What follows belongs to an exercise in optimizing a design on an open flow for a short achievable clock period and few clock cycles; a production flow would make more cautious choices. Function was checked by simulation only, so behaviour that the tests miss may differ from the original. Some runs may be left out. An edit can pass the tests and still lose a function that they never use. Power figures rest on the tool's default switching activity, not on a simulated workload.

### design/flow/run.sh
#!/bin/bash
# synth_recipe.tcl (not shown) runs the flow's synth.tcl, then flattens the netlist and writes it again
# the make line also repeats each setting of config.mk as NAME=value (left out here)
make -C /OpenROAD-flow-scripts/flow DESIGN_CONFIG=/design/flow/config.mk WORK_HOME=/design/flow/orfs CLKGATE_MAP_FILE= SYNTH_SCRIPT=/design/flow/synth_recipe.tcl finish
### design/flow/config.mk
export PLATFORM = sky130hd
export DESIGN_NAME = cpu
export DESIGN_NICKNAME = cpu
export VERILOG_FILES = /design/flow/design.v
export SDC_FILE = /design/flow/constraint.sdc
export NUM_CORES = 4
export LEC_CHECK = 0
export CAP_MARGIN = 20
export CORE_MARGIN = 2
export CORE_UTILIZATION = 40
export SLEW_MARGIN = 20
### design/flow/constraint.sdc
create_clock -name core_clock -period 7.0 [get_ports {clk}]
set_input_delay 1.4000 -clock core_clock [delete_from_list [all_inputs] [get_ports {clk}]]
set_output_delay 1.4000 -clock core_clock [all_outputs]
set_load 0.01 [all_outputs]
### design/flow/design.v
module ALU(
    input [7:0] reg_data_A,      
    input [7:0] reg_data_B,
    input [3:0] ALU_Sel,
    output reg [3:0] NZVC,   
    output reg [7:0] Result
);
    reg [8:0] temp;   
	localparam ADD = 4'd0, SUB = 4'd1,
			LAND= 4'd2, LOR = 4'd3,
			BAND= 4'd4, BOR = 4'd5, XOR = 4'd6,
			INC = 4'd7, DEC = 4'd8;
	always @* begin
        {Result, temp, NZVC} = {8'b0, 9'b0, 4'b0};
        case(ALU_Sel)
            ADD: temp = {1'b0, reg_data_A} + {1'b0, reg_data_B};                         
            SUB: temp = {1'b0, reg_data_A} - {1'b0, reg_data_B};            				  
            LAND: Result = reg_data_A != 0 && reg_data_B != 0 ? 8'h01 : 8'h00;           
            LOR: Result = reg_data_A != 0 || reg_data_B != 0 ? 8'h01 : 8'h00;             
            BAND: Result = reg_data_A & reg_data_B;            									 
            BOR: Result = reg_data_A | reg_data_B;                                        
            XOR: Result = reg_data_A ^ reg_data_B;                                        
            INC: temp = {1'b0, reg_data_A} + 9'b1;                                        
            DEC: temp = {1'b0, reg_data_A} - 9'b1;                                       
        endcase
		if (ALU_Sel==ADD || ALU_Sel==SUB || ALU_Sel==INC || ALU_Sel==DEC)
				Result = temp[7:0];
		NZVC[3] = Result[7];                  
        NZVC[2] = ~|Result;                   
        if (ALU_Sel==ADD || ALU_Sel==INC) begin
            NZVC[1] = (reg_data_A[7]^Result[7]) & ~(reg_data_A[7]^reg_data_B[7]);  
            NZVC[0] = temp[8];                                                     
        end
        else if (ALU_Sel==SUB || ALU_Sel==DEC) begin
            NZVC[1] = (reg_data_A[7]^Result[7]) &  (reg_data_A[7]^reg_data_B[7]);  
            NZVC[0] = temp[8];                                                     
        end
    end
endmodule
module register_file(
    input clk,
    input reset,
    input [3:0] read_addr_A,
    input [3:0] read_addr_B,
    input [3:0] write_addr,
    input [7:0] write_data,
    input write_enable,
    output [7:0] read_data_A,
    output [7:0] read_data_B
);
    reg [7:0] registers [0:15];
    integer i;
    always @(posedge clk) begin
        if (!reset) begin
            for (i = 0; i < 16; i = i + 1) begin
                registers[i] <= 8'h00;
            end
        end else if (write_enable) begin
            registers[write_addr] <= write_data;
        end
    end
    assign read_data_A = registers[read_addr_A];
    assign read_data_B = registers[read_addr_B];   
endmodule
module data_path (
    input  logic        clk,
    input  logic        reset,
    input  logic        IR_Load,
    input  logic        MAR_Load,
    input  logic        PC_Load,
    input  logic        PC_Inc,
    input  logic        CCR_Load,
    input  logic [1:0]  Bus1_Sel,
    input  logic [2:0]  Bus2_Sel,
    input  logic        addr_sel,         
	 input  logic [3:0]  ALU_Sel,
    input  logic [7:0]  from_memory,
    input  logic [7:0]  alu_result,
    input  logic [7:0]  reg_data_A,
    input  logic [7:0]  reg_data_B,
    input  logic [3:0]  NZVC,
    input  logic [7:0]  immediate_value, 
    input  logic [7:0]  address_value, 
    output logic [7:0]  address,
    output logic [7:0]  to_memory,
    output logic [7:0]  bus2_data,        
    output logic [3:0]  CCR_Result,
    output logic [7:0]  IR                
);
    logic [7:0] PC, MAR, IR_reg;
    logic [3:0] CCR;
	 logic [7:0] BUS1;
	 logic [7:0] BUS2;
    assign BUS1 = (Bus1_Sel == 2'd0) ? PC         :
                       (Bus1_Sel == 2'd1) ? reg_data_A :
                                           reg_data_B;
    assign BUS2 = (Bus2_Sel == 3'd0) ? alu_result     :
                       (Bus2_Sel == 3'd1) ? BUS1           :
                       (Bus2_Sel == 3'd2) ? from_memory    :
                       (Bus2_Sel == 3'd3) ? immediate_value:  
                       (Bus2_Sel == 3'd4) ? address_value  : 8'h00;
    assign bus2_data = BUS2;  
    always_ff @(posedge clk or negedge reset) begin
        if (!reset) begin
            PC      <= 8'h00;
            MAR     <= 8'h00;
            IR_reg  <= 8'h00;
            CCR     <= 4'h0;
        end
        else begin
            if (IR_Load) IR_reg <= BUS2;
            if (MAR_Load) MAR   <= BUS2;
            if (PC_Load)        PC <= BUS2;
            else if (PC_Inc)    PC <= PC + 1;
            if (CCR_Load)       CCR <= NZVC;
        end
    end
    assign IR       = IR_reg;
    assign address  = (addr_sel) ? MAR : PC;   
    assign to_memory= BUS1;
    assign CCR_Result = CCR;
endmodule
module control_unit (
    input logic clk,
    input logic reset,
    input logic [7:0] IR,
    input logic [7:0] from_memory,
    input logic [3:0] CCR_Result,
    output logic IR_Load,
    output logic MAR_Load,
    output logic PC_Load,
    output logic PC_Inc,
    output logic [3:0] reg_read_addr_A,
    output logic [3:0] reg_read_addr_B,
    output logic [3:0] reg_write_addr,
    output logic reg_write_enable,
    output logic [3:0] ALU_Sel,
    output logic CCR_Load,
    output logic [2:0] Bus2_Sel,
    output logic [1:0] Bus1_Sel,
    output logic ALU_B_Sel,
    output logic write,
    output logic [7:0] immediate_out,
    output logic [7:0] address_out,
    output logic addr_sel
);
    typedef enum logic [2:0] {
        FETCH, DECODE, EXECUTE, LOADSTORE, DATA, BRANCH
    } state_t;
    state_t state, next;
    logic [3:0] cycle_count;
    logic [7:0] reg_operand_1, reg_operand_2;
    logic LoadStoreOP, DataOP, BranchOP;
    always_ff @(posedge clk) begin
        if (state==FETCH && cycle_count==3) reg_operand_1 <= from_memory;  
        if (state==FETCH && cycle_count==5) reg_operand_2 <= from_memory;  
    end
    assign immediate_out = (IR[7:4]==4'h2) ? reg_operand_1 : reg_operand_2;
    assign address_out   = reg_operand_2;
    always_ff @(posedge clk or negedge reset) begin
        if (!reset) begin
            state <= FETCH;
            cycle_count <= 4'd0;
        end else if (state != next) begin
				 state <= next;
				 cycle_count <= 4'd0;
			end else
				 cycle_count <= cycle_count + 4'd1;
	 end
    always_comb begin
        next = state;
        unique case (state)
            FETCH: if (cycle_count==4'd5)
                        next = DECODE;
            DECODE: next = EXECUTE;
            EXECUTE: case(IR[7:4])
                          4'h8 : next = LOADSTORE;
                          4'h9 : next = DATA;
                          4'hA : next = LOADSTORE;
                          4'h2 : next = BRANCH;
                          default : next = FETCH;
                       endcase
            LOADSTORE: if ( (IR==8'h80) || cycle_count==3'd2)
							next = FETCH;
            DATA:      if (cycle_count==3'd0)
                            next = FETCH;
            BRANCH:    if (cycle_count==3'd1)
                            next = FETCH;
            default:   next = FETCH;
        endcase
    end
    typedef logic [24:0] ctrl_t;   
	 ctrl_t ctrl;
    function automatic ctrl_t CTL (
        input logic         a_sel, b_sel, wr, ccr_load, reg_we,
        input logic [3:0]   alu, reg_wa,
        input logic [1:0]   b1,
        input logic [2:0]   b2,
        input logic         pc_inc, pc_load, mar_load, ir_load
    );
        CTL = {a_sel, b_sel, wr, ccr_load, reg_we,
                alu, reg_wa, b1, b2, pc_inc, pc_load,
                mar_load, ir_load};
    endfunction
    localparam ctrl_t
        C_NOP  = CTL(1'b0,1'b0,1'b0,1'b0,1'b0, 4'd0,4'd0, 2'd0,3'd0, 1'b0,1'b0,1'b0,1'b0),
        CF0    = CTL(1'b0,1'b0,1'b0,1'b0,1'b0, 4'd0,4'd0, 2'd0,3'b001, 1'b0,1'b0,1'b1,1'b0),
        CF1    = CTL(1'b0,1'b0,1'b0,1'b0,1'b0, 4'd0,4'd0, 2'd0,3'b010, 1'b1,1'b0,1'b0,1'b1),
        CF2    = CF0,
        CF3    = CTL(1'b0,1'b0,1'b0,1'b0,1'b0, 4'd0,4'd0, 2'd0,3'b010, 1'b1,1'b0,1'b0,1'b0),
        CF4    = CF0,
        CF5    = CF3;
    function automatic ctrl_t INC_and_DEC (input logic inc, input logic [3:0] r);
        INC_and_DEC = CTL(1'b1, 1'b0,           
                   1'b1, 1'b1, 1'b1,         
                   inc ? 4'd7 : 4'd8,   
                   r,
                   2'd1, 3'd0,      
                   1'b0,1'b0,1'b0,1'b0);
    endfunction
    function automatic ctrl_t decode(
        input state_t       state,
        input logic [2:0]   cycle_count,
        input logic [7:0]   ir
    );
        ctrl_t c;
        logic [3:0] alu;
        logic pc_load;
        c = C_NOP;
         unique case (state)
            FETCH: case (cycle_count)
                    4'd0: c = CF0;
                    4'd1: c = CF1;
                    4'd2: c = CF2;
                    4'd3: c = CF3;
                    4'd4: c = CF4;
                    4'd5: c = CF5;
                endcase
            LOADSTORE: begin
                if ((ir==8'h80) && (cycle_count==3'b0)) begin               
                    c = CTL(1'b0,1'b0,1'b0,1'b0,1'b1, 4'd0, reg_operand_1[3:0], 2'd0,3'b011,1'b0,1'b0,1'b0,1'b0);
                end
                else if ((ir[7:4]==4'hA) && (cycle_count==3'b0)) begin      
                    c = CTL(1'b0,1'b0,1'b0,1'b0,1'b0, 4'd0,4'd0, 2'd0,3'b001, 1'b0,1'b0,1'b1,1'b0);
                end
                else if ((ir[7:4]==4'hA) && (cycle_count==3'd2)) begin                  
                    c = INC_and_DEC(ir==8'hA0, reg_operand_1[3:0]);
                end
            end
            DATA: if (cycle_count==4'd0) begin
                case (ir[2:0])
                    3'b000: alu = 4'd0;    
                    3'b001: alu = 4'd1;    
                    3'b010: alu = 4'd4;    
                    3'b011: alu = 4'd5;    
                    3'b100: alu = 4'd6;    
                    default: alu = 4'd0;
                endcase
                c = CTL(1'b0,1'b0,1'b0,1'b1,1'b1, alu, reg_operand_1[3:0], 2'd1, 3'd0, 1'b0,1'b0,1'b0,1'b0);
            end
            BRANCH: begin
                if (cycle_count==4'd0)
                    c = CTL(1'b1,1'b1,1'b0,1'b0,1'b0, 4'd0,4'd0, 2'd0,3'd0, 1'b0,1'b0,1'b0,1'b0);
                if (cycle_count==4'd1) begin
                    case (ir[2:0])
                        3'b000: pc_load = 1'b1;               
                        3'b011: pc_load = ~CCR_Result[2];     
                        3'b100: pc_load =  CCR_Result[2];     
                        default: pc_load = 1'b0;
                    endcase
                    c = CTL(1'b0,1'b0,1'b0,1'b0,1'b0, 4'd0,4'd0, 2'd0,3'd0, 1'b0, pc_load, 1'b0,1'b0);
                end
            end
            DECODE: ;
            EXECUTE: ;
            default: ;
        endcase
        decode = c;
    endfunction
    always_comb ctrl = decode(state, cycle_count, IR);
    assign { addr_sel, ALU_B_Sel, write, CCR_Load, reg_write_enable,
             ALU_Sel,
             reg_write_addr,
             Bus1_Sel, Bus2_Sel,
             PC_Inc, PC_Load, MAR_Load, IR_Load } = ctrl;
    assign reg_read_addr_A = (state==DATA || (state==LOADSTORE && IR[7:4]==4'hA)) ? reg_operand_1[3:0] : 4'd0;
    assign reg_read_addr_B = (state==DATA) ? reg_operand_2[3:0] : 4'd0;
endmodule
module cpu(
    input clk,
    input reset,
    output [7:0] address,
    input [7:0] from_memory,
    output write,
    output [7:0] to_memory
);
    wire        IR_Load;
    wire [7:0]  IR;
    wire        MAR_Load;
    wire        PC_Load;
    wire        PC_Inc;
    wire [3:0]  ALU_Sel;
    wire [3:0]  CCR_Result;
    wire        CCR_Load;
    wire [2:0]  Bus2_Sel;
    wire [1:0]  Bus1_Sel;
    wire [7:0]  immediate_value;
    wire [7:0]  address_value;
    wire        ALU_B_Sel;
    wire        addr_sel;        
    wire [3:0] reg_read_addr_A, reg_read_addr_B, reg_write_addr;
    wire [7:0] reg_read_data_A, reg_read_data_B, reg_write_data;
    wire reg_write_enable;
    wire [7:0] alu_result;
    wire [3:0] NZVC;
    control_unit control_unit1 (
        .clk(clk),
        .reset(reset),
        .IR_Load(IR_Load),
        .IR(IR),
        .MAR_Load(MAR_Load),
        .PC_Load(PC_Load),
        .PC_Inc(PC_Inc),
        .reg_read_addr_A(reg_read_addr_A),
        .reg_read_addr_B(reg_read_addr_B),
        .reg_write_addr(reg_write_addr),
        .reg_write_enable(reg_write_enable),
        .ALU_Sel(ALU_Sel),
        .CCR_Result(CCR_Result),
        .CCR_Load(CCR_Load),
        .Bus2_Sel(Bus2_Sel),
        .Bus1_Sel(Bus1_Sel),
        .ALU_B_Sel(ALU_B_Sel),
        .write(write),
        .from_memory(from_memory),
        .immediate_out(immediate_value),
        .address_out(address_value),
        .addr_sel(addr_sel)
    );
    data_path data_path1 (
        .clk(clk),
        .reset(reset),
        .IR_Load(IR_Load),
        .IR(IR),
        .MAR_Load(MAR_Load),
        .address(address),
        .PC_Load(PC_Load),
        .PC_Inc(PC_Inc),
        .ALU_Sel(ALU_Sel),
        .CCR_Result(CCR_Result),
        .CCR_Load(CCR_Load),
        .Bus2_Sel(Bus2_Sel),
        .Bus1_Sel(Bus1_Sel),
        .from_memory(from_memory),
        .to_memory(to_memory),
        .bus2_data(reg_write_data),
        .alu_result(alu_result),
        .reg_data_A(reg_read_data_A),
        .reg_data_B(reg_read_data_B),
        .NZVC(NZVC),
        .immediate_value(immediate_value),
        .address_value(address_value),
        .addr_sel(addr_sel)
    );
    register_file reg_file (
        .clk(clk),
        .reset(reset),
        .read_addr_A(reg_read_addr_A),
        .read_addr_B(reg_read_addr_B),
        .write_addr(reg_write_addr),
        .write_data(reg_write_data),
        .write_enable(reg_write_enable),
        .read_data_A(reg_read_data_A),
        .read_data_B(reg_read_data_B)
    );
    ALU alu1 (
        .reg_data_A(reg_read_data_A),
        .reg_data_B(reg_read_data_B),
        .ALU_Sel(ALU_Sel),
        .NZVC(NZVC),
        .Result(alu_result)
    );
endmodule
Figure 1. Top view of the die (run 1).
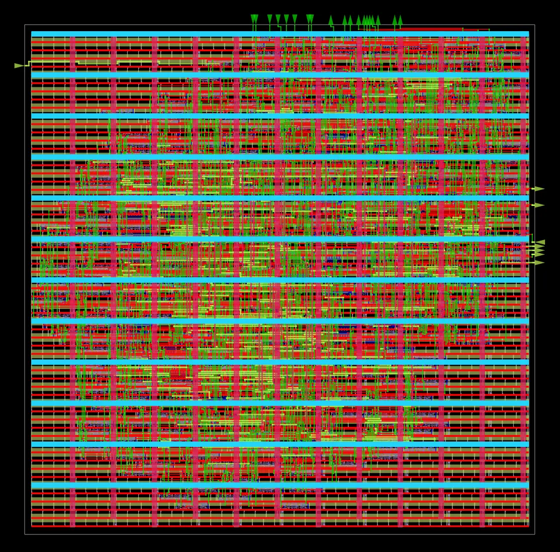
post-route insts no fill: 1379
aggregate routed wire length: 34400 µm
fin util: 44.6%
post-route cell area: 0.0120 mm²

Figure 2. Clock tree after CTS (run 1).
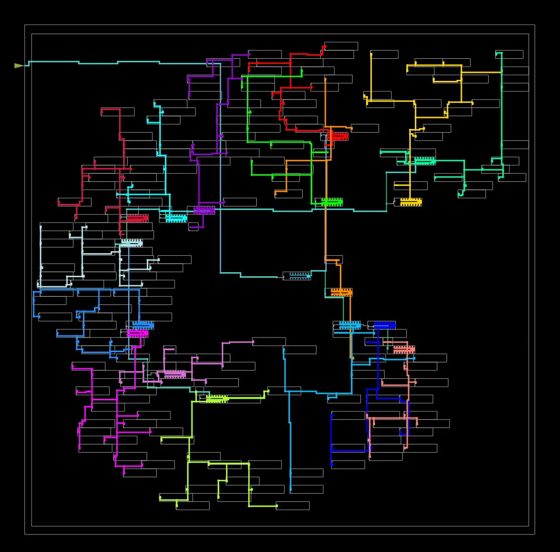
sequential cell count: 176
CTS H-tree lvls: 4

Figure 3. Cells by drive strength (run 1).
(2 px per µm)
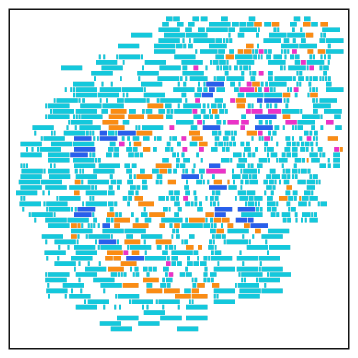
- _0 and _1 cells: cyan (cells 888; share 86%; most used nor2_1)
- _3 and _4 cells: magenta (cells 36; share 3.5%; most used buf_4)
- _6 and larger: blue (cells 28; share 2.7%; most used clkbuf_16)
- _2 cells: orange (cells 86; share 8.3%)
post-layout worst setup margin: 0.900 ns
count of plain and timing-repair buffers: 51
layout overhead on the synthesized area: 10.1%

Figure 4. Layout detail (run 1).
Window x 74 to 94, y 108 to 128 µm. Cells in grey, sequential cells in the stronger grey; small squares are vias.
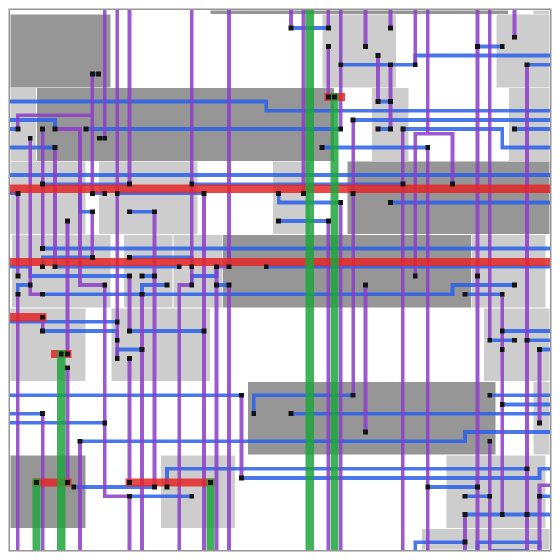
- metal 3: red
- metal 2: purple
- metal 1: blue
- metal 4: green
- cells with their middle in the window: 19
- most frequent: mux2i_1 (4), dfrtp_1 (3), buf_4 (3)
- netlist names of flops here include: control_unit1.state (3), control_unit1.reg_operand_2 (1)
- sequential cells in the window: 4

==> out/metrics.json, run 1 <==
{
  "run_status": {"value": "timing/DRC/antenna clean"},
  "worstPathRequired": {"value": 7.16, "unit": "ns"},
  "synth_top_family_by_area": {"value": "compound AO/OA/AOI/OAI gates"},
  "post_cts.resized_instances": {"value": 0},
  "synth_compound_gate_area_share": {"value": 16.4, "unit": "%"},
  "post_cts.repair.setup_buffers": {"value": 0},
  "yosysMostFrequentCell": {"value": "sky130_fd_sc_hd__nor2_1"},
  "vias": {"value": 8617},
  "tritoncts_num_sinks": {"value": 176},
  "global_route.peak_usage_layer": {"value": "met1"},
  "synth_simple_gate_area_share": {"value": 15.4, "unit": "%"},
  "timing.final.crit_share": {"value": 87.1, "unit": "%"},
  "gr-usage-met2": {"value": 35.3, "unit": "%"},
  "holdCritStartpoint": {"value": "data_path1.IR_reg[3]"},
  "synth-edff-count": {"value": 144},
  "die_height": {"value": 169, "unit": "µm"},
  "cts_root_buffer": {"value": "sky130_fd_sc_hd__clkbuf_16"},
  "synth_top_cells_by_count": {"value": "sky130_fd_sc_hd__nor2_1 (175), sky130_fd_sc_hd__edfxtp_1 (144), sky130_fd_sc_hd__nand2_1 (82), sky130_fd_sc_hd__o21ai_0 (56), sky130_fd_sc_hd__a21oi_1 (53)"},
  "fin_skew": {"value": 0.0129, "unit": "ns"},
  "register_area_share_after_synthesis": {"value": 47.1, "unit": "%"},
  "cts.clk_slew.worst_paths": {"value": 0.07, "unit": "ns"},
  "cap_violations": {"value": 0},
  "yosys.area_share.xor_xnor": {"value": 1.21, "unit": "%"},
  "placement_rows": {"value": 60},
  "max_slew.worst_pin.slew": {"value": 1.08, "unit": "ns"},
  "worst_path_max_delay_cell": {"value": "sky130_fd_sc_hd__a21boi_4"},
  "finalSetupTns": {"value": 0, "unit": "ns"},
  "dpl.hpwl": {"value": 24500, "unit": "µm"},
  "worstSetupEndpointType": {"value": "flop"},
  "worst_setup_path_start_kind": {"value": "flop"},
  "grt_pass1_wl": {"value": 51900, "unit": "µm"},
  "critPathMaxStageDelay": {"value": 0.67, "unit": "ns"},
  "reg2regPathDepth": {"value": 20},
  "ctsLongestPathBuffers": {"value": 2},
  "grt_max_degree": {"value": 51},
  "floorplan.core_area": {"value": 0.0269, "unit": "mm²"},
  "io_port_bufs": {"value": 26},
  "synth.top_cell.area_share": {"value": 39.7, "unit": "%"},
  "initial_antenna_violation_count": {"value": 0},
  "die_area": {"value": 0.0286, "unit": "mm²"},
  "numCtsBuffers": {"value": 17},
  "number_of_cells_produced_by_synthesis": {"value": 1031},
  "gp_routability_congestion": {"value": 0.972},
  "switchingPower": {"value": 2.66, "unit": "mW"},
  "swShare": {"value": 49.4, "unit": "%"},
  "mappedNetlistArea": {"value": 0.0109, "unit": "mm²"},
  "cts_tree": {"value": "yes"},
  "dpl_cell_area": {"value": 0.0114, "unit": "mm²"},
  "grt_pass1_vias": {"value": 8264},
  "grt-ovfl-total": {"value": 0},
  "timing.hold.worst_endpoint": {"value": "data_path1.IR_reg[3]"},
  "power-per-cell-area": {"value": 450, "unit": "mW/mm²"},
  "postSynthNetCount": {"value": 1072},
  "cp.arrival": {"value": 6.26, "unit": "ns"},
  "peakVddDrop": {"value": 383, "unit": "µV"},
  "detail_route.iter0.violations": {"value": 1142},
  "distinct_cell_type_count_after_synthesis": {"value": 82},
  "antenna_left": {"value": 0},
  "vias_per_cell": {"value": 6.25},
  "post_cts_hold_buffer_count": {"value": 0},
  "synth_ff_type": {"value": "sky130_fd_sc_hd__edfxtp_1"},
  "pins_over_slew_limit": {"value": 0},
  "fmax": {"value": 0.164, "unit": "GHz"},
  "antenna_cells": {"value": 0},
  "post-synth-top-area-cell": {"value": "sky130_fd_sc_hd__edfxtp_1"},
  "synth.area.mux_share": {"value": 11.4, "unit": "%"},
  "timing.final.hold_violations": {"value": 0},
  "grt_setup_unrepaired": {"value": "false"},
  "layout_commonest_cell": {"value": "sky130_fd_sc_hd__nor2_1"},
  "drt-pass1-iter-count": {"value": 5},
  "syn_area_per_cell": {"value": 10.6, "unit": "µm²"},
  "top_register": {"value": "reg_file.registers"},
  "clkPwrFrac": {"value": 18.9, "unit": "%"},
  "kind_of_path_behind_the_tightest_hold_check": {"value": "flop to flop"},
  "power_frac_comb": {"value": 54.6, "unit": "%"},
  "timing.critical_path.max_delay_family": {"value": "compound AO/OA/AOI/OAI gates"},
  "path_class": {"value": "flop to flop"},
  "ys_ff_latch": {"value": 176},
  "setup_viol": {"value": 0},
  "drive_gt1_share": {"value": 14.5, "unit": "%"},
  "whs_path_depth": {"value": 2}
}
Testbench counts for the RTL of run 1, summed over its fixed seeds: cycles 314,689.
==> run 1: cells by family (layout without fill, tap and decap cells) <==
kind of cell,Yosys count,after routing
mux,88,88
flops,176,176
buf+inv,104,111
fa+ha+maj,31,31
simple gates,360,360
compound gates,257,257
xor+xnor,15,15
==> run 1: power groups by stage <==
stage | Sequential (mW) | Clock [mW] | Combinational (mW)
global placement | 1.44 | 0 | 2.91
detailed placement | 1.45 | 0 | 2.92
CTS | 1.43 | 1.03 | 2.93
finish | 1.43 | 1.02 | 2.95
global route | 1.45 | 1.06 | 3.18
floorplan | 1.36 | 0 | 2.03
==> run 1: routing by layer <==
metal / up-vias / wire, µm
li1: 3833 / -
met1: 4210 / 15400
met2: 492 / 14800
met3: 82 / 2890
met4: 0 / 1320
met5: - / 0
==> run 1: how the worst max path moves through the flow <==
| stage | start | endpoint | slack (ns) | depth (start not counted) |
|---|---|---|---|---|
| detailed placement | control_unit1.state[2] | reg_file.registers[10][6] | 0.98 | 20 |
| floorplan | control_unit1.state[0] | reg_file.registers[11][7] | 2.09 | 21 |
| finish | control_unit1.state[2] | reg_file.registers[3][6] | 0.90 | 20 |
| global placement | control_unit1.state[2] | reg_file.registers[2][6] | 1.18 | 20 |
| global route | control_unit1.state[2] | reg_file.registers[15][6] | 0.40 | 20 |
| CTS | control_unit1.state[2] | reg_file.registers[15][6] | 0.95 | 20 |
==> run 1: through the flow <==
stage | setup slack, ns | instances | total power, mW | hold slack (ns)
after global placement | 1.18 | 1347 | 4.35 | 0.471
after global routing | 0.397 | 1379 | 5.69 | 0.534
final | 0.900 | 1379 | 5.40 | 0.500
after CTS | 0.951 | 1379 | 5.39 | 0.497
after floorplan | 2.09 | 1031 | 3.38 | 0.451
after detailed placement | 0.984 | 1347 | 4.37 | 0.479
==> run 1: area by class of cell <==
cell class / count / area (µm²)
Fill cell: 2508 / 14900
Multi-Input combinational cell: 751 / 5260
Sequential cell: 176 / 5120
Timing Repair Buffer: 51 / 443
Tap cell: 341 / 427
Clock buffer: 17 / 425
Clock inverter: 15 / 199
Inverter: 28 / 105
Figure 5. The metal 2 layer (run 1).
(2 px per µm) Cells faint in the background.
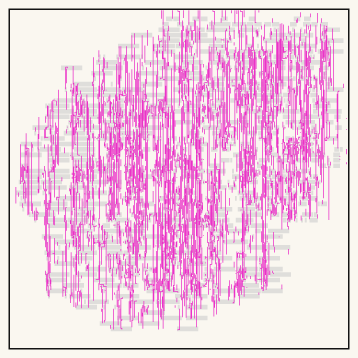

--- run 2 (changed files replaced; the others as in run 1) ---
==> design/flow/design.v <==
module cpu(
    input clk,
    input reset,
    output [7:0] address,
    input [7:0] from_memory,
    output write,
    output [7:0] to_memory
);
    localparam S_OP = 2'd0, S_B1 = 2'd1, S_B2 = 2'd2, S_WR = 2'd3;
    reg [7:0] A;           
    reg [1:0] st;
    reg       wr;
    reg [7:0] R [0:15];
    reg       Z;
    reg       i_ld, i_alu, i_id, i_inc;
    reg [2:0] i_aop;
    reg [3:0] x;
    reg       ex_v;        
    reg       ex_z;        
    reg [2:0] ex_op;       
    reg [3:0] ex_x;
    reg [7:0] ex_a, ex_b;
    assign address  = A;
    assign write    = wr;
    assign to_memory = ex_a;
    reg [7:0] res;
    always @* begin
        case (ex_op)
            3'd1: res = ex_a - ex_b;
            3'd2: res = ex_a & ex_b;
            3'd3: res = ex_a | ex_b;
            3'd4: res = ex_a ^ ex_b;
            3'd5: res = ex_b;
            default: res = ex_a + ex_b;
        endcase
    end
    wire       zf  = (ex_v && ex_z) ? (res == 8'd0) : Z;
    wire [7:0] r0f = (ex_v && ex_x == 4'd0) ? res : R[0];
    function [7:0] zadj(input [7:0] a);
        if (a[7:4] == 4'hE)
            case (a[3:0])
                4'd0, 4'd3, 4'd6, 4'd9, 4'd12, 4'd15: zadj = 8'hF2;
                4'd1, 4'd4, 4'd7, 4'd10, 4'd13:       zadj = 8'hF0;
                default:                              zadj = 8'hF1;
            endcase
        else
            zadj = a;
    endfunction
    wire in_ram = (A >= 8'h80) && (A < 8'hE0);
    wire [7:0] op = (st == S_WR && in_ram) ? ex_a : from_memory;
    wire op_ld  = (op == 8'h80);
    wire op_alu = (op[7:4] == 4'h9);
    wire op_id  = (op[7:4] == 4'hA);
    wire op_br  = (op[7:4] == 4'h2) &&
                  ((op[2:0] == 3'd0) || (op[2:0] == 3'd3 && !zf) || (op[2:0] == 3'd4 && zf));
    wire op_multi = op_ld | op_alu | op_id;
    wire [7:0] a_next3 = zadj(A + 8'd3);
    wire [7:0] a_next1 = zadj(A + 8'd1);
    wire [7:0] a_tgt   = zadj({r0f[6:0], 1'b0});
    wire is_op = (st == S_OP) || (st == S_WR);
    wire [3:0] rsel = (st == S_B1) ? from_memory[3:0] : x;
    wire [7:0] rd   = R[rsel];
    wire [7:0] ry   = R[from_memory[3:0]];
    integer k;
    always @(posedge clk or negedge reset) begin
        if (!reset) begin
            A <= 8'd0; st <= S_OP; wr <= 1'b0; Z <= 1'b0;
            i_ld <= 1'b0; i_alu <= 1'b0; i_id <= 1'b0; i_inc <= 1'b0;
            i_aop <= 3'd0; x <= 4'd0;
            ex_v <= 1'b0; ex_z <= 1'b0; ex_op <= 3'd0; ex_x <= 4'd0;
            ex_a <= 8'd0; ex_b <= 8'd0;
            for (k = 0; k < 16; k = k + 1) R[k] <= 8'd0;
        end else begin
            if (ex_v) begin
                R[ex_x] <= res;
                if (ex_z) Z <= (res == 8'd0);
            end
            ex_v <= 1'b0;
            wr <= 1'b0;
            case (st)
                S_B1: begin
                    x <= from_memory[3:0];
                    ex_a <= rd;
                    if (i_id) begin
                        A <= A + 8'd2;
                        st <= S_WR;
                        wr <= 1'b1;
                        ex_v <= 1'b1; ex_z <= 1'b1; ex_x <= from_memory[3:0];
                        ex_op <= 3'd0;
                        ex_b <= i_inc ? 8'h01 : 8'hFF;
                    end else begin
                        A <= A + 8'd1;
                        st <= S_B2;
                    end
                end
                S_B2: begin
                    A <= a_next1;
                    st <= S_OP;
                    ex_v <= 1'b1; ex_x <= x; ex_a <= rd;
                    ex_z <= i_alu;
                    if (i_ld) begin
                        ex_op <= 3'd5; ex_b <= from_memory;
                    end else begin
                        ex_b <= ry;
                        case (i_aop)
                            3'd1: ex_op <= 3'd1;
                            3'd2: ex_op <= 3'd2;
                            3'd3: ex_op <= 3'd3;
                            3'd4: ex_op <= 3'd4;
                            default: ex_op <= 3'd0;
                        endcase
                    end
                end
                default: begin  
                    i_ld <= op_ld; i_alu <= op_alu; i_id <= op_id;
                    i_inc <= (op == 8'hA0); i_aop <= op[2:0];
                    if (op_multi) begin
                        A <= A + 8'd1;
                        st <= S_B1;
                    end else begin
                        A <= op_br ? a_tgt : a_next3;
                        st <= S_OP;
                    end
                end
            endcase
        end
    end
endmodule
==> design/flow/config.mk <==
export PLATFORM = sky130hd
export DESIGN_NAME = cpu
export DESIGN_NICKNAME = cpu
export VERILOG_FILES = /design/flow/design.v
export SDC_FILE = /design/flow/constraint.sdc
export NUM_CORES = 4
export LEC_CHECK = 0
export ABC_CLOCK_PERIOD_IN_PS = 2200
export CAP_MARGIN = 20
export CORE_MARGIN = 2
export CORE_UTILIZATION = 40
export SETUP_SLACK_MARGIN = 4.8
export SLEW_MARGIN = 20
Figure 6. The metal 2 layer (run 2).
(2 px per µm) Cells faint in the background.
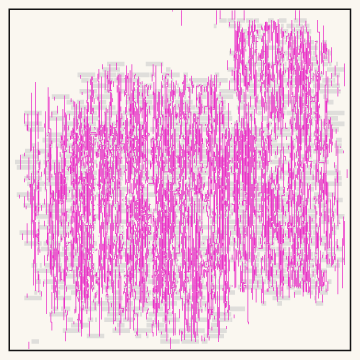
- nets with wire on the layer: 1223
- main direction: vertical
- longest straight run: 81.3 µm
- wire length on this layer: 19800 µm
- share of all routed wire: 44%
count of vias placed by the detailed router: 11195
met2 Usage GRT: 47.4%
aggregate routed wire length: 45200 µm

Figure 7. Cells by drive strength (run 2).
(2 px per µm)
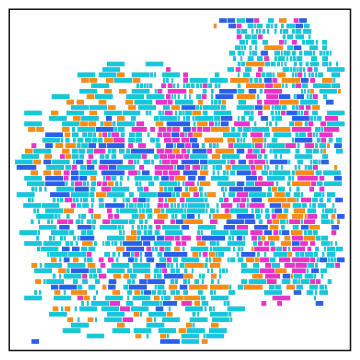
- _2 cells: orange (cells 173; share 12%; most used mux2_2)
- _0 and _1 cells: cyan (cells 889; share 63%; most used dfrtp_1)
- _6 and larger: blue (cells 136; share 9.6%; most used buf_6)
- _3 and _4 cells: magenta (cells 218; share 15%; most used buf_4)
post-route cell area: 0.0154 mm²
count of plain and timing-repair buffers: 233
post-layout worst setup margin: 3.39 ns
layout overhead on the synthesized area: 40.0%

Figure 8. Nets reached from selected ports (run 2).
(3 px per µm)
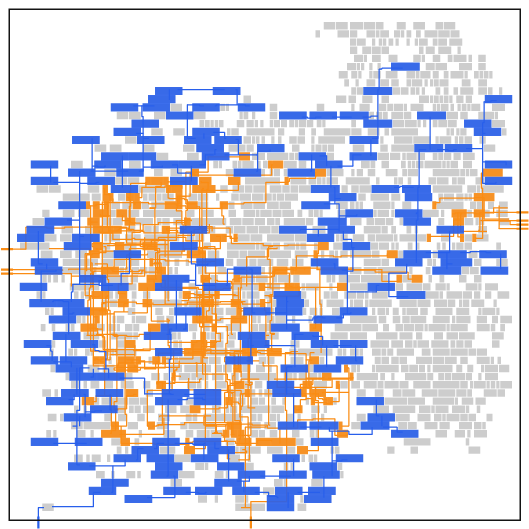
- from_memory: orange (direction input; edge 4 east, 3 west, 1 south; end cells 152; buffers 54; wire 4040 µm)
- reset: blue (direction input; edge south; end cells 176; buffers 3; wire 1380 µm)
IO Port Bufs: 26
I/O pin cnt: 27

Figure 9. Top view of the die (run 2).
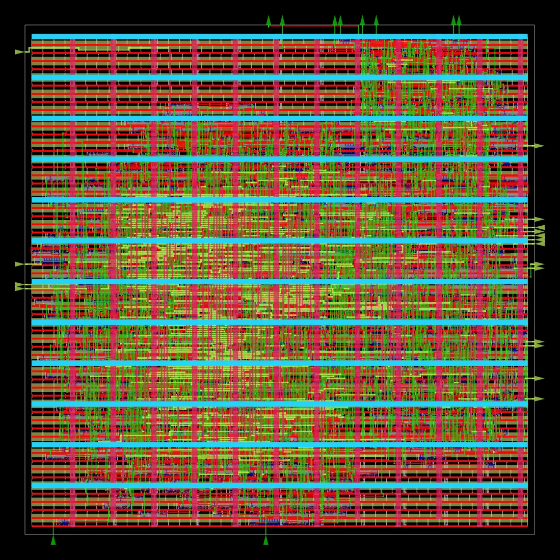
Chip Height: 170 µm
width of the die: 170 µm
number of standard-cell rows in the floorplan: 60

==> run 2 against run 1 <==
Against the previous run:
- still clean on timing, DRC and antenna
- first-iteration DRC count up 25%
- utilization is 13 points higher
- sequential share of layout area shrank 14 points
- sequential cell count is the same
- non-clock buffer count increased by 182
- sequential power rose by about 10%
- die area is 0.98% higher
- synthesized cell count grew 19%
- register-to-register slack better by 2.5 ns
- final area up 28%
- critical path type unchanged
- largest power group unchanged
==> out/metrics.json, run 2 <==
{
  "path_class": {"value": "flop to flop"},
  "ys_ff_latch": {"value": 176, "change": "unchanged"},
  "worstSetupEndpointType": {"value": "flop"},
  "total_nets_final": {"value": 1448},
  "antenna_left": {"value": 0, "change": "unchanged"},
  "worst_path_max_delay_cell": {"value": "sky130_fd_sc_hd__dfrtp_2"},
  "synth.area.mux_share": {"value": 9.77, "unit": "%", "change": "-1.6 points"},
  "p_leak": {"value": 6.68, "unit": "nW"},
  "cap_violations": {"value": 0, "change": "unchanged"},
  "cts.clk_slew.worst_paths": {"value": 0.08, "unit": "ns", "change": "about the same"},
  "number_of_cells_produced_by_synthesis": {"value": 1228, "change": "+19%"},
  "register_area": {"value": 0.00443, "unit": "mm²", "change": "-14%"},
  "max_slew.worst_pin.slew": {"value": 0.999, "unit": "ns", "change": "-0.0856 ns"},
  "peakVddDrop": {"value": 329, "unit": "µV", "change": "-14%"},
  "report.power.total": {"value": 6.64, "unit": "mW", "change": "+23%"},
  "cts_root_buffer": {"value": "sky130_fd_sc_hd__clkbuf_16"},
  "die_area": {"value": 0.0288, "unit": "mm²", "change": "+0.98%"},
  "dpl.hpwl": {"value": 26000, "unit": "µm", "change": "+6.1%"},
  "initial_antenna_violation_count": {"value": 1, "change": "+1"},
  "timing.final.hold_violations": {"value": 0, "change": "unchanged"},
  "top_register": {"value": "R"},
  "postSynthNetCount": {"value": 1273, "change": "+19%"},
  "route.detailed.wl_per_inst": {"value": 25.7, "unit": "µm"},
  "grt_setup_unrepaired": {"value": "true"},
  "critPathMaxStageDelay": {"value": 0.44, "unit": "ns", "change": "-0.23 ns"},
  "grt-ovfl-total": {"value": 0, "change": "unchanged"},
  "mappedNetlistArea": {"value": 0.0110, "unit": "mm²", "change": "+1.0%"},
  "multi_input_comb_area": {"value": 0.00724, "unit": "mm²", "change": "+37%"},
  "floorplan.core_area": {"value": 0.0270, "unit": "mm²", "change": "+0.28%"},
  "detail_route.iter0.violations": {"value": 1429, "change": "+25%"},
  "fin_skew": {"value": 0.0181, "unit": "ns", "change": "+0.00520 ns"},
  "synth_top_family_by_area": {"value": "compound AO/OA/AOI/OAI gates"},
  "global_routing_usage_summed_across_all_routing_layers": {"value": 31.2, "unit": "%"},
  "register_area_share_after_synthesis": {"value": 40.0, "unit": "%", "change": "-7.0 points"},
  "post-synth-top-area-cell": {"value": "sky130_fd_sc_hd__dfrtp_1"},
  "worst-path-max-fanout": {"value": 5},
  "synth-warning-count": {"value": 2},
  "pins_over_slew_limit": {"value": 0, "change": "unchanged"},
  "kind_of_path_behind_the_tightest_hold_check": {"value": "flop to flop"},
  "largest_register_ff_count": {"value": 128},
  "yosysMostFrequentCell": {"value": "sky130_fd_sc_hd__dfrtp_1"},
  "synth.top_cell.area_share": {"value": 40.0, "unit": "%", "change": "+0.33 points"},
  "syn_area_per_cell": {"value": 8.96, "unit": "µm²", "change": "-15%"},
  "synth_ff_type": {"value": "sky130_fd_sc_hd__dfrtp_1"},
  "cp.arrival": {"value": 3.94, "unit": "ns", "change": "-2.32 ns"},
  "synth_simple_gate_area_share": {"value": 16.8, "unit": "%", "change": "+1.4 points"},
  "yosys-top-cells-area": {"value": "sky130_fd_sc_hd__dfrtp_1 (40%), sky130_fd_sc_hd__mux2_2 (5.4%), sky130_fd_sc_hd__nor2_1 (5.2%), sky130_fd_sc_hd__a21oi_1 (4.9%), sky130_fd_sc_hd__nand2_1 (4.0%)"},
  "gp_routability_congestion": {"value": 0.929, "change": "-4.3%"},
  "timing.rr.start": {"value": "ex_op[2]"},
  "asr_flop_ratio_synth": {"value": 100, "unit": "%"},
  "slew_headroom": {"value": 33.2, "unit": "%"},
  "worstPathRequired": {"value": 7.33, "unit": "ns", "change": "+0.17 ns"},
  "tritoncts_num_sinks": {"value": 176, "change": "unchanged"},
  "drt-pass1-iter-count": {"value": 6, "change": "+1"},
  "critPathLaunch": {"value": "ex_op[2]"},
  "synth-adder-area-share": {"value": 4.05, "unit": "%"},
  "post_cts_hold_buffer_count": {"value": 0, "change": "unchanged"},
  "finalSetupTns": {"value": 0, "unit": "ns", "change": "unchanged"},
  "grt_pass1_wl": {"value": 67000, "unit": "µm", "change": "+29%"},
  "layout_commonest_cell": {"value": "sky130_fd_sc_hd__dfrtp_1"},
  "cp_common_cell": {"value": "sky130_fd_sc_hd__o311a_4"},
  "grt_max_degree": {"value": 69, "change": "+35%"},
  "numCtsBuffers": {"value": 17, "change": "unchanged"},
  "num-fill-cells": {"value": 2234, "change": "-11%"},
  "synth-edff-count": {"value": 0, "change": "-100%"},
  "final_period_minus_worst_setup_slack": {"value": 3.61, "unit": "ns"},
  "synth_compound_gate_area_share": {"value": 22.6, "unit": "%", "change": "+6.2 points"},
  "worst_setup_path_start_kind": {"value": "flop"},
  "synth_top_cells_by_count": {"value": "sky130_fd_sc_hd__dfrtp_1 (176), sky130_fd_sc_hd__nor2_1 (152), sky130_fd_sc_hd__nand2_1 (117), sky130_fd_sc_hd__a21oi_1 (108), sky130_fd_sc_hd__o21ai_0 (67)"},
  "most-common-layout-cells": {"value": "sky130_fd_sc_hd__dfrtp_1 (155), sky130_fd_sc_hd__nor2_1 (126), sky130_fd_sc_hd__buf_4 (118), sky130_fd_sc_hd__nand2_1 (113), sky130_fd_sc_hd__a21oi_1 (77)"},
  "run_status": {"value": "timing/DRC/antenna clean"},
  "cp_cell_sequence": {"value": "nor3b_4, mux2_4, inv_4, ha_4, nor2b_4, o311a_4, o2111ai_4, o311a_4, o21ba_4, a311o_1, buf_6, nand3_4, nor4bb_4, o31ai_1"},
  "h-tree-depth": {"value": 4, "change": "unchanged"},
  "grt_pass1_vias": {"value": 10897, "change": "+32%"},
  "holdCritStartpoint": {"value": "Z"},
  "yosys.area_share.xor_xnor": {"value": 2.14, "unit": "%", "change": "+0.93 points"},
  "setup_viol": {"value": 0, "change": "unchanged"},
  "power-per-cell-area": {"value": 431, "unit": "mW/mm²", "change": "-4.3%"},
  "drcViolationCount": {"value": 0},
  "drive_gt1_share": {"value": 37.2, "unit": "%", "change": "+23 points"},
  "vias_per_cell": {"value": 6.37, "change": "+1.9%"},
  "fmax": {"value": 0.277, "unit": "GHz", "change": "+69%"},
  "timing.final.crit_share": {"value": 51.6, "unit": "%", "change": "-36 points"},
  "clk-insertion-delay-late": {"value": 0.46, "unit": "ns"},
  "ctsLongestPathBuffers": {"value": 2, "change": "unchanged"},
  "cts_tree": {"value": "yes"},
  "distinct_cell_type_count_after_synthesis": {"value": 89, "change": "+8.5%"},
  "initial_core_util": {"value": 40.8, "unit": "%"}
}
Testbench counts for the RTL of run 2, summed over its fixed seeds: cycles 52,247.
-- run 2: worst paths after layout --
kind	slack, ns	endpoint	cells after the start
worst min-delay path	0.51	Z	2
worst max register to register	3.39	A[1]	14
worst max-delay path	3.39	A[1]	14
min in group asynchronous	0.88	R[3][7]	1
max in group asynchronous	5.00	ex_op[0]	2
worst min register to register	0.51	Z	2
-- run 2: layer usage --
layer	GRT usage (%)	wire, µm	vias to the layer above
li1	-	-	4829
met1	40.6	18100	5436
met2	47.4	19800	716
met3	7.44	4300	214
met4	18.0	2970	0
met5	0	0	-
-- run 2: kinds of logic (layout without fill, tap and decap cells) --
kind of cell	count (synthesis)	after routing
AO/OA/AOI/OAI	373	373
XOR/XNOR	26	26
adder cells (fa/ha/maj)	35	35
buffers and inverters	122	308
flip-flops	176	176
multiplexers	98	98
other	0	1
AND/OR/NAND/NOR	398	400
-- run 2: what timing repair did --
item                                    in CTS  in global routing
endpoints found under the setup margin     231                200
resized for setup                          292                 91
pin swaps                                  104                 32
buffers inserted                           162                 20
gates cloned                                10                  1
-- run 2: where the power goes --
group          internal (mW)  switching, mW  total, mW
combinational           1.87           2.19       4.06
clock                  0.486          0.513       1.00
sequential              1.26          0.311       1.58
total                   3.62           3.02       6.64
-- run 2: worst max-delay path: cells and delay by family, from the launching register on --
kind | cells | cell delay [ns]
muxes | 1 | 0.35
DFF | 1 | 0.44
buffers and inverters | 2 | 0.22
and+or+nand+nor | 4 | 0.80
adders and majority gates | 1 | 0.18
AOI/OAI and AO/OA | 6 | 1.50
-- run 2: layout make-up --
| class | instances | area share [%] |
|---|---|---|
| Multi-Input combinational cell | 932 | 47.0 |
| Sequential cell | 176 | 28.8 |
| Timing Repair Buffer | 233 | 16.4 |
| Tap cell | 341 | 2.77 |
| Clock buffer | 17 | 2.76 |
| Clock inverter | 15 | 1.19 |
| Inverter | 43 | 1.13 |
| Antenna cell | 1 | 0.0162 |
-- run 2: through the flow --
stage          util [%]  hold WS, ns  area [µm²]  setup slack, ns  cells
2_1_floorplan         -        0.451       11700             3.46   1228
3_3_place_gp       44.0        0.483       11900             2.30   1532
3_5_place_dp       44.0        0.484       11900             2.22   1532
4_1_cts            55.3        0.513       14900             3.54   1736
5_1_grt            57.1        0.541       15400             3.28   1758
6_report           57.1        0.513       15400             3.39   1758
Figure 10. Layout detail (run 2).
Window x 75 to 95, y 109 to 129 µm. Cells in grey, sequential cells in the stronger grey; small squares are vias.
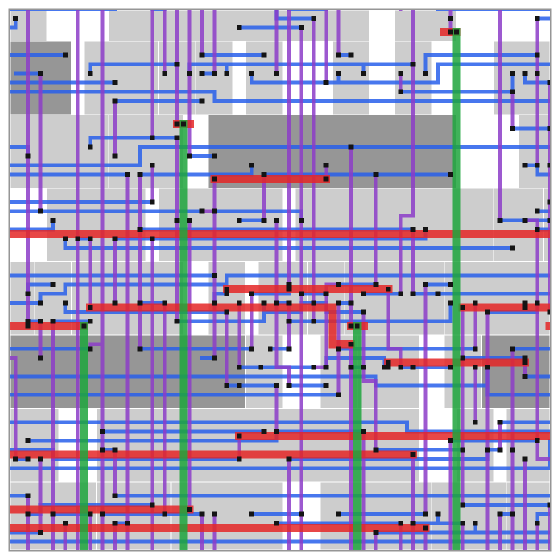

==> run 2 -> run 3 <==
--- a/design/flow/design.v
+++ b/design/flow/design.v
@@ -34,8 +34,8 @@
             default: res = ex_a + ex_b;
         endcase
     end
-    wire       zf  = (ex_v && ex_z) ? (res == 8'd0) : Z;
-    wire [7:0] r0f = (ex_v && ex_x == 4'd0) ? res : R[0];
+    wire       zf  = Z;
+    wire [7:0] r0f = R[0];
     function [7:0] zadj(input [7:0] a);
         if (a[7:4] == 4'hE)
             case (a[3:0])
@@ -51,8 +51,9 @@
     wire op_ld  = (op == 8'h80);
     wire op_alu = (op[7:4] == 4'h9);
     wire op_id  = (op[7:4] == 4'hA);
-    wire op_br  = (op[7:4] == 4'h2) &&
-                  ((op[2:0] == 3'd0) || (op[2:0] == 3'd3 && !zf) || (op[2:0] == 3'd4 && zf));
+    wire op_bx  = (op[7:4] == 4'h2) && (op[2:0] == 3'd0 || op[2:0] == 3'd3 || op[2:0] == 3'd4);
+    wire br_stall = op_bx && ex_v && (ex_z || ex_x == 4'd0);
+    wire op_br  = op_bx && ((op[2:0] == 3'd0) || (op[2:0] == 3'd3 && !zf) || (op[2:0] == 3'd4 && zf));
     wire op_multi = op_ld | op_alu | op_id;
     wire [7:0] a_next3 = zadj(A + 8'd3);
     wire [7:0] a_next1 = zadj(A + 8'd1);
@@ -114,7 +115,9 @@
                 default: begin  
                     i_ld <= op_ld; i_alu <= op_alu; i_id <= op_id;
                     i_inc <= (op == 8'hA0); i_aop <= op[2:0];
-                    if (op_multi) begin
+                    if (br_stall) begin
+                        st <= S_OP;
+                    end else if (op_multi) begin
                         A <= A + 8'd1;
                         st <= S_B1;
                     end else begin
--- a/design/flow/config.mk
+++ b/design/flow/config.mk
@@ -9,5 +9,6 @@
 export CAP_MARGIN = 20
 export CORE_MARGIN = 2
 export CORE_UTILIZATION = 40
-export SETUP_SLACK_MARGIN = 4.8
+export SETUP_SLACK_MARGIN = 4.6
 export SLEW_MARGIN = 20
+export TNS_END_PERCENT = 10
Figure 11. Layout detail (run 3).
Window x 76 to 96, y 111 to 131 µm. Cells in grey, sequential cells in the stronger grey; small squares are vias.
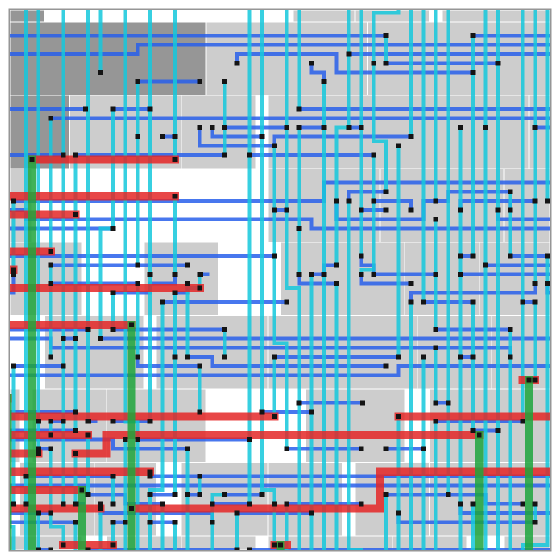
- metal 4: green
- metal 3: red
- metal 2: cyan
- metal 1: blue
- sequential cells in the window: 1
- cells with their middle in the window: 28
- most frequent: buf_4 (5), a22oi_1 (3)
- netlist names of flops here include: R (1)

Figure 12. Top view of the die (run 3).
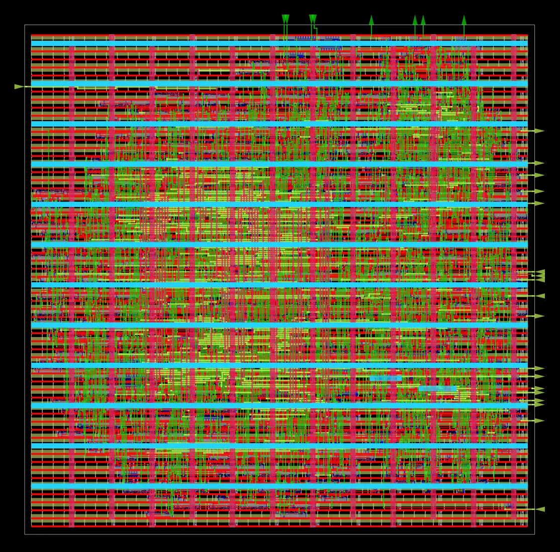
number of standard-cell rows in the floorplan: 61
aggregate routed wire length: 44600 µm
Chip Height: 172 µm
fin util: 51.8%
die area: 0.0296 mm²

Figure 13. Cells by drive strength (run 3).
(2 px per µm)
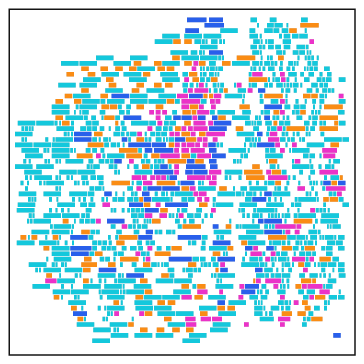
- _3 and _4 cells: magenta (cells 138; share 10%; most used buf_4)
- _2 cells: orange (cells 167; share 13%; most used mux2_2)
- _6 and larger: blue (cells 78; share 5.9%; most used buf_6)
- _0 and _1 cells: cyan (cells 949; share 71%; most used dfrtp_1)
layout overhead on the synthesized area: 27.1%
post-route cell area: 0.0144 mm²
post-layout worst setup margin: 3.98 ns

Figure 14. Nets reached from selected ports (run 3).
(3 px per µm)
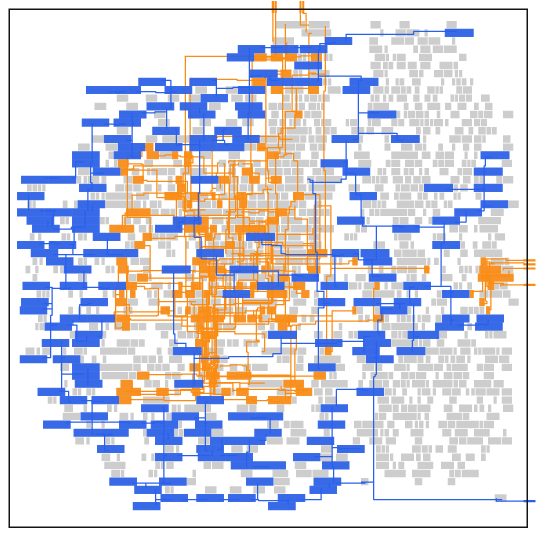
- from_memory: orange (direction input; edge 4 north, 4 east; end cells 144; buffers 44; wire 3820 µm)
- reset: blue (direction input; edge east; end cells 176; buffers 3; wire 1590 µm)

==> run 3 against run 2 <==
Against the previous run:
- final area down 6.6%
- critical endpoint is now ex_b[3]
- synthesized area up 2.9%
- highest routed layer is now met5
- critical path type is now input port to flop
- sequential share of layout area up 2.0 points
- largest cell class unchanged
- clock-buffer cell count up 3
==> out/metrics.json, run 3 <==
{
  "cp.arrival": {"value": 3.33, "unit": "ns", "change": "-0.61 ns"},
  "sequential_cell_fraction_of_total_power": {"value": 31.3, "unit": "%", "change": "+7.6 points"},
  "worstSetupEndpointType": {"value": "flop"},
  "finalSetupTns": {"value": 0, "unit": "ns", "change": "unchanged"},
  "synth.top_cell.area_share": {"value": 38.9, "unit": "%", "change": "-1.1 points"},
  "cts.clk_slew.worst_paths": {"value": 0.07, "unit": "ns", "change": "about the same"},
  "initial_antenna_violation_count": {"value": 3, "change": "+2"},
  "powerSeq": {"value": 1.57, "unit": "mW", "change": "about the same"},
  "distinct_cell_type_count_after_synthesis": {"value": 86, "change": "-3.4%"},
  "whs_path_depth": {"value": 1, "change": "-1"},
  "global_routing_usage_summed_across_all_routing_layers": {"value": 30.5, "unit": "%", "change": "-0.70 points"},
  "vias_per_cell": {"value": 6.36, "change": "-0.20%"},
  "fin_skew": {"value": 0.0145, "unit": "ns", "change": "-0.00363 ns"},
  "holdCritStartpoint": {"value": "i_alu"},
  "worst-path-max-fanout": {"value": 13, "change": "+8"},
  "drive_gt1_share": {"value": 28.8, "unit": "%", "change": "-8.5 points"},
  "postSynthNetCount": {"value": 1271, "change": "-0.16%"},
  "power_clock": {"value": 0.962, "unit": "mW", "change": "-4%"},
  "grt_pass1_wl": {"value": 65900, "unit": "µm", "change": "-1.6%"},
  "cts_tree": {"value": "yes"},
  "ys_ff_latch": {"value": 176, "change": "unchanged"},
  "synth_ff_type": {"value": "sky130_fd_sc_hd__dfrtp_1"},
  "timing.hold.worst_endpoint": {"value": "ex_z"},
  "yosysMostFrequentCell": {"value": "sky130_fd_sc_hd__dfrtp_1"},
  "numCtsBuffers": {"value": 17, "change": "unchanged"},
  "detail_route.iter0.violations": {"value": 1319, "change": "-7.7%"},
  "ctsLongestPathBuffers": {"value": 2, "change": "unchanged"},
  "worstPathRequired": {"value": 7.31, "unit": "ns", "change": "-0.02 ns"},
  "layout_commonest_cell": {"value": "sky130_fd_sc_hd__dfrtp_1"},
  "swShare": {"value": 44.1, "unit": "%", "change": "-1.3 points"},
  "yosys-top-cells-area": {"value": "sky130_fd_sc_hd__dfrtp_1 (39%), sky130_fd_sc_hd__mux2_2 (7.0%), sky130_fd_sc_hd__a21oi_1 (5.0%), sky130_fd_sc_hd__a22oi_1 (4.2%), sky130_fd_sc_hd__ha_1 (3.8%)"},
  "synth-edff-count": {"value": 0, "change": "unchanged"},
  "top_register": {"value": "R"},
  "gp_routability_congestion": {"value": 0.973, "change": "+4.7%"},
  "timing.rr.start": {"value": "ex_b[1]"},
  "p_leak": {"value": 6.11, "unit": "nW", "change": "-8.6%"},
  "largest_register_ff_count": {"value": 128, "change": "unchanged"},
  "grt_max_degree": {"value": 65, "change": "-5.8%"},
  "critPathLaunch": {"value": "from_memory[3]"},
  "timing.final.hold_violations": {"value": 0, "change": "unchanged"},
  "vias": {"value": 10874, "change": "-2.9%"},
  "max_slew.worst_pin.slew": {"value": 0.966, "unit": "ns", "change": "-0.0337 ns"},
  "switchingPower": {"value": 2.21, "unit": "mW", "change": "-27%"},
  "timing.final.crit_share": {"value": 43.2, "unit": "%", "change": "-8.4 points"},
  "width_of_the_die": {"value": 172, "unit": "µm", "change": "+1.4%"},
  "kind_of_path_behind_the_tightest_hold_check": {"value": "flop to flop"},
  "reg2regPathDepth": {"value": 14, "change": "unchanged"},
  "power_frac_comb": {"value": 49.5, "unit": "%", "change": "-12 points"},
  "mappedNetlistArea": {"value": 0.0113, "unit": "mm²", "change": "+2.9%"},
  "io-pin-count": {"value": 27, "change": "unchanged"},
  "h-tree-depth": {"value": 4, "change": "unchanged"},
  "setup.reg_to_reg.worst_slack": {"value": 3.99, "unit": "ns", "change": "+0.60 ns"},
  "peakVddDrop": {"value": 306, "unit": "µV", "change": "-7.1%"},
  "grt_pass1_vias": {"value": 10251, "change": "-5.9%"},
  "internal_power": {"value": 2.80, "unit": "mW", "change": "-23%"},
  "clk-insertion-delay-late": {"value": 0.46, "unit": "ns", "change": "about the same"},
  "cap_violations": {"value": 0, "change": "unchanged"},
  "io_port_bufs": {"value": 26, "change": "unchanged"},
  "fmax": {"value": 0.331, "unit": "GHz", "change": "+19%"},
  "floorplan.core_area": {"value": 0.0278, "unit": "mm²", "change": "+3.1%"},
  "pins_over_slew_limit": {"value": 0, "change": "unchanged"},
  "register_area_share_after_synthesis": {"value": 38.9, "unit": "%", "change": "-1.1 points"},
  "initial_core_util": {"value": 40.7, "unit": "%", "change": "-0.081 points"},
  "most-common-layout-cells": {"value": "sky130_fd_sc_hd__dfrtp_1 (156), sky130_fd_sc_hd__nor2_1 (99), sky130_fd_sc_hd__nand2_1 (98), sky130_fd_sc_hd__a21oi_1 (96), sky130_fd_sc_hd__buf_4 (87)"},
  "path_class": {"value": "input port to flop"},
  "post_cts_hold_buffer_count": {"value": 0, "change": "unchanged"},
  "clkPwrFrac": {"value": 19.2, "unit": "%", "change": "+4.1 points"},
  "route.detailed.wl_per_inst": {"value": 26.1, "unit": "µm", "change": "+1.4%"},
  "post_cts.resized_instances": {"value": 166, "change": "-43%"},
  "synth_top_cells_by_count": {"value": "sky130_fd_sc_hd__dfrtp_1 (176), sky130_fd_sc_hd__a21oi_1 (112), sky130_fd_sc_hd__nor2_1 (105), sky130_fd_sc_hd__nand2_1 (101), sky130_fd_sc_hd__o21ai_0 (77)"},
  "power-per-cell-area": {"value": 349, "unit": "mW/mm²", "change": "-19%"},
  "number_of_cells_produced_by_synthesis": {"value": 1226, "change": "-0.16%"},
  "tritoncts_num_sinks": {"value": 176, "change": "unchanged"},
  "total_nets_final": {"value": 1364, "change": "-5.8%"},
  "power_of_the_combinational_group": {"value": 2.48, "unit": "mW", "change": "-39%"},
  "dpl.hpwl": {"value": 28700, "unit": "µm", "change": "+10%"},
  "syn_area_per_cell": {"value": 9.23, "unit": "µm²", "change": "+3.0%"},
  "synth-warning-count": {"value": 2, "change": "unchanged"},
  "power_leader": {"value": "combinational logic"},
  "grt_setup_unrepaired": {"value": "true"},
  "slew_headroom": {"value": 35.6, "unit": "%", "change": "+2.4 points"},
  "post_cts.repair.setup_buffers": {"value": 71, "change": "-56%"},
  "cts_root_buffer": {"value": "sky130_fd_sc_hd__clkbuf_16"},
  "antenna_left": {"value": 0, "change": "unchanged"},
  "num-fill-cells": {"value": 2542, "change": "+14%"},
  "grt-ovfl-total": {"value": 0, "change": "unchanged"},
  "asr_flop_ratio_synth": {"value": 100, "unit": "%", "change": "unchanged"},
  "final_period_minus_worst_setup_slack": {"value": 3.02, "unit": "ns", "change": "-0.588 ns"},
  "post-synth-top-area-cell": {"value": "sky130_fd_sc_hd__dfrtp_1"},
  "drcViolationCount": {"value": 0, "change": "unchanged"},
  "crit_end": {"value": "ex_b[3]"},
  "run_status": {"value": "timing/DRC/antenna clean"},
  "drt-pass1-iter-count": {"value": 7, "change": "+1"},
  "worst_setup_path_start_kind": {"value": "input port"},
  "setup_viol": {"value": 0, "change": "unchanged"},
  "regToRegEndpoint": {"value": "R[7][7]"}
}
Testbench counts for the RTL of run 3, summed over its fixed seeds: cycles 53,510.
## run 3: changes by cell type after synthesis, moves of 8 or more
| cell | delta |
|---|---|
| sky130_fd_sc_hd__nor2_1 | -47 |
| sky130_fd_sc_hd__mux2_2 | +17 |
| sky130_fd_sc_hd__nand2_1 | -16 |
| sky130_fd_sc_hd__o21ai_1 | +15 |
| sky130_fd_sc_hd__o21ai_0 | +10 |
| sky130_fd_sc_hd__a22o_1 | -9 |
| sky130_fd_sc_hd__a221o_1 | -8 |
| sky130_fd_sc_hd__buf_2 | +8 |
| sky130_fd_sc_hd__clkbuf_1 | -8 |
| sky130_fd_sc_hd__o221ai_1 | +8 |
## run 3: metal layers
metal	track usage, %	part of all wire (%)
met5	0	0.045
met4	13.3	5.0
met3	7.37	9.3
met2	47.4	45
met1	40.5	41
## run 3: cell type report
class	count	area [µm²]	share of cell area, %
Tap cell	378	473	3.29
Timing Repair Buffer	156	1720	12.0
Inverter	42	176	1.23
Antenna cell	1	2.50	0.0174
Clock inverter	12	124	0.861
Multi-Input combinational cell	926	7010	48.8
Clock buffer	20	437	3.04
Sequential cell	176	4430	30.8
## run 3: through the flow
stage / instances / setup slack (ns) / hold WS (ns) / power (mW) / area, µm²
2_1_floorplan: 1226 / 3.86 / 0.456 / 2.73 / 11500
3_3_place_gp: 1573 / 2.38 / 0.492 / 3.42 / 12000
3_5_place_dp: 1577 / 2.52 / 0.488 / 3.43 / 12000
4_1_cts: 1687 / 4.06 / 0.516 / 4.67 / 14000
5_1_grt: 1710 / 3.94 / 0.525 / 5.24 / 14400
6_report: 1711 / 3.98 / 0.516 / 5.01 / 14400
## run 3: critical path, stage by stage
cell and delay [ns]:
sky130_fd_sc_hd__buf_12 0.12, sky130_fd_sc_hd__buf_12 0.14, sky130_fd_sc_hd__inv_1 0.47, sky130_fd_sc_hd__nor3_1 0.14, sky130_fd_sc_hd__a32o_1 0.23, sky130_fd_sc_hd__a22oi_1 0.26, sky130_fd_sc_hd__o221ai_1 0.18, sky130_fd_sc_hd__o221ai_1 0.25
sky130_fd_sc_hd__a31oi_1 0.12
## run 3: cell families after synthesis
group	share of synthesized area (%)
xor+xnor	2.24
buf+inv	4.94
compound gates	24.0
simple gates	14.3
mux	11.6
fa+ha+maj	3.94
flops	38.9
Figure 15. The metal 2 layer (run 3).
(2 px per µm) Cells faint in the background.
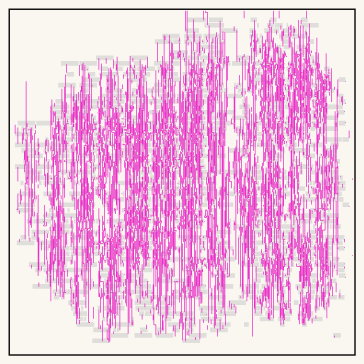

==> run 3 -> run 4 <==
--- a/design/flow/config.mk
+++ b/design/flow/config.mk
@@ -8,7 +8,8 @@
 export ABC_CLOCK_PERIOD_IN_PS = 2200
 export CAP_MARGIN = 20
 export CORE_MARGIN = 2
-export CORE_UTILIZATION = 40
-export SETUP_SLACK_MARGIN = 4.6
+export CORE_UTILIZATION = 55
+export PLACE_DENSITY = 0.75
+export SETUP_SLACK_MARGIN = 4.2
 export SLEW_MARGIN = 20
-export TNS_END_PERCENT = 10
+export TNS_END_PERCENT = 100
Figure 16. The metal 2 layer (run 4).
(2 px per µm) Cells faint in the background.
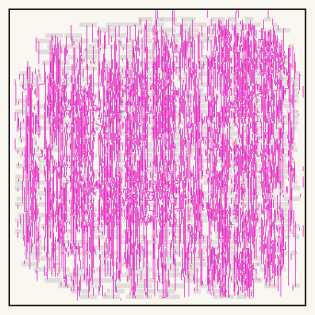
- longest straight run: 76.2 µm
- wire length on this layer: 19500 µm
- share of all routed wire: 44%
count of vias placed by the detailed router: 11491
aggregate routed wire length: 44700 µm
met2 Usage GRT: 62.0%

Figure 17. Nets reached from selected ports (run 4).
(4 px per µm)
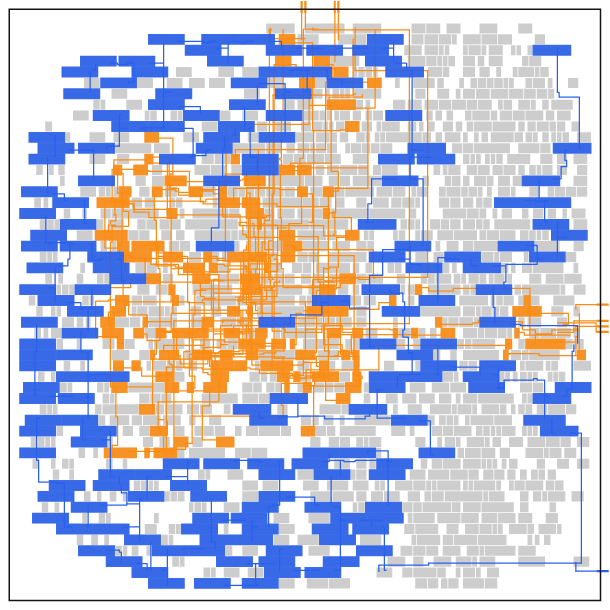
- from_memory: orange (direction input; edge 4 north, 4 east; end cells 144; buffers 39; wire 4010 µm)
- reset: blue (direction input; edge east; end cells 176; buffers 3; wire 1310 µm)

Figure 18. Clock tree after CTS (run 4).
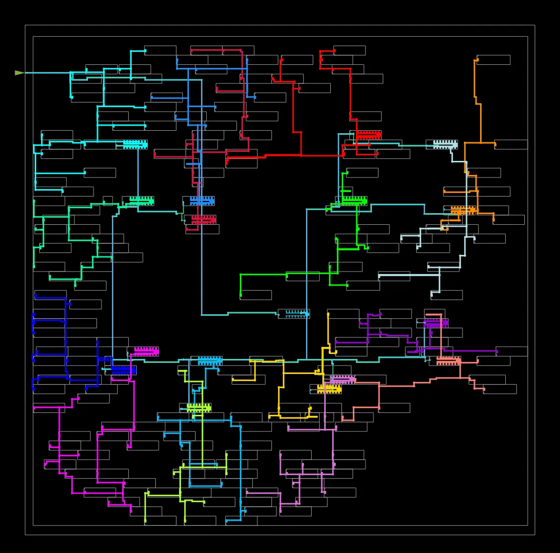
library cell used as clock root buffer: sky130_fd_sc_hd__clkbuf_16
clock sinks: 176
number of CTS-inserted buffers: 17

Figure 19. Layout detail (run 4).
Window x 64 to 84, y 93 to 113 µm. Cells in grey, sequential cells in the stronger grey; small squares are vias.
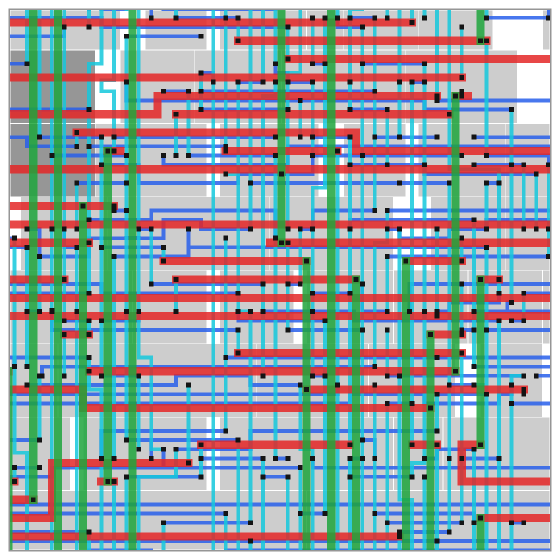
- metal 2: cyan
- metal 3: red
- metal 1: blue
- metal 4: green
- sequential cells in the window: 0
- cells with their middle in the window: 36
- most frequent: buf_4 (7), nand3b_1 (3), a22oi_2 (3)

==> run 4 against run 3 <==
Against the previous run:
- still clean on timing, DRC and antenna
- synthesized cell count unchanged
- cell count down 5.9%
- final area down 0.45%
- clock-buffer cell count down 2
- clock skew down 0.0018 ns
- first-iteration DRC count up 39%
- sequential cell count unchanged
==> out/metrics.json, run 4 <==
{
  "grt_max_degree": {"value": 83, "change": "+28%"},
  "largest_register_ff_count": {"value": 128, "change": "unchanged"},
  "post-synth-top-area-cell": {"value": "sky130_fd_sc_hd__dfrtp_1"},
  "synth-warning-count": {"value": 2, "change": "unchanged"},
  "p_leak": {"value": 6.18, "unit": "nW", "change": "+1.3%"},
  "worstSetupEndpointType": {"value": "flop"},
  "vias_per_cell": {"value": 7.14, "change": "+12%"},
  "grt-ovfl-total": {"value": 0, "change": "unchanged"},
  "path_class": {"value": "flop to flop"},
  "cp.arrival": {"value": 3.33, "unit": "ns", "change": "about the same"},
  "antenna_left": {"value": 0, "change": "unchanged"},
  "kind_of_path_behind_the_tightest_hold_check": {"value": "flop to flop"},
  "timing.final.crit_share": {"value": 42.7, "unit": "%", "change": "-0.46 points"},
  "route.detailed.wl_per_inst": {"value": 27.8, "unit": "µm", "change": "+6.6%"},
  "worst-path-max-fanout": {"value": 7, "change": "-6"},
  "worstPathRequired": {"value": 7.34, "unit": "ns", "change": "+0.03 ns"},
  "gp_routability_congestion": {"value": 1.08, "change": "+11%"},
  "synth.top_cell.area_share": {"value": 38.9, "unit": "%", "change": "unchanged"},
  "max_slew.worst_pin.slew": {"value": 0.983, "unit": "ns", "change": "+0.0169 ns"},
  "setup_viol": {"value": 0, "change": "unchanged"},
  "global_routing_usage_summed_across_all_routing_layers": {"value": 39.3, "unit": "%", "change": "+8.8 points"},
  "cts.clk_slew.worst_paths": {"value": 0.07, "unit": "ns", "change": "about the same"},
  "pins_over_slew_limit": {"value": 0, "change": "unchanged"},
  "critPathLaunch": {"value": "ex_b[0]"},
  "layout_commonest_cell": {"value": "sky130_fd_sc_hd__dfrtp_1"},
  "report.power.total": {"value": 4.96, "unit": "mW", "change": "-1.0%"},
  "critPathMaxStageDelay": {"value": 0.41, "unit": "ns", "change": "-0.06 ns"},
  "cts_tree": {"value": "yes"},
  "clk-insertion-delay-late": {"value": 0.46, "unit": "ns", "change": "about the same"},
  "top_register": {"value": "R"},
  "worst_path_max_delay_cell": {"value": "sky130_fd_sc_hd__dfrtp_1"},
  "detail_route.iter0.violations": {"value": 1829, "change": "+39%"},
  "timing.final.hold_violations": {"value": 0, "change": "unchanged"},
  "io-pin-count": {"value": 27, "change": "unchanged"},
  "die_area": {"value": 0.0217, "unit": "mm²", "change": "-27%"},
  "grt_pass1_vias": {"value": 10582, "change": "+3.2%"},
  "synth_top_cells_by_count": {"value": "sky130_fd_sc_hd__dfrtp_1 (176), sky130_fd_sc_hd__a21oi_1 (112), sky130_fd_sc_hd__nor2_1 (105), sky130_fd_sc_hd__nand2_1 (101), sky130_fd_sc_hd__o21ai_0 (77)"},
  "placement_rows": {"value": 52, "change": "-15%"},
  "finalSetupTns": {"value": 0, "unit": "ns", "change": "unchanged"},
  "cap_violations": {"value": 0, "change": "unchanged"},
  "yosys-top-cells-area": {"value": "sky130_fd_sc_hd__dfrtp_1 (39%), sky130_fd_sc_hd__mux2_2 (7.0%), sky130_fd_sc_hd__a21oi_1 (5.0%), sky130_fd_sc_hd__a22oi_1 (4.2%), sky130_fd_sc_hd__ha_1 (3.8%)"},
  "number_of_cells_produced_by_synthesis": {"value": 1226, "change": "unchanged"},
  "distinct_cell_type_count_after_synthesis": {"value": 86, "change": "unchanged"},
  "total_nets_final": {"value": 1371, "change": "+0.51%"},
  "floorplan.core_area": {"value": 0.0202, "unit": "mm²", "change": "-27%"},
  "ctsLongestPathBuffers": {"value": 2, "change": "unchanged"},
  "power-per-cell-area": {"value": 347, "unit": "mW/mm²", "change": "-0.57%"},
  "syn_area_per_cell": {"value": 9.23, "unit": "µm²", "change": "unchanged"},
  "drt-pass1-iter-count": {"value": 15, "change": "+8"},
  "io_port_bufs": {"value": 26, "change": "unchanged"},
  "run_status": {"value": "timing/DRC/antenna clean"},
  "h-tree-depth": {"value": 4, "change": "unchanged"},
  "initial_antenna_violation_count": {"value": 2, "change": "-1"},
  "cp_common_cell": {"value": "sky130_fd_sc_hd__buf_6"},
  "ys_ff_latch": {"value": 176, "change": "unchanged"},
  "area.growth.synth_to_final": {"value": 26.5, "unit": "%"},
  "timing.rr.start": {"value": "ex_b[0]"},
  "drcViolationCount": {"value": 0, "change": "unchanged"},
  "holdCritStartpoint": {"value": "i_alu"},
  "yosysMostFrequentCell": {"value": "sky130_fd_sc_hd__dfrtp_1"},
  "cp_cell_sequence": {"value": "buf_6, nor3_4, buf_6, a31oi_4, xnor2_2, ha_1, or3_4, o21ai_2, a31oi_1, xnor2_1, a221oi_4, inv_2, a32o_1"},
  "most-common-layout-cells": {"value": "sky130_fd_sc_hd__dfrtp_1 (155), sky130_fd_sc_hd__buf_4 (106), sky130_fd_sc_hd__nor2_1 (101), sky130_fd_sc_hd__a21oi_1 (99), sky130_fd_sc_hd__nand2_1 (96)"},
  "peakVddDrop": {"value": 206, "unit": "µV", "change": "-33%"},
  "synth_ff_type": {"value": "sky130_fd_sc_hd__dfrtp_1"},
  "width_of_the_die": {"value": 147, "unit": "µm", "change": "-14%"},
  "fin_skew": {"value": 0.0127, "unit": "ns", "change": "-0.00182 ns"},
  "num-fill-cells": {"value": 1465, "change": "-42%"},
  "slew_headroom": {"value": 34.5, "unit": "%", "change": "-1.1 points"},
  "fmax": {"value": 0.335, "unit": "GHz", "change": "+1.1%"},
  "mappedNetlistArea": {"value": 0.0113, "unit": "mm²", "change": "unchanged"},
  "die_height": {"value": 147, "unit": "µm", "change": "-14%"},
  "dpl.hpwl": {"value": 26900, "unit": "µm", "change": "-6.0%"},
  "synth-edff-count": {"value": 0, "change": "unchanged"},
  "postSynthNetCount": {"value": 1271, "change": "unchanged"},
  "drive_gt1_share": {"value": 30.5, "unit": "%", "change": "+1.7 points"},
  "post_cts_hold_buffer_count": {"value": 0, "change": "unchanged"},
  "worst_setup_path_start_kind": {"value": "flop"},
  "asr_flop_ratio_synth": {"value": 100, "unit": "%", "change": "unchanged"},
  "register_area_share_after_synthesis": {"value": 38.9, "unit": "%", "change": "unchanged"},
  "grt_setup_unrepaired": {"value": "true"},
  "grt_pass1_wl": {"value": 64100, "unit": "µm", "change": "-2.7%"},
  "final_period_minus_worst_setup_slack": {"value": 2.99, "unit": "ns", "change": "-0.0324 ns"},
  "initial_core_util": {"value": 55.9, "unit": "%", "change": "+15 points"}
}
## run 4: cell counts after synthesis
Identical to the previous run, type by type.
## run 4: through the flow
step	worst slack (ns)	hold slack [ns]	area [µm²]	util, %	instances
after global placement	2.81	0.495	11800	58.2	1462
after detailed placement	2.62	0.486	11800	58.2	1462
after global routing	3.94	0.541	14300	70.7	1609
final	4.01	0.520	14300	70.7	1610
after floorplan	3.86	0.456	11500	-	1226
after CTS	4.04	0.507	13400	66.2	1557
## run 4: area by class of cell
type / count / area [µm²] / area share [%]
diodes: 1 / 2.50 / 0.0175
clock buffers: 18 / 439 / 3.07
clock inverters: 14 / 143 / 0.997
inverters: 42 / 174 / 1.22
multi-input cells: 926 / 7140 / 49.9
flip-flops and latches: 176 / 4430 / 31.0
well taps: 270 / 338 / 2.36
repair buffers: 163 / 1650 / 11.5
## run 4: power by group
part	switching [mW]	internal (mW)	total, mW	leakage [nW]
sequential	0.293	1.24	1.53	2.33
clock	0.481	0.483	0.964	0.278
combinational	1.46	1.01	2.47	3.58
## run 4: final timing paths
kind	endpoint	slack, ns	cells past startpoint
hold / removal	i_alu	0.52	1
hold reg to reg	i_alu	0.52	1
max in group asynchronous	ex_a[2]	4.88	2
setup reg to reg	Z	4.01	13
min in group asynchronous	ex_op[2]	0.80	1
setup / recovery	Z	4.01	13
## run 4: what timing repair did
action	4_1_cts	5_1_grt
setup endpoints to repair	157	96
buffers inserted	56	49
gates cloned	7	3
pin swaps	22	66
gates resized for setup	126	125
## run 4: logic make-up after synthesis
family / count (synthesis) / synth area share, %
xor gates and xnor gates: 29 / 2.24
buffers and inverters: 124 / 4.94
AOI/OAI and AO/OA: 412 / 24.0
muxes: 116 / 11.6
adders and majority gates: 35 / 3.94
and+or+nand+nor: 334 / 14.3
DFF: 176 / 38.9
## run 4: metal layers
layer	wire length [µm]	share of wire, %	vias to the layer above	track usage (%)
met1	16000	36	5472	50.4
li1	-	-	4760	-
met3	5580	12	314	9.88
met5	41	0.092	-	0
met4	3560	8.0	2	20.3
met2	19500	44	943	62.0
## run 4: worst max-delay path: cells and delay by family (launching register included)
kind / cells / cell delay (ns)
buffers and inverters: 3 / 0.42
adders and majority gates: 1 / 0.32
and+or+nand+nor: 2 / 0.54
xor gates and xnor gates: 2 / 0.35
DFF: 1 / 0.41
AOI/OAI and AO/OA: 5 / 0.84
Figure 20. Top view of the die (run 4).
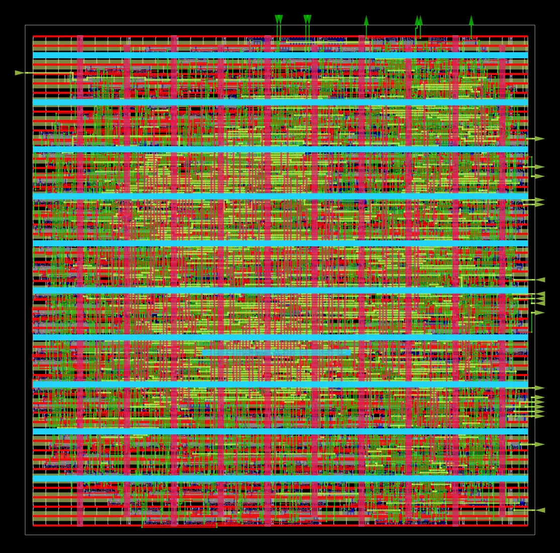

==> run 4 -> run 5 <==
--- a/design/flow/design.v
+++ b/design/flow/design.v
@@ -23,15 +23,35 @@
     assign address  = A;
     assign write    = wr;
     assign to_memory = ex_a;
+    wire       cin = (ex_op == 3'd1);
+    wire [7:0] bb  = ex_b ^ {8{cin}};
+    wire [7:0] g0 = ex_a & bb, p0 = ex_a ^ bb;
+    reg  [7:0] G1, P1, G2, P2, G3, P3;
+    integer t;
+    always @* begin
+        for (t = 0; t < 8; t = t + 1) begin
+            if (t % 2 == 1) begin G1[t] = g0[t] | (p0[t] & g0[t-1]); P1[t] = p0[t] & p0[t-1]; end
+            else            begin G1[t] = g0[t]; P1[t] = p0[t]; end
+        end
+        for (t = 0; t < 8; t = t + 1) begin
+            if (t % 4 >= 2) begin G2[t] = G1[t] | (P1[t] & G1[(t/4)*4+1]); P2[t] = P1[t] & P1[(t/4)*4+1]; end
+            else            begin G2[t] = G1[t]; P2[t] = P1[t]; end
+        end
+        for (t = 0; t < 8; t = t + 1) begin
+            if (t >= 4) begin G3[t] = G2[t] | (P2[t] & G2[3]); P3[t] = P2[t] & P2[3]; end
+            else        begin G3[t] = G2[t]; P3[t] = P2[t]; end
+        end
+    end
+    wire [7:0] carry = {G3[6:0] | (P3[6:0] & {7{cin}}), cin};
+    wire [7:0] sum = p0 ^ carry;
     reg [7:0] res;
     always @* begin
         case (ex_op)
-            3'd1: res = ex_a - ex_b;
             3'd2: res = ex_a & ex_b;
             3'd3: res = ex_a | ex_b;
             3'd4: res = ex_a ^ ex_b;
             3'd5: res = ex_b;
-            default: res = ex_a + ex_b;
+            default: res = sum;
         endcase
     end
     wire       zf  = Z;
--- a/design/flow/config.mk
+++ b/design/flow/config.mk
@@ -8,8 +8,7 @@
 export ABC_CLOCK_PERIOD_IN_PS = 2200
 export CAP_MARGIN = 20
 export CORE_MARGIN = 2
-export CORE_UTILIZATION = 55
-export PLACE_DENSITY = 0.75
-export SETUP_SLACK_MARGIN = 4.2
+export CORE_UTILIZATION = 40
+export SETUP_SLACK_MARGIN = 4.6
 export SLEW_MARGIN = 20
-export TNS_END_PERCENT = 100
+export TNS_END_PERCENT = 10
Figure 21. Top view of the die (run 5).
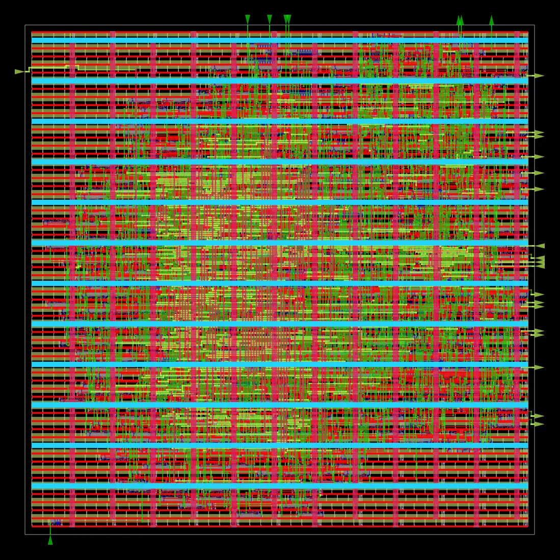
aggregate routed wire length: 42900 µm
fin util: 51.4%
Chip Height: 171 µm
post-route cell area: 0.0142 mm²
width of the die: 171 µm

Figure 22. Cells by drive strength (run 5).
(2 px per µm)
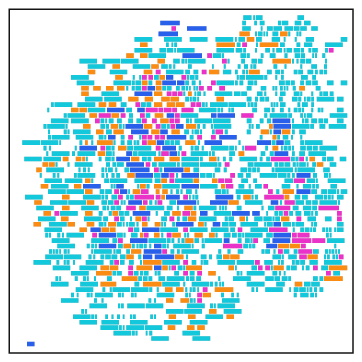
- _3 and _4 cells: magenta (cells 124; share 9.3%; most used buf_4)
- _2 cells: orange (cells 167; share 13%; most used mux2_2)
- _6 and larger: blue (cells 74; share 5.6%; most used clkbuf_16)
- _0 and _1 cells: cyan (cells 964; share 73%; most used dfrtp_1)
count of plain and timing-repair buffers: 159
layout overhead on the synthesized area: 27.1%
post-layout worst setup margin: 3.94 ns

==> run 5 against run 4 <==
Against the previous run:
- synthesized cell count is 0.82% lower
- clock power decreased by 0.8%
- die area rose by 35%
- sequential cell count unchanged
- wire length down 4.1%
- largest cell class unchanged
- highest routed layer is now met4
==> out/metrics.json, run 5 <==
{
  "run_status": {"value": "timing/DRC/antenna clean"},
  "numCtsBuffers": {"value": 17, "change": "unchanged"},
  "yosysMostFrequentCell": {"value": "sky130_fd_sc_hd__dfrtp_1"},
  "num-fill-cells": {"value": 2525, "change": "+72%"},
  "worstSetupEndpointType": {"value": "output port"},
  "cp.arrival": {"value": 1.66, "unit": "ns", "change": "-1.67 ns"},
  "pins_over_slew_limit": {"value": 0, "change": "unchanged"},
  "peakVddDrop": {"value": 209, "unit": "µV", "change": "+1.5%"},
  "antenna_left": {"value": 0, "change": "unchanged"},
  "register_area": {"value": 0.00442, "unit": "mm²", "change": "-0.34%"},
  "max_slew.worst_pin.slew": {"value": 1.02, "unit": "ns", "change": "+0.0411 ns"},
  "io_port_bufs": {"value": 26, "change": "unchanged"},
  "tritoncts_num_sinks": {"value": 176, "change": "unchanged"},
  "grt_pass1_vias": {"value": 9793, "change": "-7.5%"},
  "gr-usage-met1": {"value": 37.4, "unit": "%", "change": "-13 points"},
  "register_area_share_after_synthesis": {"value": 39.4, "unit": "%", "change": "+0.52 points"},
  "antenna_cells": {"value": 0, "change": "-1"},
  "die_area": {"value": 0.0293, "unit": "mm²", "change": "+35%"},
  "grt-ovfl-total": {"value": 0, "change": "unchanged"},
  "floorplan.core_area": {"value": 0.0276, "unit": "mm²", "change": "+37%"},
  "stdcell_count": {"value": 1707, "change": "+6.0%"},
  "cts_root_buffer": {"value": "sky130_fd_sc_hd__clkbuf_16"},
  "drive_gt1_share": {"value": 27.5, "unit": "%", "change": "-3.0 points"},
  "synth_top_cells_by_count": {"value": "sky130_fd_sc_hd__dfrtp_1 (176), sky130_fd_sc_hd__nand2_1 (120), sky130_fd_sc_hd__nor2_1 (105), sky130_fd_sc_hd__a21oi_1 (99), sky130_fd_sc_hd__o21ai_0 (83)"},
  "drt-pass1-iter-count": {"value": 8, "change": "-7"},
  "worst-path-buf-inv": {"value": 1, "change": "-2"},
  "number_of_cells_produced_by_synthesis": {"value": 1216, "change": "-0.82%"},
  "cp_cell_sequence": {"value": "clkdlybuf4s50_1"},
  "post-synth-top-area-cell": {"value": "sky130_fd_sc_hd__dfrtp_1"},
  "synth.area.mux_share": {"value": 9.40, "unit": "%", "change": "-2.2 points"},
  "report.power.total": {"value": 5.42, "unit": "mW", "change": "+9.2%"},
  "grt_max_degree": {"value": 92, "change": "+11%"},
  "finalSetupTns": {"value": 0, "unit": "ns", "change": "unchanged"},
  "post_cts_hold_buffer_count": {"value": 0, "change": "unchanged"},
  "grtUsageMet3": {"value": 5.76, "unit": "%", "change": "-4.1 points"},
  "initial_antenna_violation_count": {"value": 0, "change": "-2"},
  "ys_ff_latch": {"value": 176, "change": "unchanged"},
  "dpl.hpwl": {"value": 26700, "unit": "µm", "change": "-0.81%"},
  "synth-adder-area-share": {"value": 3.70, "unit": "%", "change": "-0.24 points"},
  "asr_flop_ratio_synth": {"value": 100, "unit": "%", "change": "unchanged"},
  "global_route.peak_usage_layer": {"value": "met2"},
  "worst_path_max_delay_cell": {"value": "sky130_fd_sc_hd__clkdlybuf4s50_1"},
  "multi_input_comb_area": {"value": 0.00679, "unit": "mm²", "change": "-4.9%"},
  "syn_area_per_cell": {"value": 9.18, "unit": "µm²", "change": "-0.52%"},
  "synth-warning-count": {"value": 2, "change": "unchanged"},
  "final_period_minus_worst_setup_slack": {"value": 3.06, "unit": "ns", "change": "+0.0752 ns"},
  "critPathMaxStageDelay": {"value": 0.62, "unit": "ns", "change": "+0.21 ns"},
  "gp_routability_congestion": {"value": 0.991, "change": "-8.4%"},
  "gr-usage-met2": {"value": 42.5, "unit": "%", "change": "-19 points"},
  "h-tree-depth": {"value": 4, "change": "unchanged"},
  "postSynthNetCount": {"value": 1259, "change": "-0.94%"},
  "path_class": {"value": "flop to output port"},
  "placement_rows": {"value": 61, "change": "+17%"},
  "top_register": {"value": "R"},
  "largest_register_ff_count": {"value": 128, "change": "unchanged"},
  "yosys.area_share.xor_xnor": {"value": 2.20, "unit": "%", "change": "-0.048 points"},
  "synth-edff-count": {"value": 0, "change": "unchanged"},
  "cts.clk_slew.worst_paths": {"value": 0.07, "unit": "ns", "change": "about the same"},
  "detail_route.iter0.violations": {"value": 1783, "change": "-2.5%"},
  "grt_pass1_wl": {"value": 60800, "unit": "µm", "change": "-5.3%"},
  "yosys-top-cells-area": {"value": "sky130_fd_sc_hd__dfrtp_1 (39%), sky130_fd_sc_hd__mux2_2 (6.0%), sky130_fd_sc_hd__a22oi_1 (5.3%), sky130_fd_sc_hd__a21oi_1 (4.4%), sky130_fd_sc_hd__nand2_1 (4.0%)"},
  "layout_commonest_cell": {"value": "sky130_fd_sc_hd__dfrtp_1"},
  "ctsLongestPathBuffers": {"value": 2, "change": "unchanged"},
  "io-pin-count": {"value": 27, "change": "unchanged"},
  "timing.final.hold_violations": {"value": 0, "change": "unchanged"},
  "fmax": {"value": 0.326, "unit": "GHz", "change": "-2.5%"},
  "vias": {"value": 10985, "change": "-4.4%"},
  "kind_of_path_behind_the_tightest_hold_check": {"value": "flop to flop"},
  "timing.critical_path.max_delay_family": {"value": "buffers and inverters"},
  "fin_skew": {"value": 0.0141, "unit": "ns", "change": "+0.00138 ns"},
  "setup_viol": {"value": 0, "change": "unchanged"},
  "slew_headroom": {"value": 31.5, "unit": "%", "change": "-3.0 points"},
  "most-common-layout-cells": {"value": "sky130_fd_sc_hd__dfrtp_1 (167), sky130_fd_sc_hd__nand2_1 (116), sky130_fd_sc_hd__nor2_1 (102), sky130_fd_sc_hd__buf_4 (92), sky130_fd_sc_hd__a21oi_1 (89)"},
  "mappedNetlistArea": {"value": 0.0112, "unit": "mm²", "change": "-1.3%"},
  "synth.top_cell.area_share": {"value": 39.4, "unit": "%", "change": "+0.52 points"},
  "clk-insertion-delay-late": {"value": 0.44, "unit": "ns", "change": "-0.02 ns"},
  "distinct_cell_type_count_after_synthesis": {"value": 83, "change": "-3.5%"},
  "drcViolationCount": {"value": 0, "change": "unchanged"},
  "power-per-cell-area": {"value": 382, "unit": "mW/mm²", "change": "+10%"},
  "global_routing_usage_summed_across_all_routing_layers": {"value": 27.7, "unit": "%", "change": "-12 points"},
  "grt_setup_unrepaired": {"value": "true"},
  "cts_tree": {"value": "yes"},
  "cap_violations": {"value": 0, "change": "unchanged"},
  "worst-path-max-fanout": {"value": 7, "change": "unchanged"},
  "p_leak": {"value": 5.97, "unit": "nW", "change": "-3.5%"},
  "worstPathRequired": {"value": 5.60, "unit": "ns", "change": "-1.74 ns"},
  "initial_core_util": {"value": 40.4, "unit": "%", "change": "-16 points"},
  "route.detailed.wl_per_inst": {"value": 25.1, "unit": "µm", "change": "-9.6%"},
  "dp_cells": {"value": 1576, "change": "+7.8%"},
  "synth_compound_gate_area_share": {"value": 25.4, "unit": "%", "change": "+1.4 points"},
  "timing.final.crit_share": {"value": 43.8, "unit": "%", "change": "+1.1 points"},
  "vias_per_cell": {"value": 6.44, "change": "-9.8%"},
  "synth_top_family_by_area": {"value": "compound AO/OA/AOI/OAI gates"},
  "synth_ff_type": {"value": "sky130_fd_sc_hd__dfrtp_1"},
  "synth_simple_gate_area_share": {"value": 15.4, "unit": "%", "change": "+1.1 points"},
  "worst_setup_path_start_kind": {"value": "flop"},
  "total_nets_final": {"value": 1359, "change": "-0.88%"}
}
Testbench counts for the RTL of run 5, summed over its fixed seeds: cycles 53,510.
Figure 23. Layout detail (run 5).
Window x 76 to 96, y 110 to 130 µm. Cells in grey, sequential cells in the stronger grey; small squares are vias.
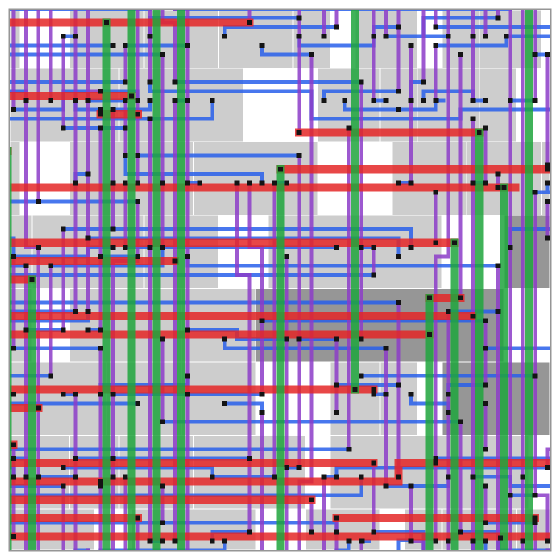
- metal 1: blue
- metal 3: red
- metal 2: purple
- metal 4: green
- sequential cells in the window: 1
- most frequent: buf_4 (10), nor2_1 (7), a22oi_2 (6)
- cells with their middle in the window: 40
- netlist names of flops here include: R (1)

Figure 24. Nets reached from selected ports (run 5).
(3 px per µm)
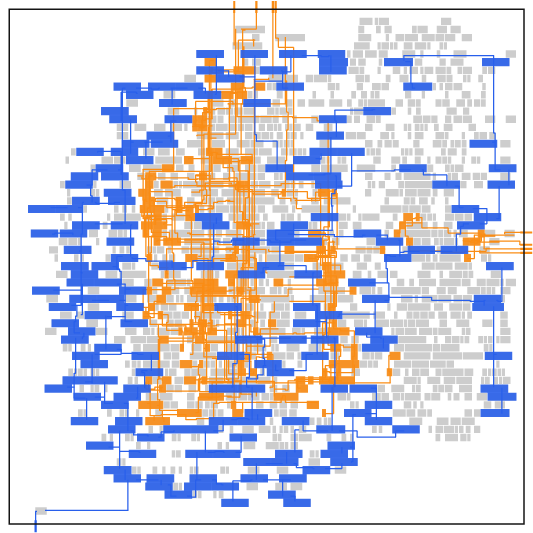
- reset: blue (direction input; edge south; end cells 176; buffers 3; wire 1630 µm)
- from_memory: orange (direction input; edge 4 north, 4 east; end cells 151; buffers 45; wire 4130 µm)

-- run 5: cell types whose count changed after synthesis, sizes merged, moves of 7 or more --
cell and delta:
a221oi +8, mux2 -12, a22oi +16, clkbuf -10, o21ai -13, nand3 +7
nor3 -12, nand2 +17, buf +7, mux2i -15
-- run 5: layout make-up --
type | count | share of cell area (%)
Sequential cell | 176 | 31.1
Multi-Input combinational cell | 922 | 47.9
Timing Repair Buffer | 159 | 12.5
Clock inverter | 14 | 0.961
Inverter | 39 | 1.09
Clock buffer | 18 | 3.09
Timing Repair inverter | 1 | 0.0353
Tap cell | 378 | 3.33
-- run 5: per-stage QoR --
step                area [µm²]  util [%]  worst slack [ns]  hold WS (ns)
floorplan                11400         -              3.99         0.454
global placement         11900      43.2              2.75         0.477
detailed placement       11900      43.2              2.65         0.482
CTS                      13000      47.0              3.96         0.500
global route             14200      51.4              3.87         0.520
finish                   14200      51.4              3.94         0.497
-- run 5: cell families (layout without fill, tap and decap cells) --
family / after synthesis / after routing
compound gates: 416 / 416
xor+xnor: 28 / 28
fa+ha+maj: 33 / 33
buf+inv: 118 / 231
flops: 176 / 176
mux: 90 / 90
simple gates: 355 / 355
-- run 5: worst paths after layout --
kind	start	end	slack, ns	cells past startpoint
worst max register to register	ex_op[2]	Z	3.96	12
min in group asynchronous	reset	R[9][2]	1.05	1
worst min-delay path	i_alu	i_alu	0.50	1
worst max-delay path	ex_a[7]	to_memory[7]	3.94	1
worst min register to register	i_alu	i_alu	0.50	1
max in group asynchronous	reset	ex_op[0]	4.71	2
-- run 5: routing by layer --
layer | routed length [µm] | up-vias
met2 | 18700 | 692
li1 | - | 4744
met5 | 0 | -
met3 | 4500 | 227
met4 | 2760 | 0
met1 | 16900 | 5322
-- run 5: what timing repair did --
action | 4_1_cts | 5_1_grt
resized for setup | 52 | 107
gates cloned | 5 | 11
pin swaps | 12 | 51
buffers inserted | 21 | 62
endpoints found under the setup margin | 159 | 235
-- run 5: power breakdown --
group / leakage [nW] / switching (mW) / total (mW) / internal (mW)
registers: 2.33 / 0.392 / 1.65 / 1.26
clock network: 0.286 / 0.471 / 0.956 / 0.485
logic: 3.35 / 1.56 / 2.81 / 1.25
## Run 6: files that changed since run 5, shown whole
==> design/flow/design.v <==
module cpu(
    input clk,
    input reset,
    output [7:0] address,
    input [7:0] from_memory,
    output write,
    output [7:0] to_memory
);
    localparam K = 4;
    reg [7:0]   A;           
    reg [255:0] oh;          
    reg         s_b1, s_b2, s_wr;    
    reg [7:0]   R [0:15];
    reg         Z;
    reg         i_ld, i_alu, i_id, i_inc;
    reg [2:0]   i_aop;
    reg [15:0]  i_xoh;
    reg         ex_v, ex_z, ex_imm_sel;
    reg [5:0]   ex_op;       
    reg [15:0]  ex_xoh, ex_yoh;
    reg [7:0]   ex_imm;
    reg [7:0] ra, rb;
    integer q;
    always @* begin
        ra = 8'd0; rb = 8'd0;
        for (q = 0; q < 16; q = q + 1) begin
            ra = ra | ({8{ex_xoh[q]}} & R[q]);
            rb = rb | ({8{ex_yoh[q]}} & R[q]);
        end
    end
    wire [7:0] ea = ra;
    wire [7:0] eb = ex_imm_sel ? ex_imm : rb;
    wire       cin = ex_op[1];
    wire [7:0] bb = eb ^ {8{cin}};
    wire [7:0] g0 = ea & bb, p0 = ea ^ bb;
    wire [7:0] gc, pc_;
    reg  [7:0] G1, P1, G2, P2, G3, P3;
    integer t;
    always @* begin
        for (t = 0; t < 8; t = t + 1) begin
            if (t % 2 == 1) begin G1[t] = g0[t] | (p0[t] & g0[t-1]); P1[t] = p0[t] & p0[t-1]; end
            else            begin G1[t] = g0[t]; P1[t] = p0[t]; end
        end
        for (t = 0; t < 8; t = t + 1) begin
            if (t % 4 >= 2) begin G2[t] = G1[t] | (P1[t] & G1[(t/4)*4+1]); P2[t] = P1[t] & P1[(t/4)*4+1]; end
            else            begin G2[t] = G1[t]; P2[t] = P1[t]; end
        end
        for (t = 0; t < 8; t = t + 1) begin
            if (t >= 4) begin G3[t] = G2[t] | (P2[t] & G2[3]); P3[t] = P2[t] & P2[3]; end
            else        begin G3[t] = G2[t]; P3[t] = P2[t]; end
        end
    end
    wire [7:0] carry = {G3[6:0] | (P3[6:0] & {7{cin}}), cin};
    wire [7:0] sum = p0 ^ carry;
    wire [7:0] res = ({8{ex_op[0] | ex_op[1]}} & sum) |
                     ({8{ex_op[2]}} & (ea & eb)) |
                     ({8{ex_op[3]}} & (ea | eb)) |
                     ({8{ex_op[4]}} & (ea ^ eb)) |
                     ({8{ex_op[5]}} & eb);
    wire [7:0] zt = {ea[6:0] | bb[6:0], cin};
    wire z_sum = &(p0 ~^ zt);
    wire z_new = ((ex_op[0] | ex_op[1]) & z_sum) |
                 (ex_op[2] & ~|(ea & eb)) |
                 (ex_op[3] & ~|(ea | eb)) |
                 (ex_op[4] & (ea == eb));
    assign address   = A;
    assign write     = s_wr;
    assign to_memory = ea;
    wire       in_ram = (A >= 8'h80) && (A < 8'hE0);
    wire [7:0] byte_now = (s_wr && in_ram) ? ea : from_memory;
    function isnop(input [7:0] o);
        isnop = !((o == 8'h80) || (o[7:4] == 4'h9) || (o[7:4] == 4'hA) ||
                  (o[7:4] == 4'h2 && (o[2:0] == 3'd0 || o[2:0] == 3'd3 || o[2:0] == 3'd4)));
    endfunction
    wire nop_now = isnop(byte_now);
    wire [7:0]   cd [0:255];
    wire [255:0] cv, cn;        
    genvar g, j;
    generate
        for (g = 0; g < 256; g = g + 1) begin : shadow
            if (g >= 224 && g < 240) begin : zero
                assign cd[g] = 8'h00;
                assign cv[g] = 1'b1;
                assign cn[g] = 1'b1;
            end else begin : ent
                reg [7:0] d;
                reg v, n;
                always @(posedge clk) if (oh[g]) d <= byte_now;
                always @(posedge clk or negedge reset)
                    if (!reset) begin
                        v <= 1'b0; n <= 1'b0;
                    end else if (oh[g]) begin
                        v <= 1'b1; n <= nop_now;
                    end
                assign cd[g] = d;
                assign cv[g] = v;
                assign cn[g] = n;
            end
        end
    endgenerate
    reg [7:0] b1c, b2c;
    reg       b1v, b2v;
    reg [K:1] sk;
    integer e, mm;
    always @* begin
        b1c = 8'd0; b2c = 8'd0; b1v = 1'b0; b2v = 1'b0; sk = {K{1'b0}};
        for (e = 0; e < 256; e = e + 1) begin
            b1c = b1c | ({8{oh[e]}} & cd[(e + 1) & 255]);
            b2c = b2c | ({8{oh[e]}} & cd[(e + 2) & 255]);
            b1v = b1v | (oh[e] & cv[(e + 1) & 255]);
            b2v = b2v | (oh[e] & cv[(e + 2) & 255]);
            for (mm = 1; mm <= K; mm = mm + 1)
                sk[mm] = sk[mm] | (oh[e] & cn[(e + 3 * mm) & 255]);
        end
    end
    function [7:0] zadj(input [7:0] a);
        if (a[7:4] == 4'hE)
            case (a[3:0])
                4'd0, 4'd3, 4'd6, 4'd9, 4'd12, 4'd15: zadj = 8'hF2;
                4'd1, 4'd4, 4'd7, 4'd10, 4'd13:       zadj = 8'hF0;
                default:                              zadj = 8'hF1;
            endcase
        else
            zadj = a;
    endfunction
    function [255:0] rot(input [255:0] v, input integer n);
        rot = (v << n) | (v >> (256 - n));
    endfunction
    function [255:0] zoh(input [255:0] v);
        begin
            zoh = v;
            zoh[239:224] = 16'd0;
            zoh[240] = v[240] | v[225] | v[228] | v[231] | v[234] | v[237];
            zoh[241] = v[241] | v[226] | v[229] | v[232] | v[235] | v[238];
            zoh[242] = v[242] | v[224] | v[227] | v[230] | v[233] | v[236] | v[239];
        end
    endfunction
    reg [K:0] nsel;
    integer u;
    reg run;
    always @* begin
        run = 1'b1;
        for (u = 0; u <= K; u = u + 1) begin
            if (u == K) nsel[u] = run;
            else begin
                nsel[u] = run & ~sk[u+1];
                run = run & sk[u+1];
            end
        end
    end
    reg [7:0]   nxt_a;
    reg [255:0] nxt_oh;
    always @* begin
        nxt_a = 8'd0; nxt_oh = 256'd0;
        for (u = 0; u <= K; u = u + 1) begin
            nxt_a  = nxt_a  | ({8{nsel[u]}} & zadj(A + 8'd3 * u + 8'd3));
            nxt_oh = nxt_oh | ({256{nsel[u]}} & zoh(rot(oh, 3 * u + 3)));
        end
    end
    wire [7:0]   tgt_a  = zadj({R[0][6:0], 1'b0});
    wire [255:0] tgt_oh = 256'd1 << tgt_a;
    wire s_op   = ~(s_b1 | s_b2);            
    wire [7:0] op = byte_now;
    wire op_ld  = (op == 8'h80);
    wire op_alu = (op[7:4] == 4'h9);
    wire op_id  = (op[7:4] == 4'hA);
    wire op_bx  = (op[7:4] == 4'h2) && (op[2:0] == 3'd0 || op[2:0] == 3'd3 || op[2:0] == 3'd4);
    wire br_stall = op_bx && ex_v && (ex_z || ex_xoh[0]);
    wire op_br  = op_bx && ((op[2:0] == 3'd0) || (op[2:0] == 3'd3 && !Z) || (op[2:0] == 3'd4 && Z));
    wire op_la  = op_ld | op_alu;
    function [5:0] aluop(input [2:0] f);
        case (f)
            3'd1: aluop = 6'b000010;
            3'd2: aluop = 6'b000100;
            3'd3: aluop = 6'b001000;
            3'd4: aluop = 6'b010000;
            default: aluop = 6'b000001;
        endcase
    endfunction
    function [15:0] dec4(input [3:0] r);
        dec4 = 16'd1 << r;
    endfunction
    wire o_stall = s_op & br_stall;
    wire o_go    = s_op & ~br_stall;
    wire sel_tgt = o_go & op_br;
    wire sel_a1  = o_go & ((op_la & ~b1v) | (op_id & ~b1v));
    wire sel_a2  = (o_go & op_la & b1v & ~b2v) | (s_b1 & i_id);
    wire sel_a3  = o_go & op_id & b1v;
    wire sel_nxt = o_go & ~op_br & ~(op_la & ~(b1v & b2v)) & ~op_id;
    wire sel_za1 = s_b2;
    wire sel_b1n = s_b1 & ~i_id;             
    wire sel_za2 = sel_b1n & b1v;
    wire sel_a1b = sel_b1n & ~b1v;
    wire [7:0] a_next =
        ({8{o_stall}} & A) |
        ({8{sel_tgt}} & tgt_a) |
        ({8{sel_a1 | sel_a1b}} & (A + 8'd1)) |
        ({8{sel_a2}}  & (A + 8'd2)) |
        ({8{sel_a3}}  & (A + 8'd3)) |
        ({8{sel_za1}} & zadj(A + 8'd1)) |
        ({8{sel_za2}} & zadj(A + 8'd2)) |
        ({8{sel_nxt}} & nxt_a);
    wire [255:0] oh_next =
        ({256{o_stall}} & oh) |
        ({256{sel_tgt}} & tgt_oh) |
        ({256{sel_a1 | sel_a1b}} & rot(oh, 1)) |
        ({256{sel_a2}}  & rot(oh, 2)) |
        ({256{sel_a3}}  & rot(oh, 3)) |
        ({256{sel_za1}} & zoh(rot(oh, 1))) |
        ({256{sel_za2}} & zoh(rot(oh, 2))) |
        ({256{sel_nxt}} & nxt_oh);
    integer k;
    always @(posedge clk or negedge reset) begin
        if (!reset) begin
            A <= 8'd0; oh <= 256'd1;
            s_b1 <= 1'b0; s_b2 <= 1'b0; s_wr <= 1'b0; Z <= 1'b0;
            i_ld <= 1'b0; i_alu <= 1'b0; i_id <= 1'b0; i_inc <= 1'b0;
            i_aop <= 3'd0; i_xoh <= 16'd0;
            ex_v <= 1'b0; ex_z <= 1'b0; ex_imm_sel <= 1'b0; ex_op <= 6'd0;
            ex_xoh <= 16'd0; ex_yoh <= 16'd0; ex_imm <= 8'd0;
            for (k = 0; k < 16; k = k + 1) R[k] <= 8'd0;
        end else begin
            if (ex_v) begin
                for (k = 0; k < 16; k = k + 1)
                    if (ex_xoh[k]) R[k] <= res;
                if (ex_z) Z <= z_new;
            end
            A  <= a_next;
            oh <= oh_next;
            s_b1 <= sel_a1;
            s_b2 <= (o_go & op_la & b1v & ~b2v) | sel_a1b;
            s_wr <= sel_a3 | (s_b1 & i_id);
            ex_v <= 1'b0;
            if (s_op) begin
                i_ld <= op_ld; i_alu <= op_alu; i_id <= op_id;
                i_inc <= (op == 8'hA0); i_aop <= op[2:0];
                i_xoh <= dec4(b1c[3:0]);
            end
            if (s_b1 && !i_id) i_xoh <= dec4(from_memory[3:0]);
            if (o_go & op_la & b1v & b2v) begin
                ex_v <= 1'b1; ex_z <= op_alu; ex_xoh <= dec4(b1c[3:0]);
                ex_yoh <= dec4(b2c[3:0]); ex_imm <= b2c; ex_imm_sel <= op_ld;
                ex_op <= op_ld ? 6'b100000 : aluop(op[2:0]);
            end else if (sel_a3) begin
                ex_v <= 1'b1; ex_z <= 1'b1; ex_xoh <= dec4(b1c[3:0]);
                ex_imm_sel <= 1'b1; ex_imm <= (op == 8'hA0) ? 8'h01 : 8'hFF;
                ex_op <= 6'b000001;
            end else if (s_b1 && i_id) begin
                ex_v <= 1'b1; ex_z <= 1'b1; ex_xoh <= dec4(from_memory[3:0]);
                ex_imm_sel <= 1'b1; ex_imm <= i_inc ? 8'h01 : 8'hFF;
                ex_op <= 6'b000001;
            end else if (sel_za2) begin
                ex_v <= 1'b1; ex_z <= i_alu; ex_xoh <= dec4(from_memory[3:0]);
                ex_yoh <= dec4(b1c[3:0]); ex_imm <= b1c; ex_imm_sel <= i_ld;
                ex_op <= i_ld ? 6'b100000 : aluop(i_aop);
            end else if (s_b2) begin
                ex_v <= 1'b1; ex_z <= i_alu; ex_xoh <= i_xoh;
                ex_yoh <= dec4(from_memory[3:0]); ex_imm <= from_memory; ex_imm_sel <= i_ld;
                ex_op <= i_ld ? 6'b100000 : aluop(i_aop);
            end
        end
    end
endmodule
==> design/flow/config.mk <==
export PLATFORM = sky130hd
export DESIGN_NAME = cpu
export DESIGN_NICKNAME = cpu
export VERILOG_FILES = /design/flow/design.v
export SDC_FILE = /design/flow/constraint.sdc
export NUM_CORES = 4
export LEC_CHECK = 0
export ABC_CLOCK_PERIOD_IN_PS = 2500
export CAP_MARGIN = 20
export CORE_MARGIN = 2
export CORE_UTILIZATION = 40
export SETUP_SLACK_MARGIN = 4.3
export SLEW_MARGIN = 20
export TNS_END_PERCENT = 5
==> run 6 against run 5 <==
Against the previous run:
- synthesized cell count rose to 9.3 times the previous value
- the run now fails in global routing
- synthesized area rose to 12 times the previous value
==> out/metrics.json, run 6 <==
{
  "h-tree-depth": {"value": 5, "change": "+1"},
  "initial_core_util": {"value": 40.1, "unit": "%", "change": "-0.30 points"},
  "io_port_bufs": {"value": 26, "change": "unchanged"},
  "grt_pass1_vias": {"value": 154170},
  "flow.stopped_at": {"value": "global routing"},
  "syn_area_per_cell": {"value": 12.2, "unit": "µm²", "change": "+33%"},
  "dpl.hpwl": {"value": 821000, "unit": "µm", "change": "+3000%"},
  "dp_cells": {"value": 15618, "change": "+890%"},
  "yosysMostFrequentCell": {"value": "sky130_fd_sc_hd__edfxtp_1"},
  "die_height": {"value": 592, "unit": "µm", "change": "+250%"},
  "tritoncts_num_sinks": {"value": 2868, "change": "+1500%"},
  "yosys-top-cells-area": {"value": "sky130_fd_sc_hd__edfxtp_1 (42%), sky130_fd_sc_hd__dfrtp_1 (17%), sky130_fd_sc_hd__a221oi_1 (7.0%), sky130_fd_sc_hd__a22o_1 (6.8%), sky130_fd_sc_hd__a22oi_1 (6.0%)"},
  "run_status": {"value": "aborted with a tool error"},
  "global_routing_usage_summed_across_all_routing_layers": {"value": 79.2, "unit": "%"},
  "placement_rows": {"value": 216, "change": "+250%"},
  "synth_top_cells_by_count": {"value": "sky130_fd_sc_hd__edfxtp_1 (1920), sky130_fd_sc_hd__a22oi_1 (1116), sky130_fd_sc_hd__a221oi_1 (1104), sky130_fd_sc_hd__a22o_1 (1071), sky130_fd_sc_hd__clkbuf_1 (979)"},
  "numCtsBuffers": {"value": 336, "change": "+319"},
  "synth-warning-count": {"value": 2, "change": "unchanged"},
  "grt_max_degree": {"value": 241},
  "grt-ovfl-total": {"value": 6},
  "distinct_cell_type_count_after_synthesis": {"value": 79, "change": "-4.8%"},
  "grt_pass1_wl": {"value": 1790000, "unit": "µm"},
  "io-pin-count": {"value": 27, "change": "unchanged"},
  "number_of_cells_produced_by_synthesis": {"value": 11361, "change": "+830%"},
  "error_message": {"value": "[ERROR GRT-0116] Global routing finished with congestion. Check the congestion regions in the DRC Viewer."},
  "postSynthNetCount": {"value": 11415, "change": "+810%"},
  "synth-edff-count": {"value": 1920, "change": "+1920"},
  "synth.top_cell.area_share": {"value": 41.6, "unit": "%", "change": "+2.2 points"},
  "synth_ff_type": {"value": "sky130_fd_sc_hd__edfxtp_1"},
  "post-synth-top-area-cell": {"value": "sky130_fd_sc_hd__edfxtp_1"},
  "post_cts_hold_buffer_count": {"value": 0, "change": "unchanged"},
  "cts_root_buffer": {"value": "sky130_fd_sc_hd__clkbuf_16"},
  "ctsLongestPathBuffers": {"value": 4, "change": "+2"},
  "ys_ff_latch": {"value": 2868, "change": "+1500%"},
  "register_area_share_after_synthesis": {"value": 58.7, "unit": "%", "change": "+19 points"},
  "mappedNetlistArea": {"value": 0.139, "unit": "mm²", "change": "+1100%"},
  "width_of_the_die": {"value": 592, "unit": "µm", "change": "+250%"},
  "asr_flop_ratio_synth": {"value": 33.1, "unit": "%", "change": "-67 points"},
  "gp_routability_congestion": {"value": 1.17, "change": "+18%"}
}
Testbench counts for the RTL of run 6, summed over its fixed seeds: cycles 23,110.
==> run 6: cell types whose count changed after synthesis, sizes merged, moves of 258 or more <==
cell and delta:
a22oi +1037, dfrtp +771, clkbuf +935, buf +258, a221oi +1090, nand4 +421
edfxtp +1920, nand2 +442, a22o +1060
==> run 6: what timing repair did <==
item                       in CTS
pin swaps                     213
setup endpoints to repair    2550
cloned                         68
buffers inserted              599
gates resized for setup       520
==> run 6: power by group through the flow <==
stage | combinational (mW) | clock, mW | sequential (mW)
after floorplan | 8.81 | 0 | 22.9
after CTS | 22.3 | 18.3 | 26.3
after global placement | 19.3 | 0 | 27.8
after detailed placement | 19.3 | 0 | 27.8
==> run 6: how the worst max path moves through the flow <==
stage               to  cells past startpoint           start  slack (ns)
4_1_cts        oh[140]                     16          oh[72]        2.52
2_1_floorplan  oh[170]                     11  from_memory[3]        1.25
3_5_place_dp   oh[223]                     12         oh[216]        1.20
3_3_place_gp   oh[223]                     12         oh[204]        0.98
==> run 6: metrics by stage <==
step	instance area [µm²]	worst slack, ns	hold WS [ns]
after CTS	170000	2.52	0.493
after global placement	149000	0.980	0.463
after detailed placement	149000	1.20	0.481
after floorplan	139000	1.25	0.451
==> run 6: logic make-up after synthesis <==
family | Yosys count | synth area share [%]
mux | 277 | 2.23
flops | 2868 | 58.7
simple gates | 2217 | 8.45
xor+xnor | 53 | 0.335
buf+inv | 1339 | 3.71
compound gates | 4563 | 26.1
fa+ha+maj | 44 | 0.397
==> run 6: metal layers <==
layer,GRT overflow,GRT usage [%]
met1,0,81.2
met2,0,87.6
met3,3,72.7
met4,3,72.5
met5,0,53.0

-- separate check: timing with driven ports --
In the flow no input, the clock included, has a driving cell. The finished layouts below were timed again as built, in two steps.
Step 1, drivers: a clkbuf_16 drives clk and a buf_2 each remaining input, both assumed.
Step 2, shift: input delay + t, output delay - t, t = (earliest + latest rising clock arrival at the registers) / 2. This alone moves slack from input paths to output paths.
Slacks: ideal / step 1 / step 2; pairs: ideal / step 1.
| run | t (ns) | slack for setup (ns) | hold slack, ns | worst setup path at the end |
|---|---|---|---|---|
| run 1 | 0.483 | 0.900 / 0.900 / 0.900 | 0.500 / 0.500 / 0.500 | register to register |
| run 2 | 0.503 | 3.391 / 3.391 / 3.386 | 0.513 / 0.513 / 0.513 | input to register |
| run 3 | 0.496 | 3.979 / 3.981 / 3.485 | 0.516 / 0.516 / 0.516 | input to register |
| run 4 | 0.503 | 4.011 / 3.931 / 3.428 | 0.520 / 0.520 / 0.520 | input to register |
| run 5 | 0.489 | 3.936 / 3.883 / 3.449 | 0.497 / 0.497 / 0.497 | input to register |
After both steps setup and hold are still met in every run listed. The setup slack of run 4, which loses most, moves by -0.080 ns with the drivers and by -0.583 ns with both steps.
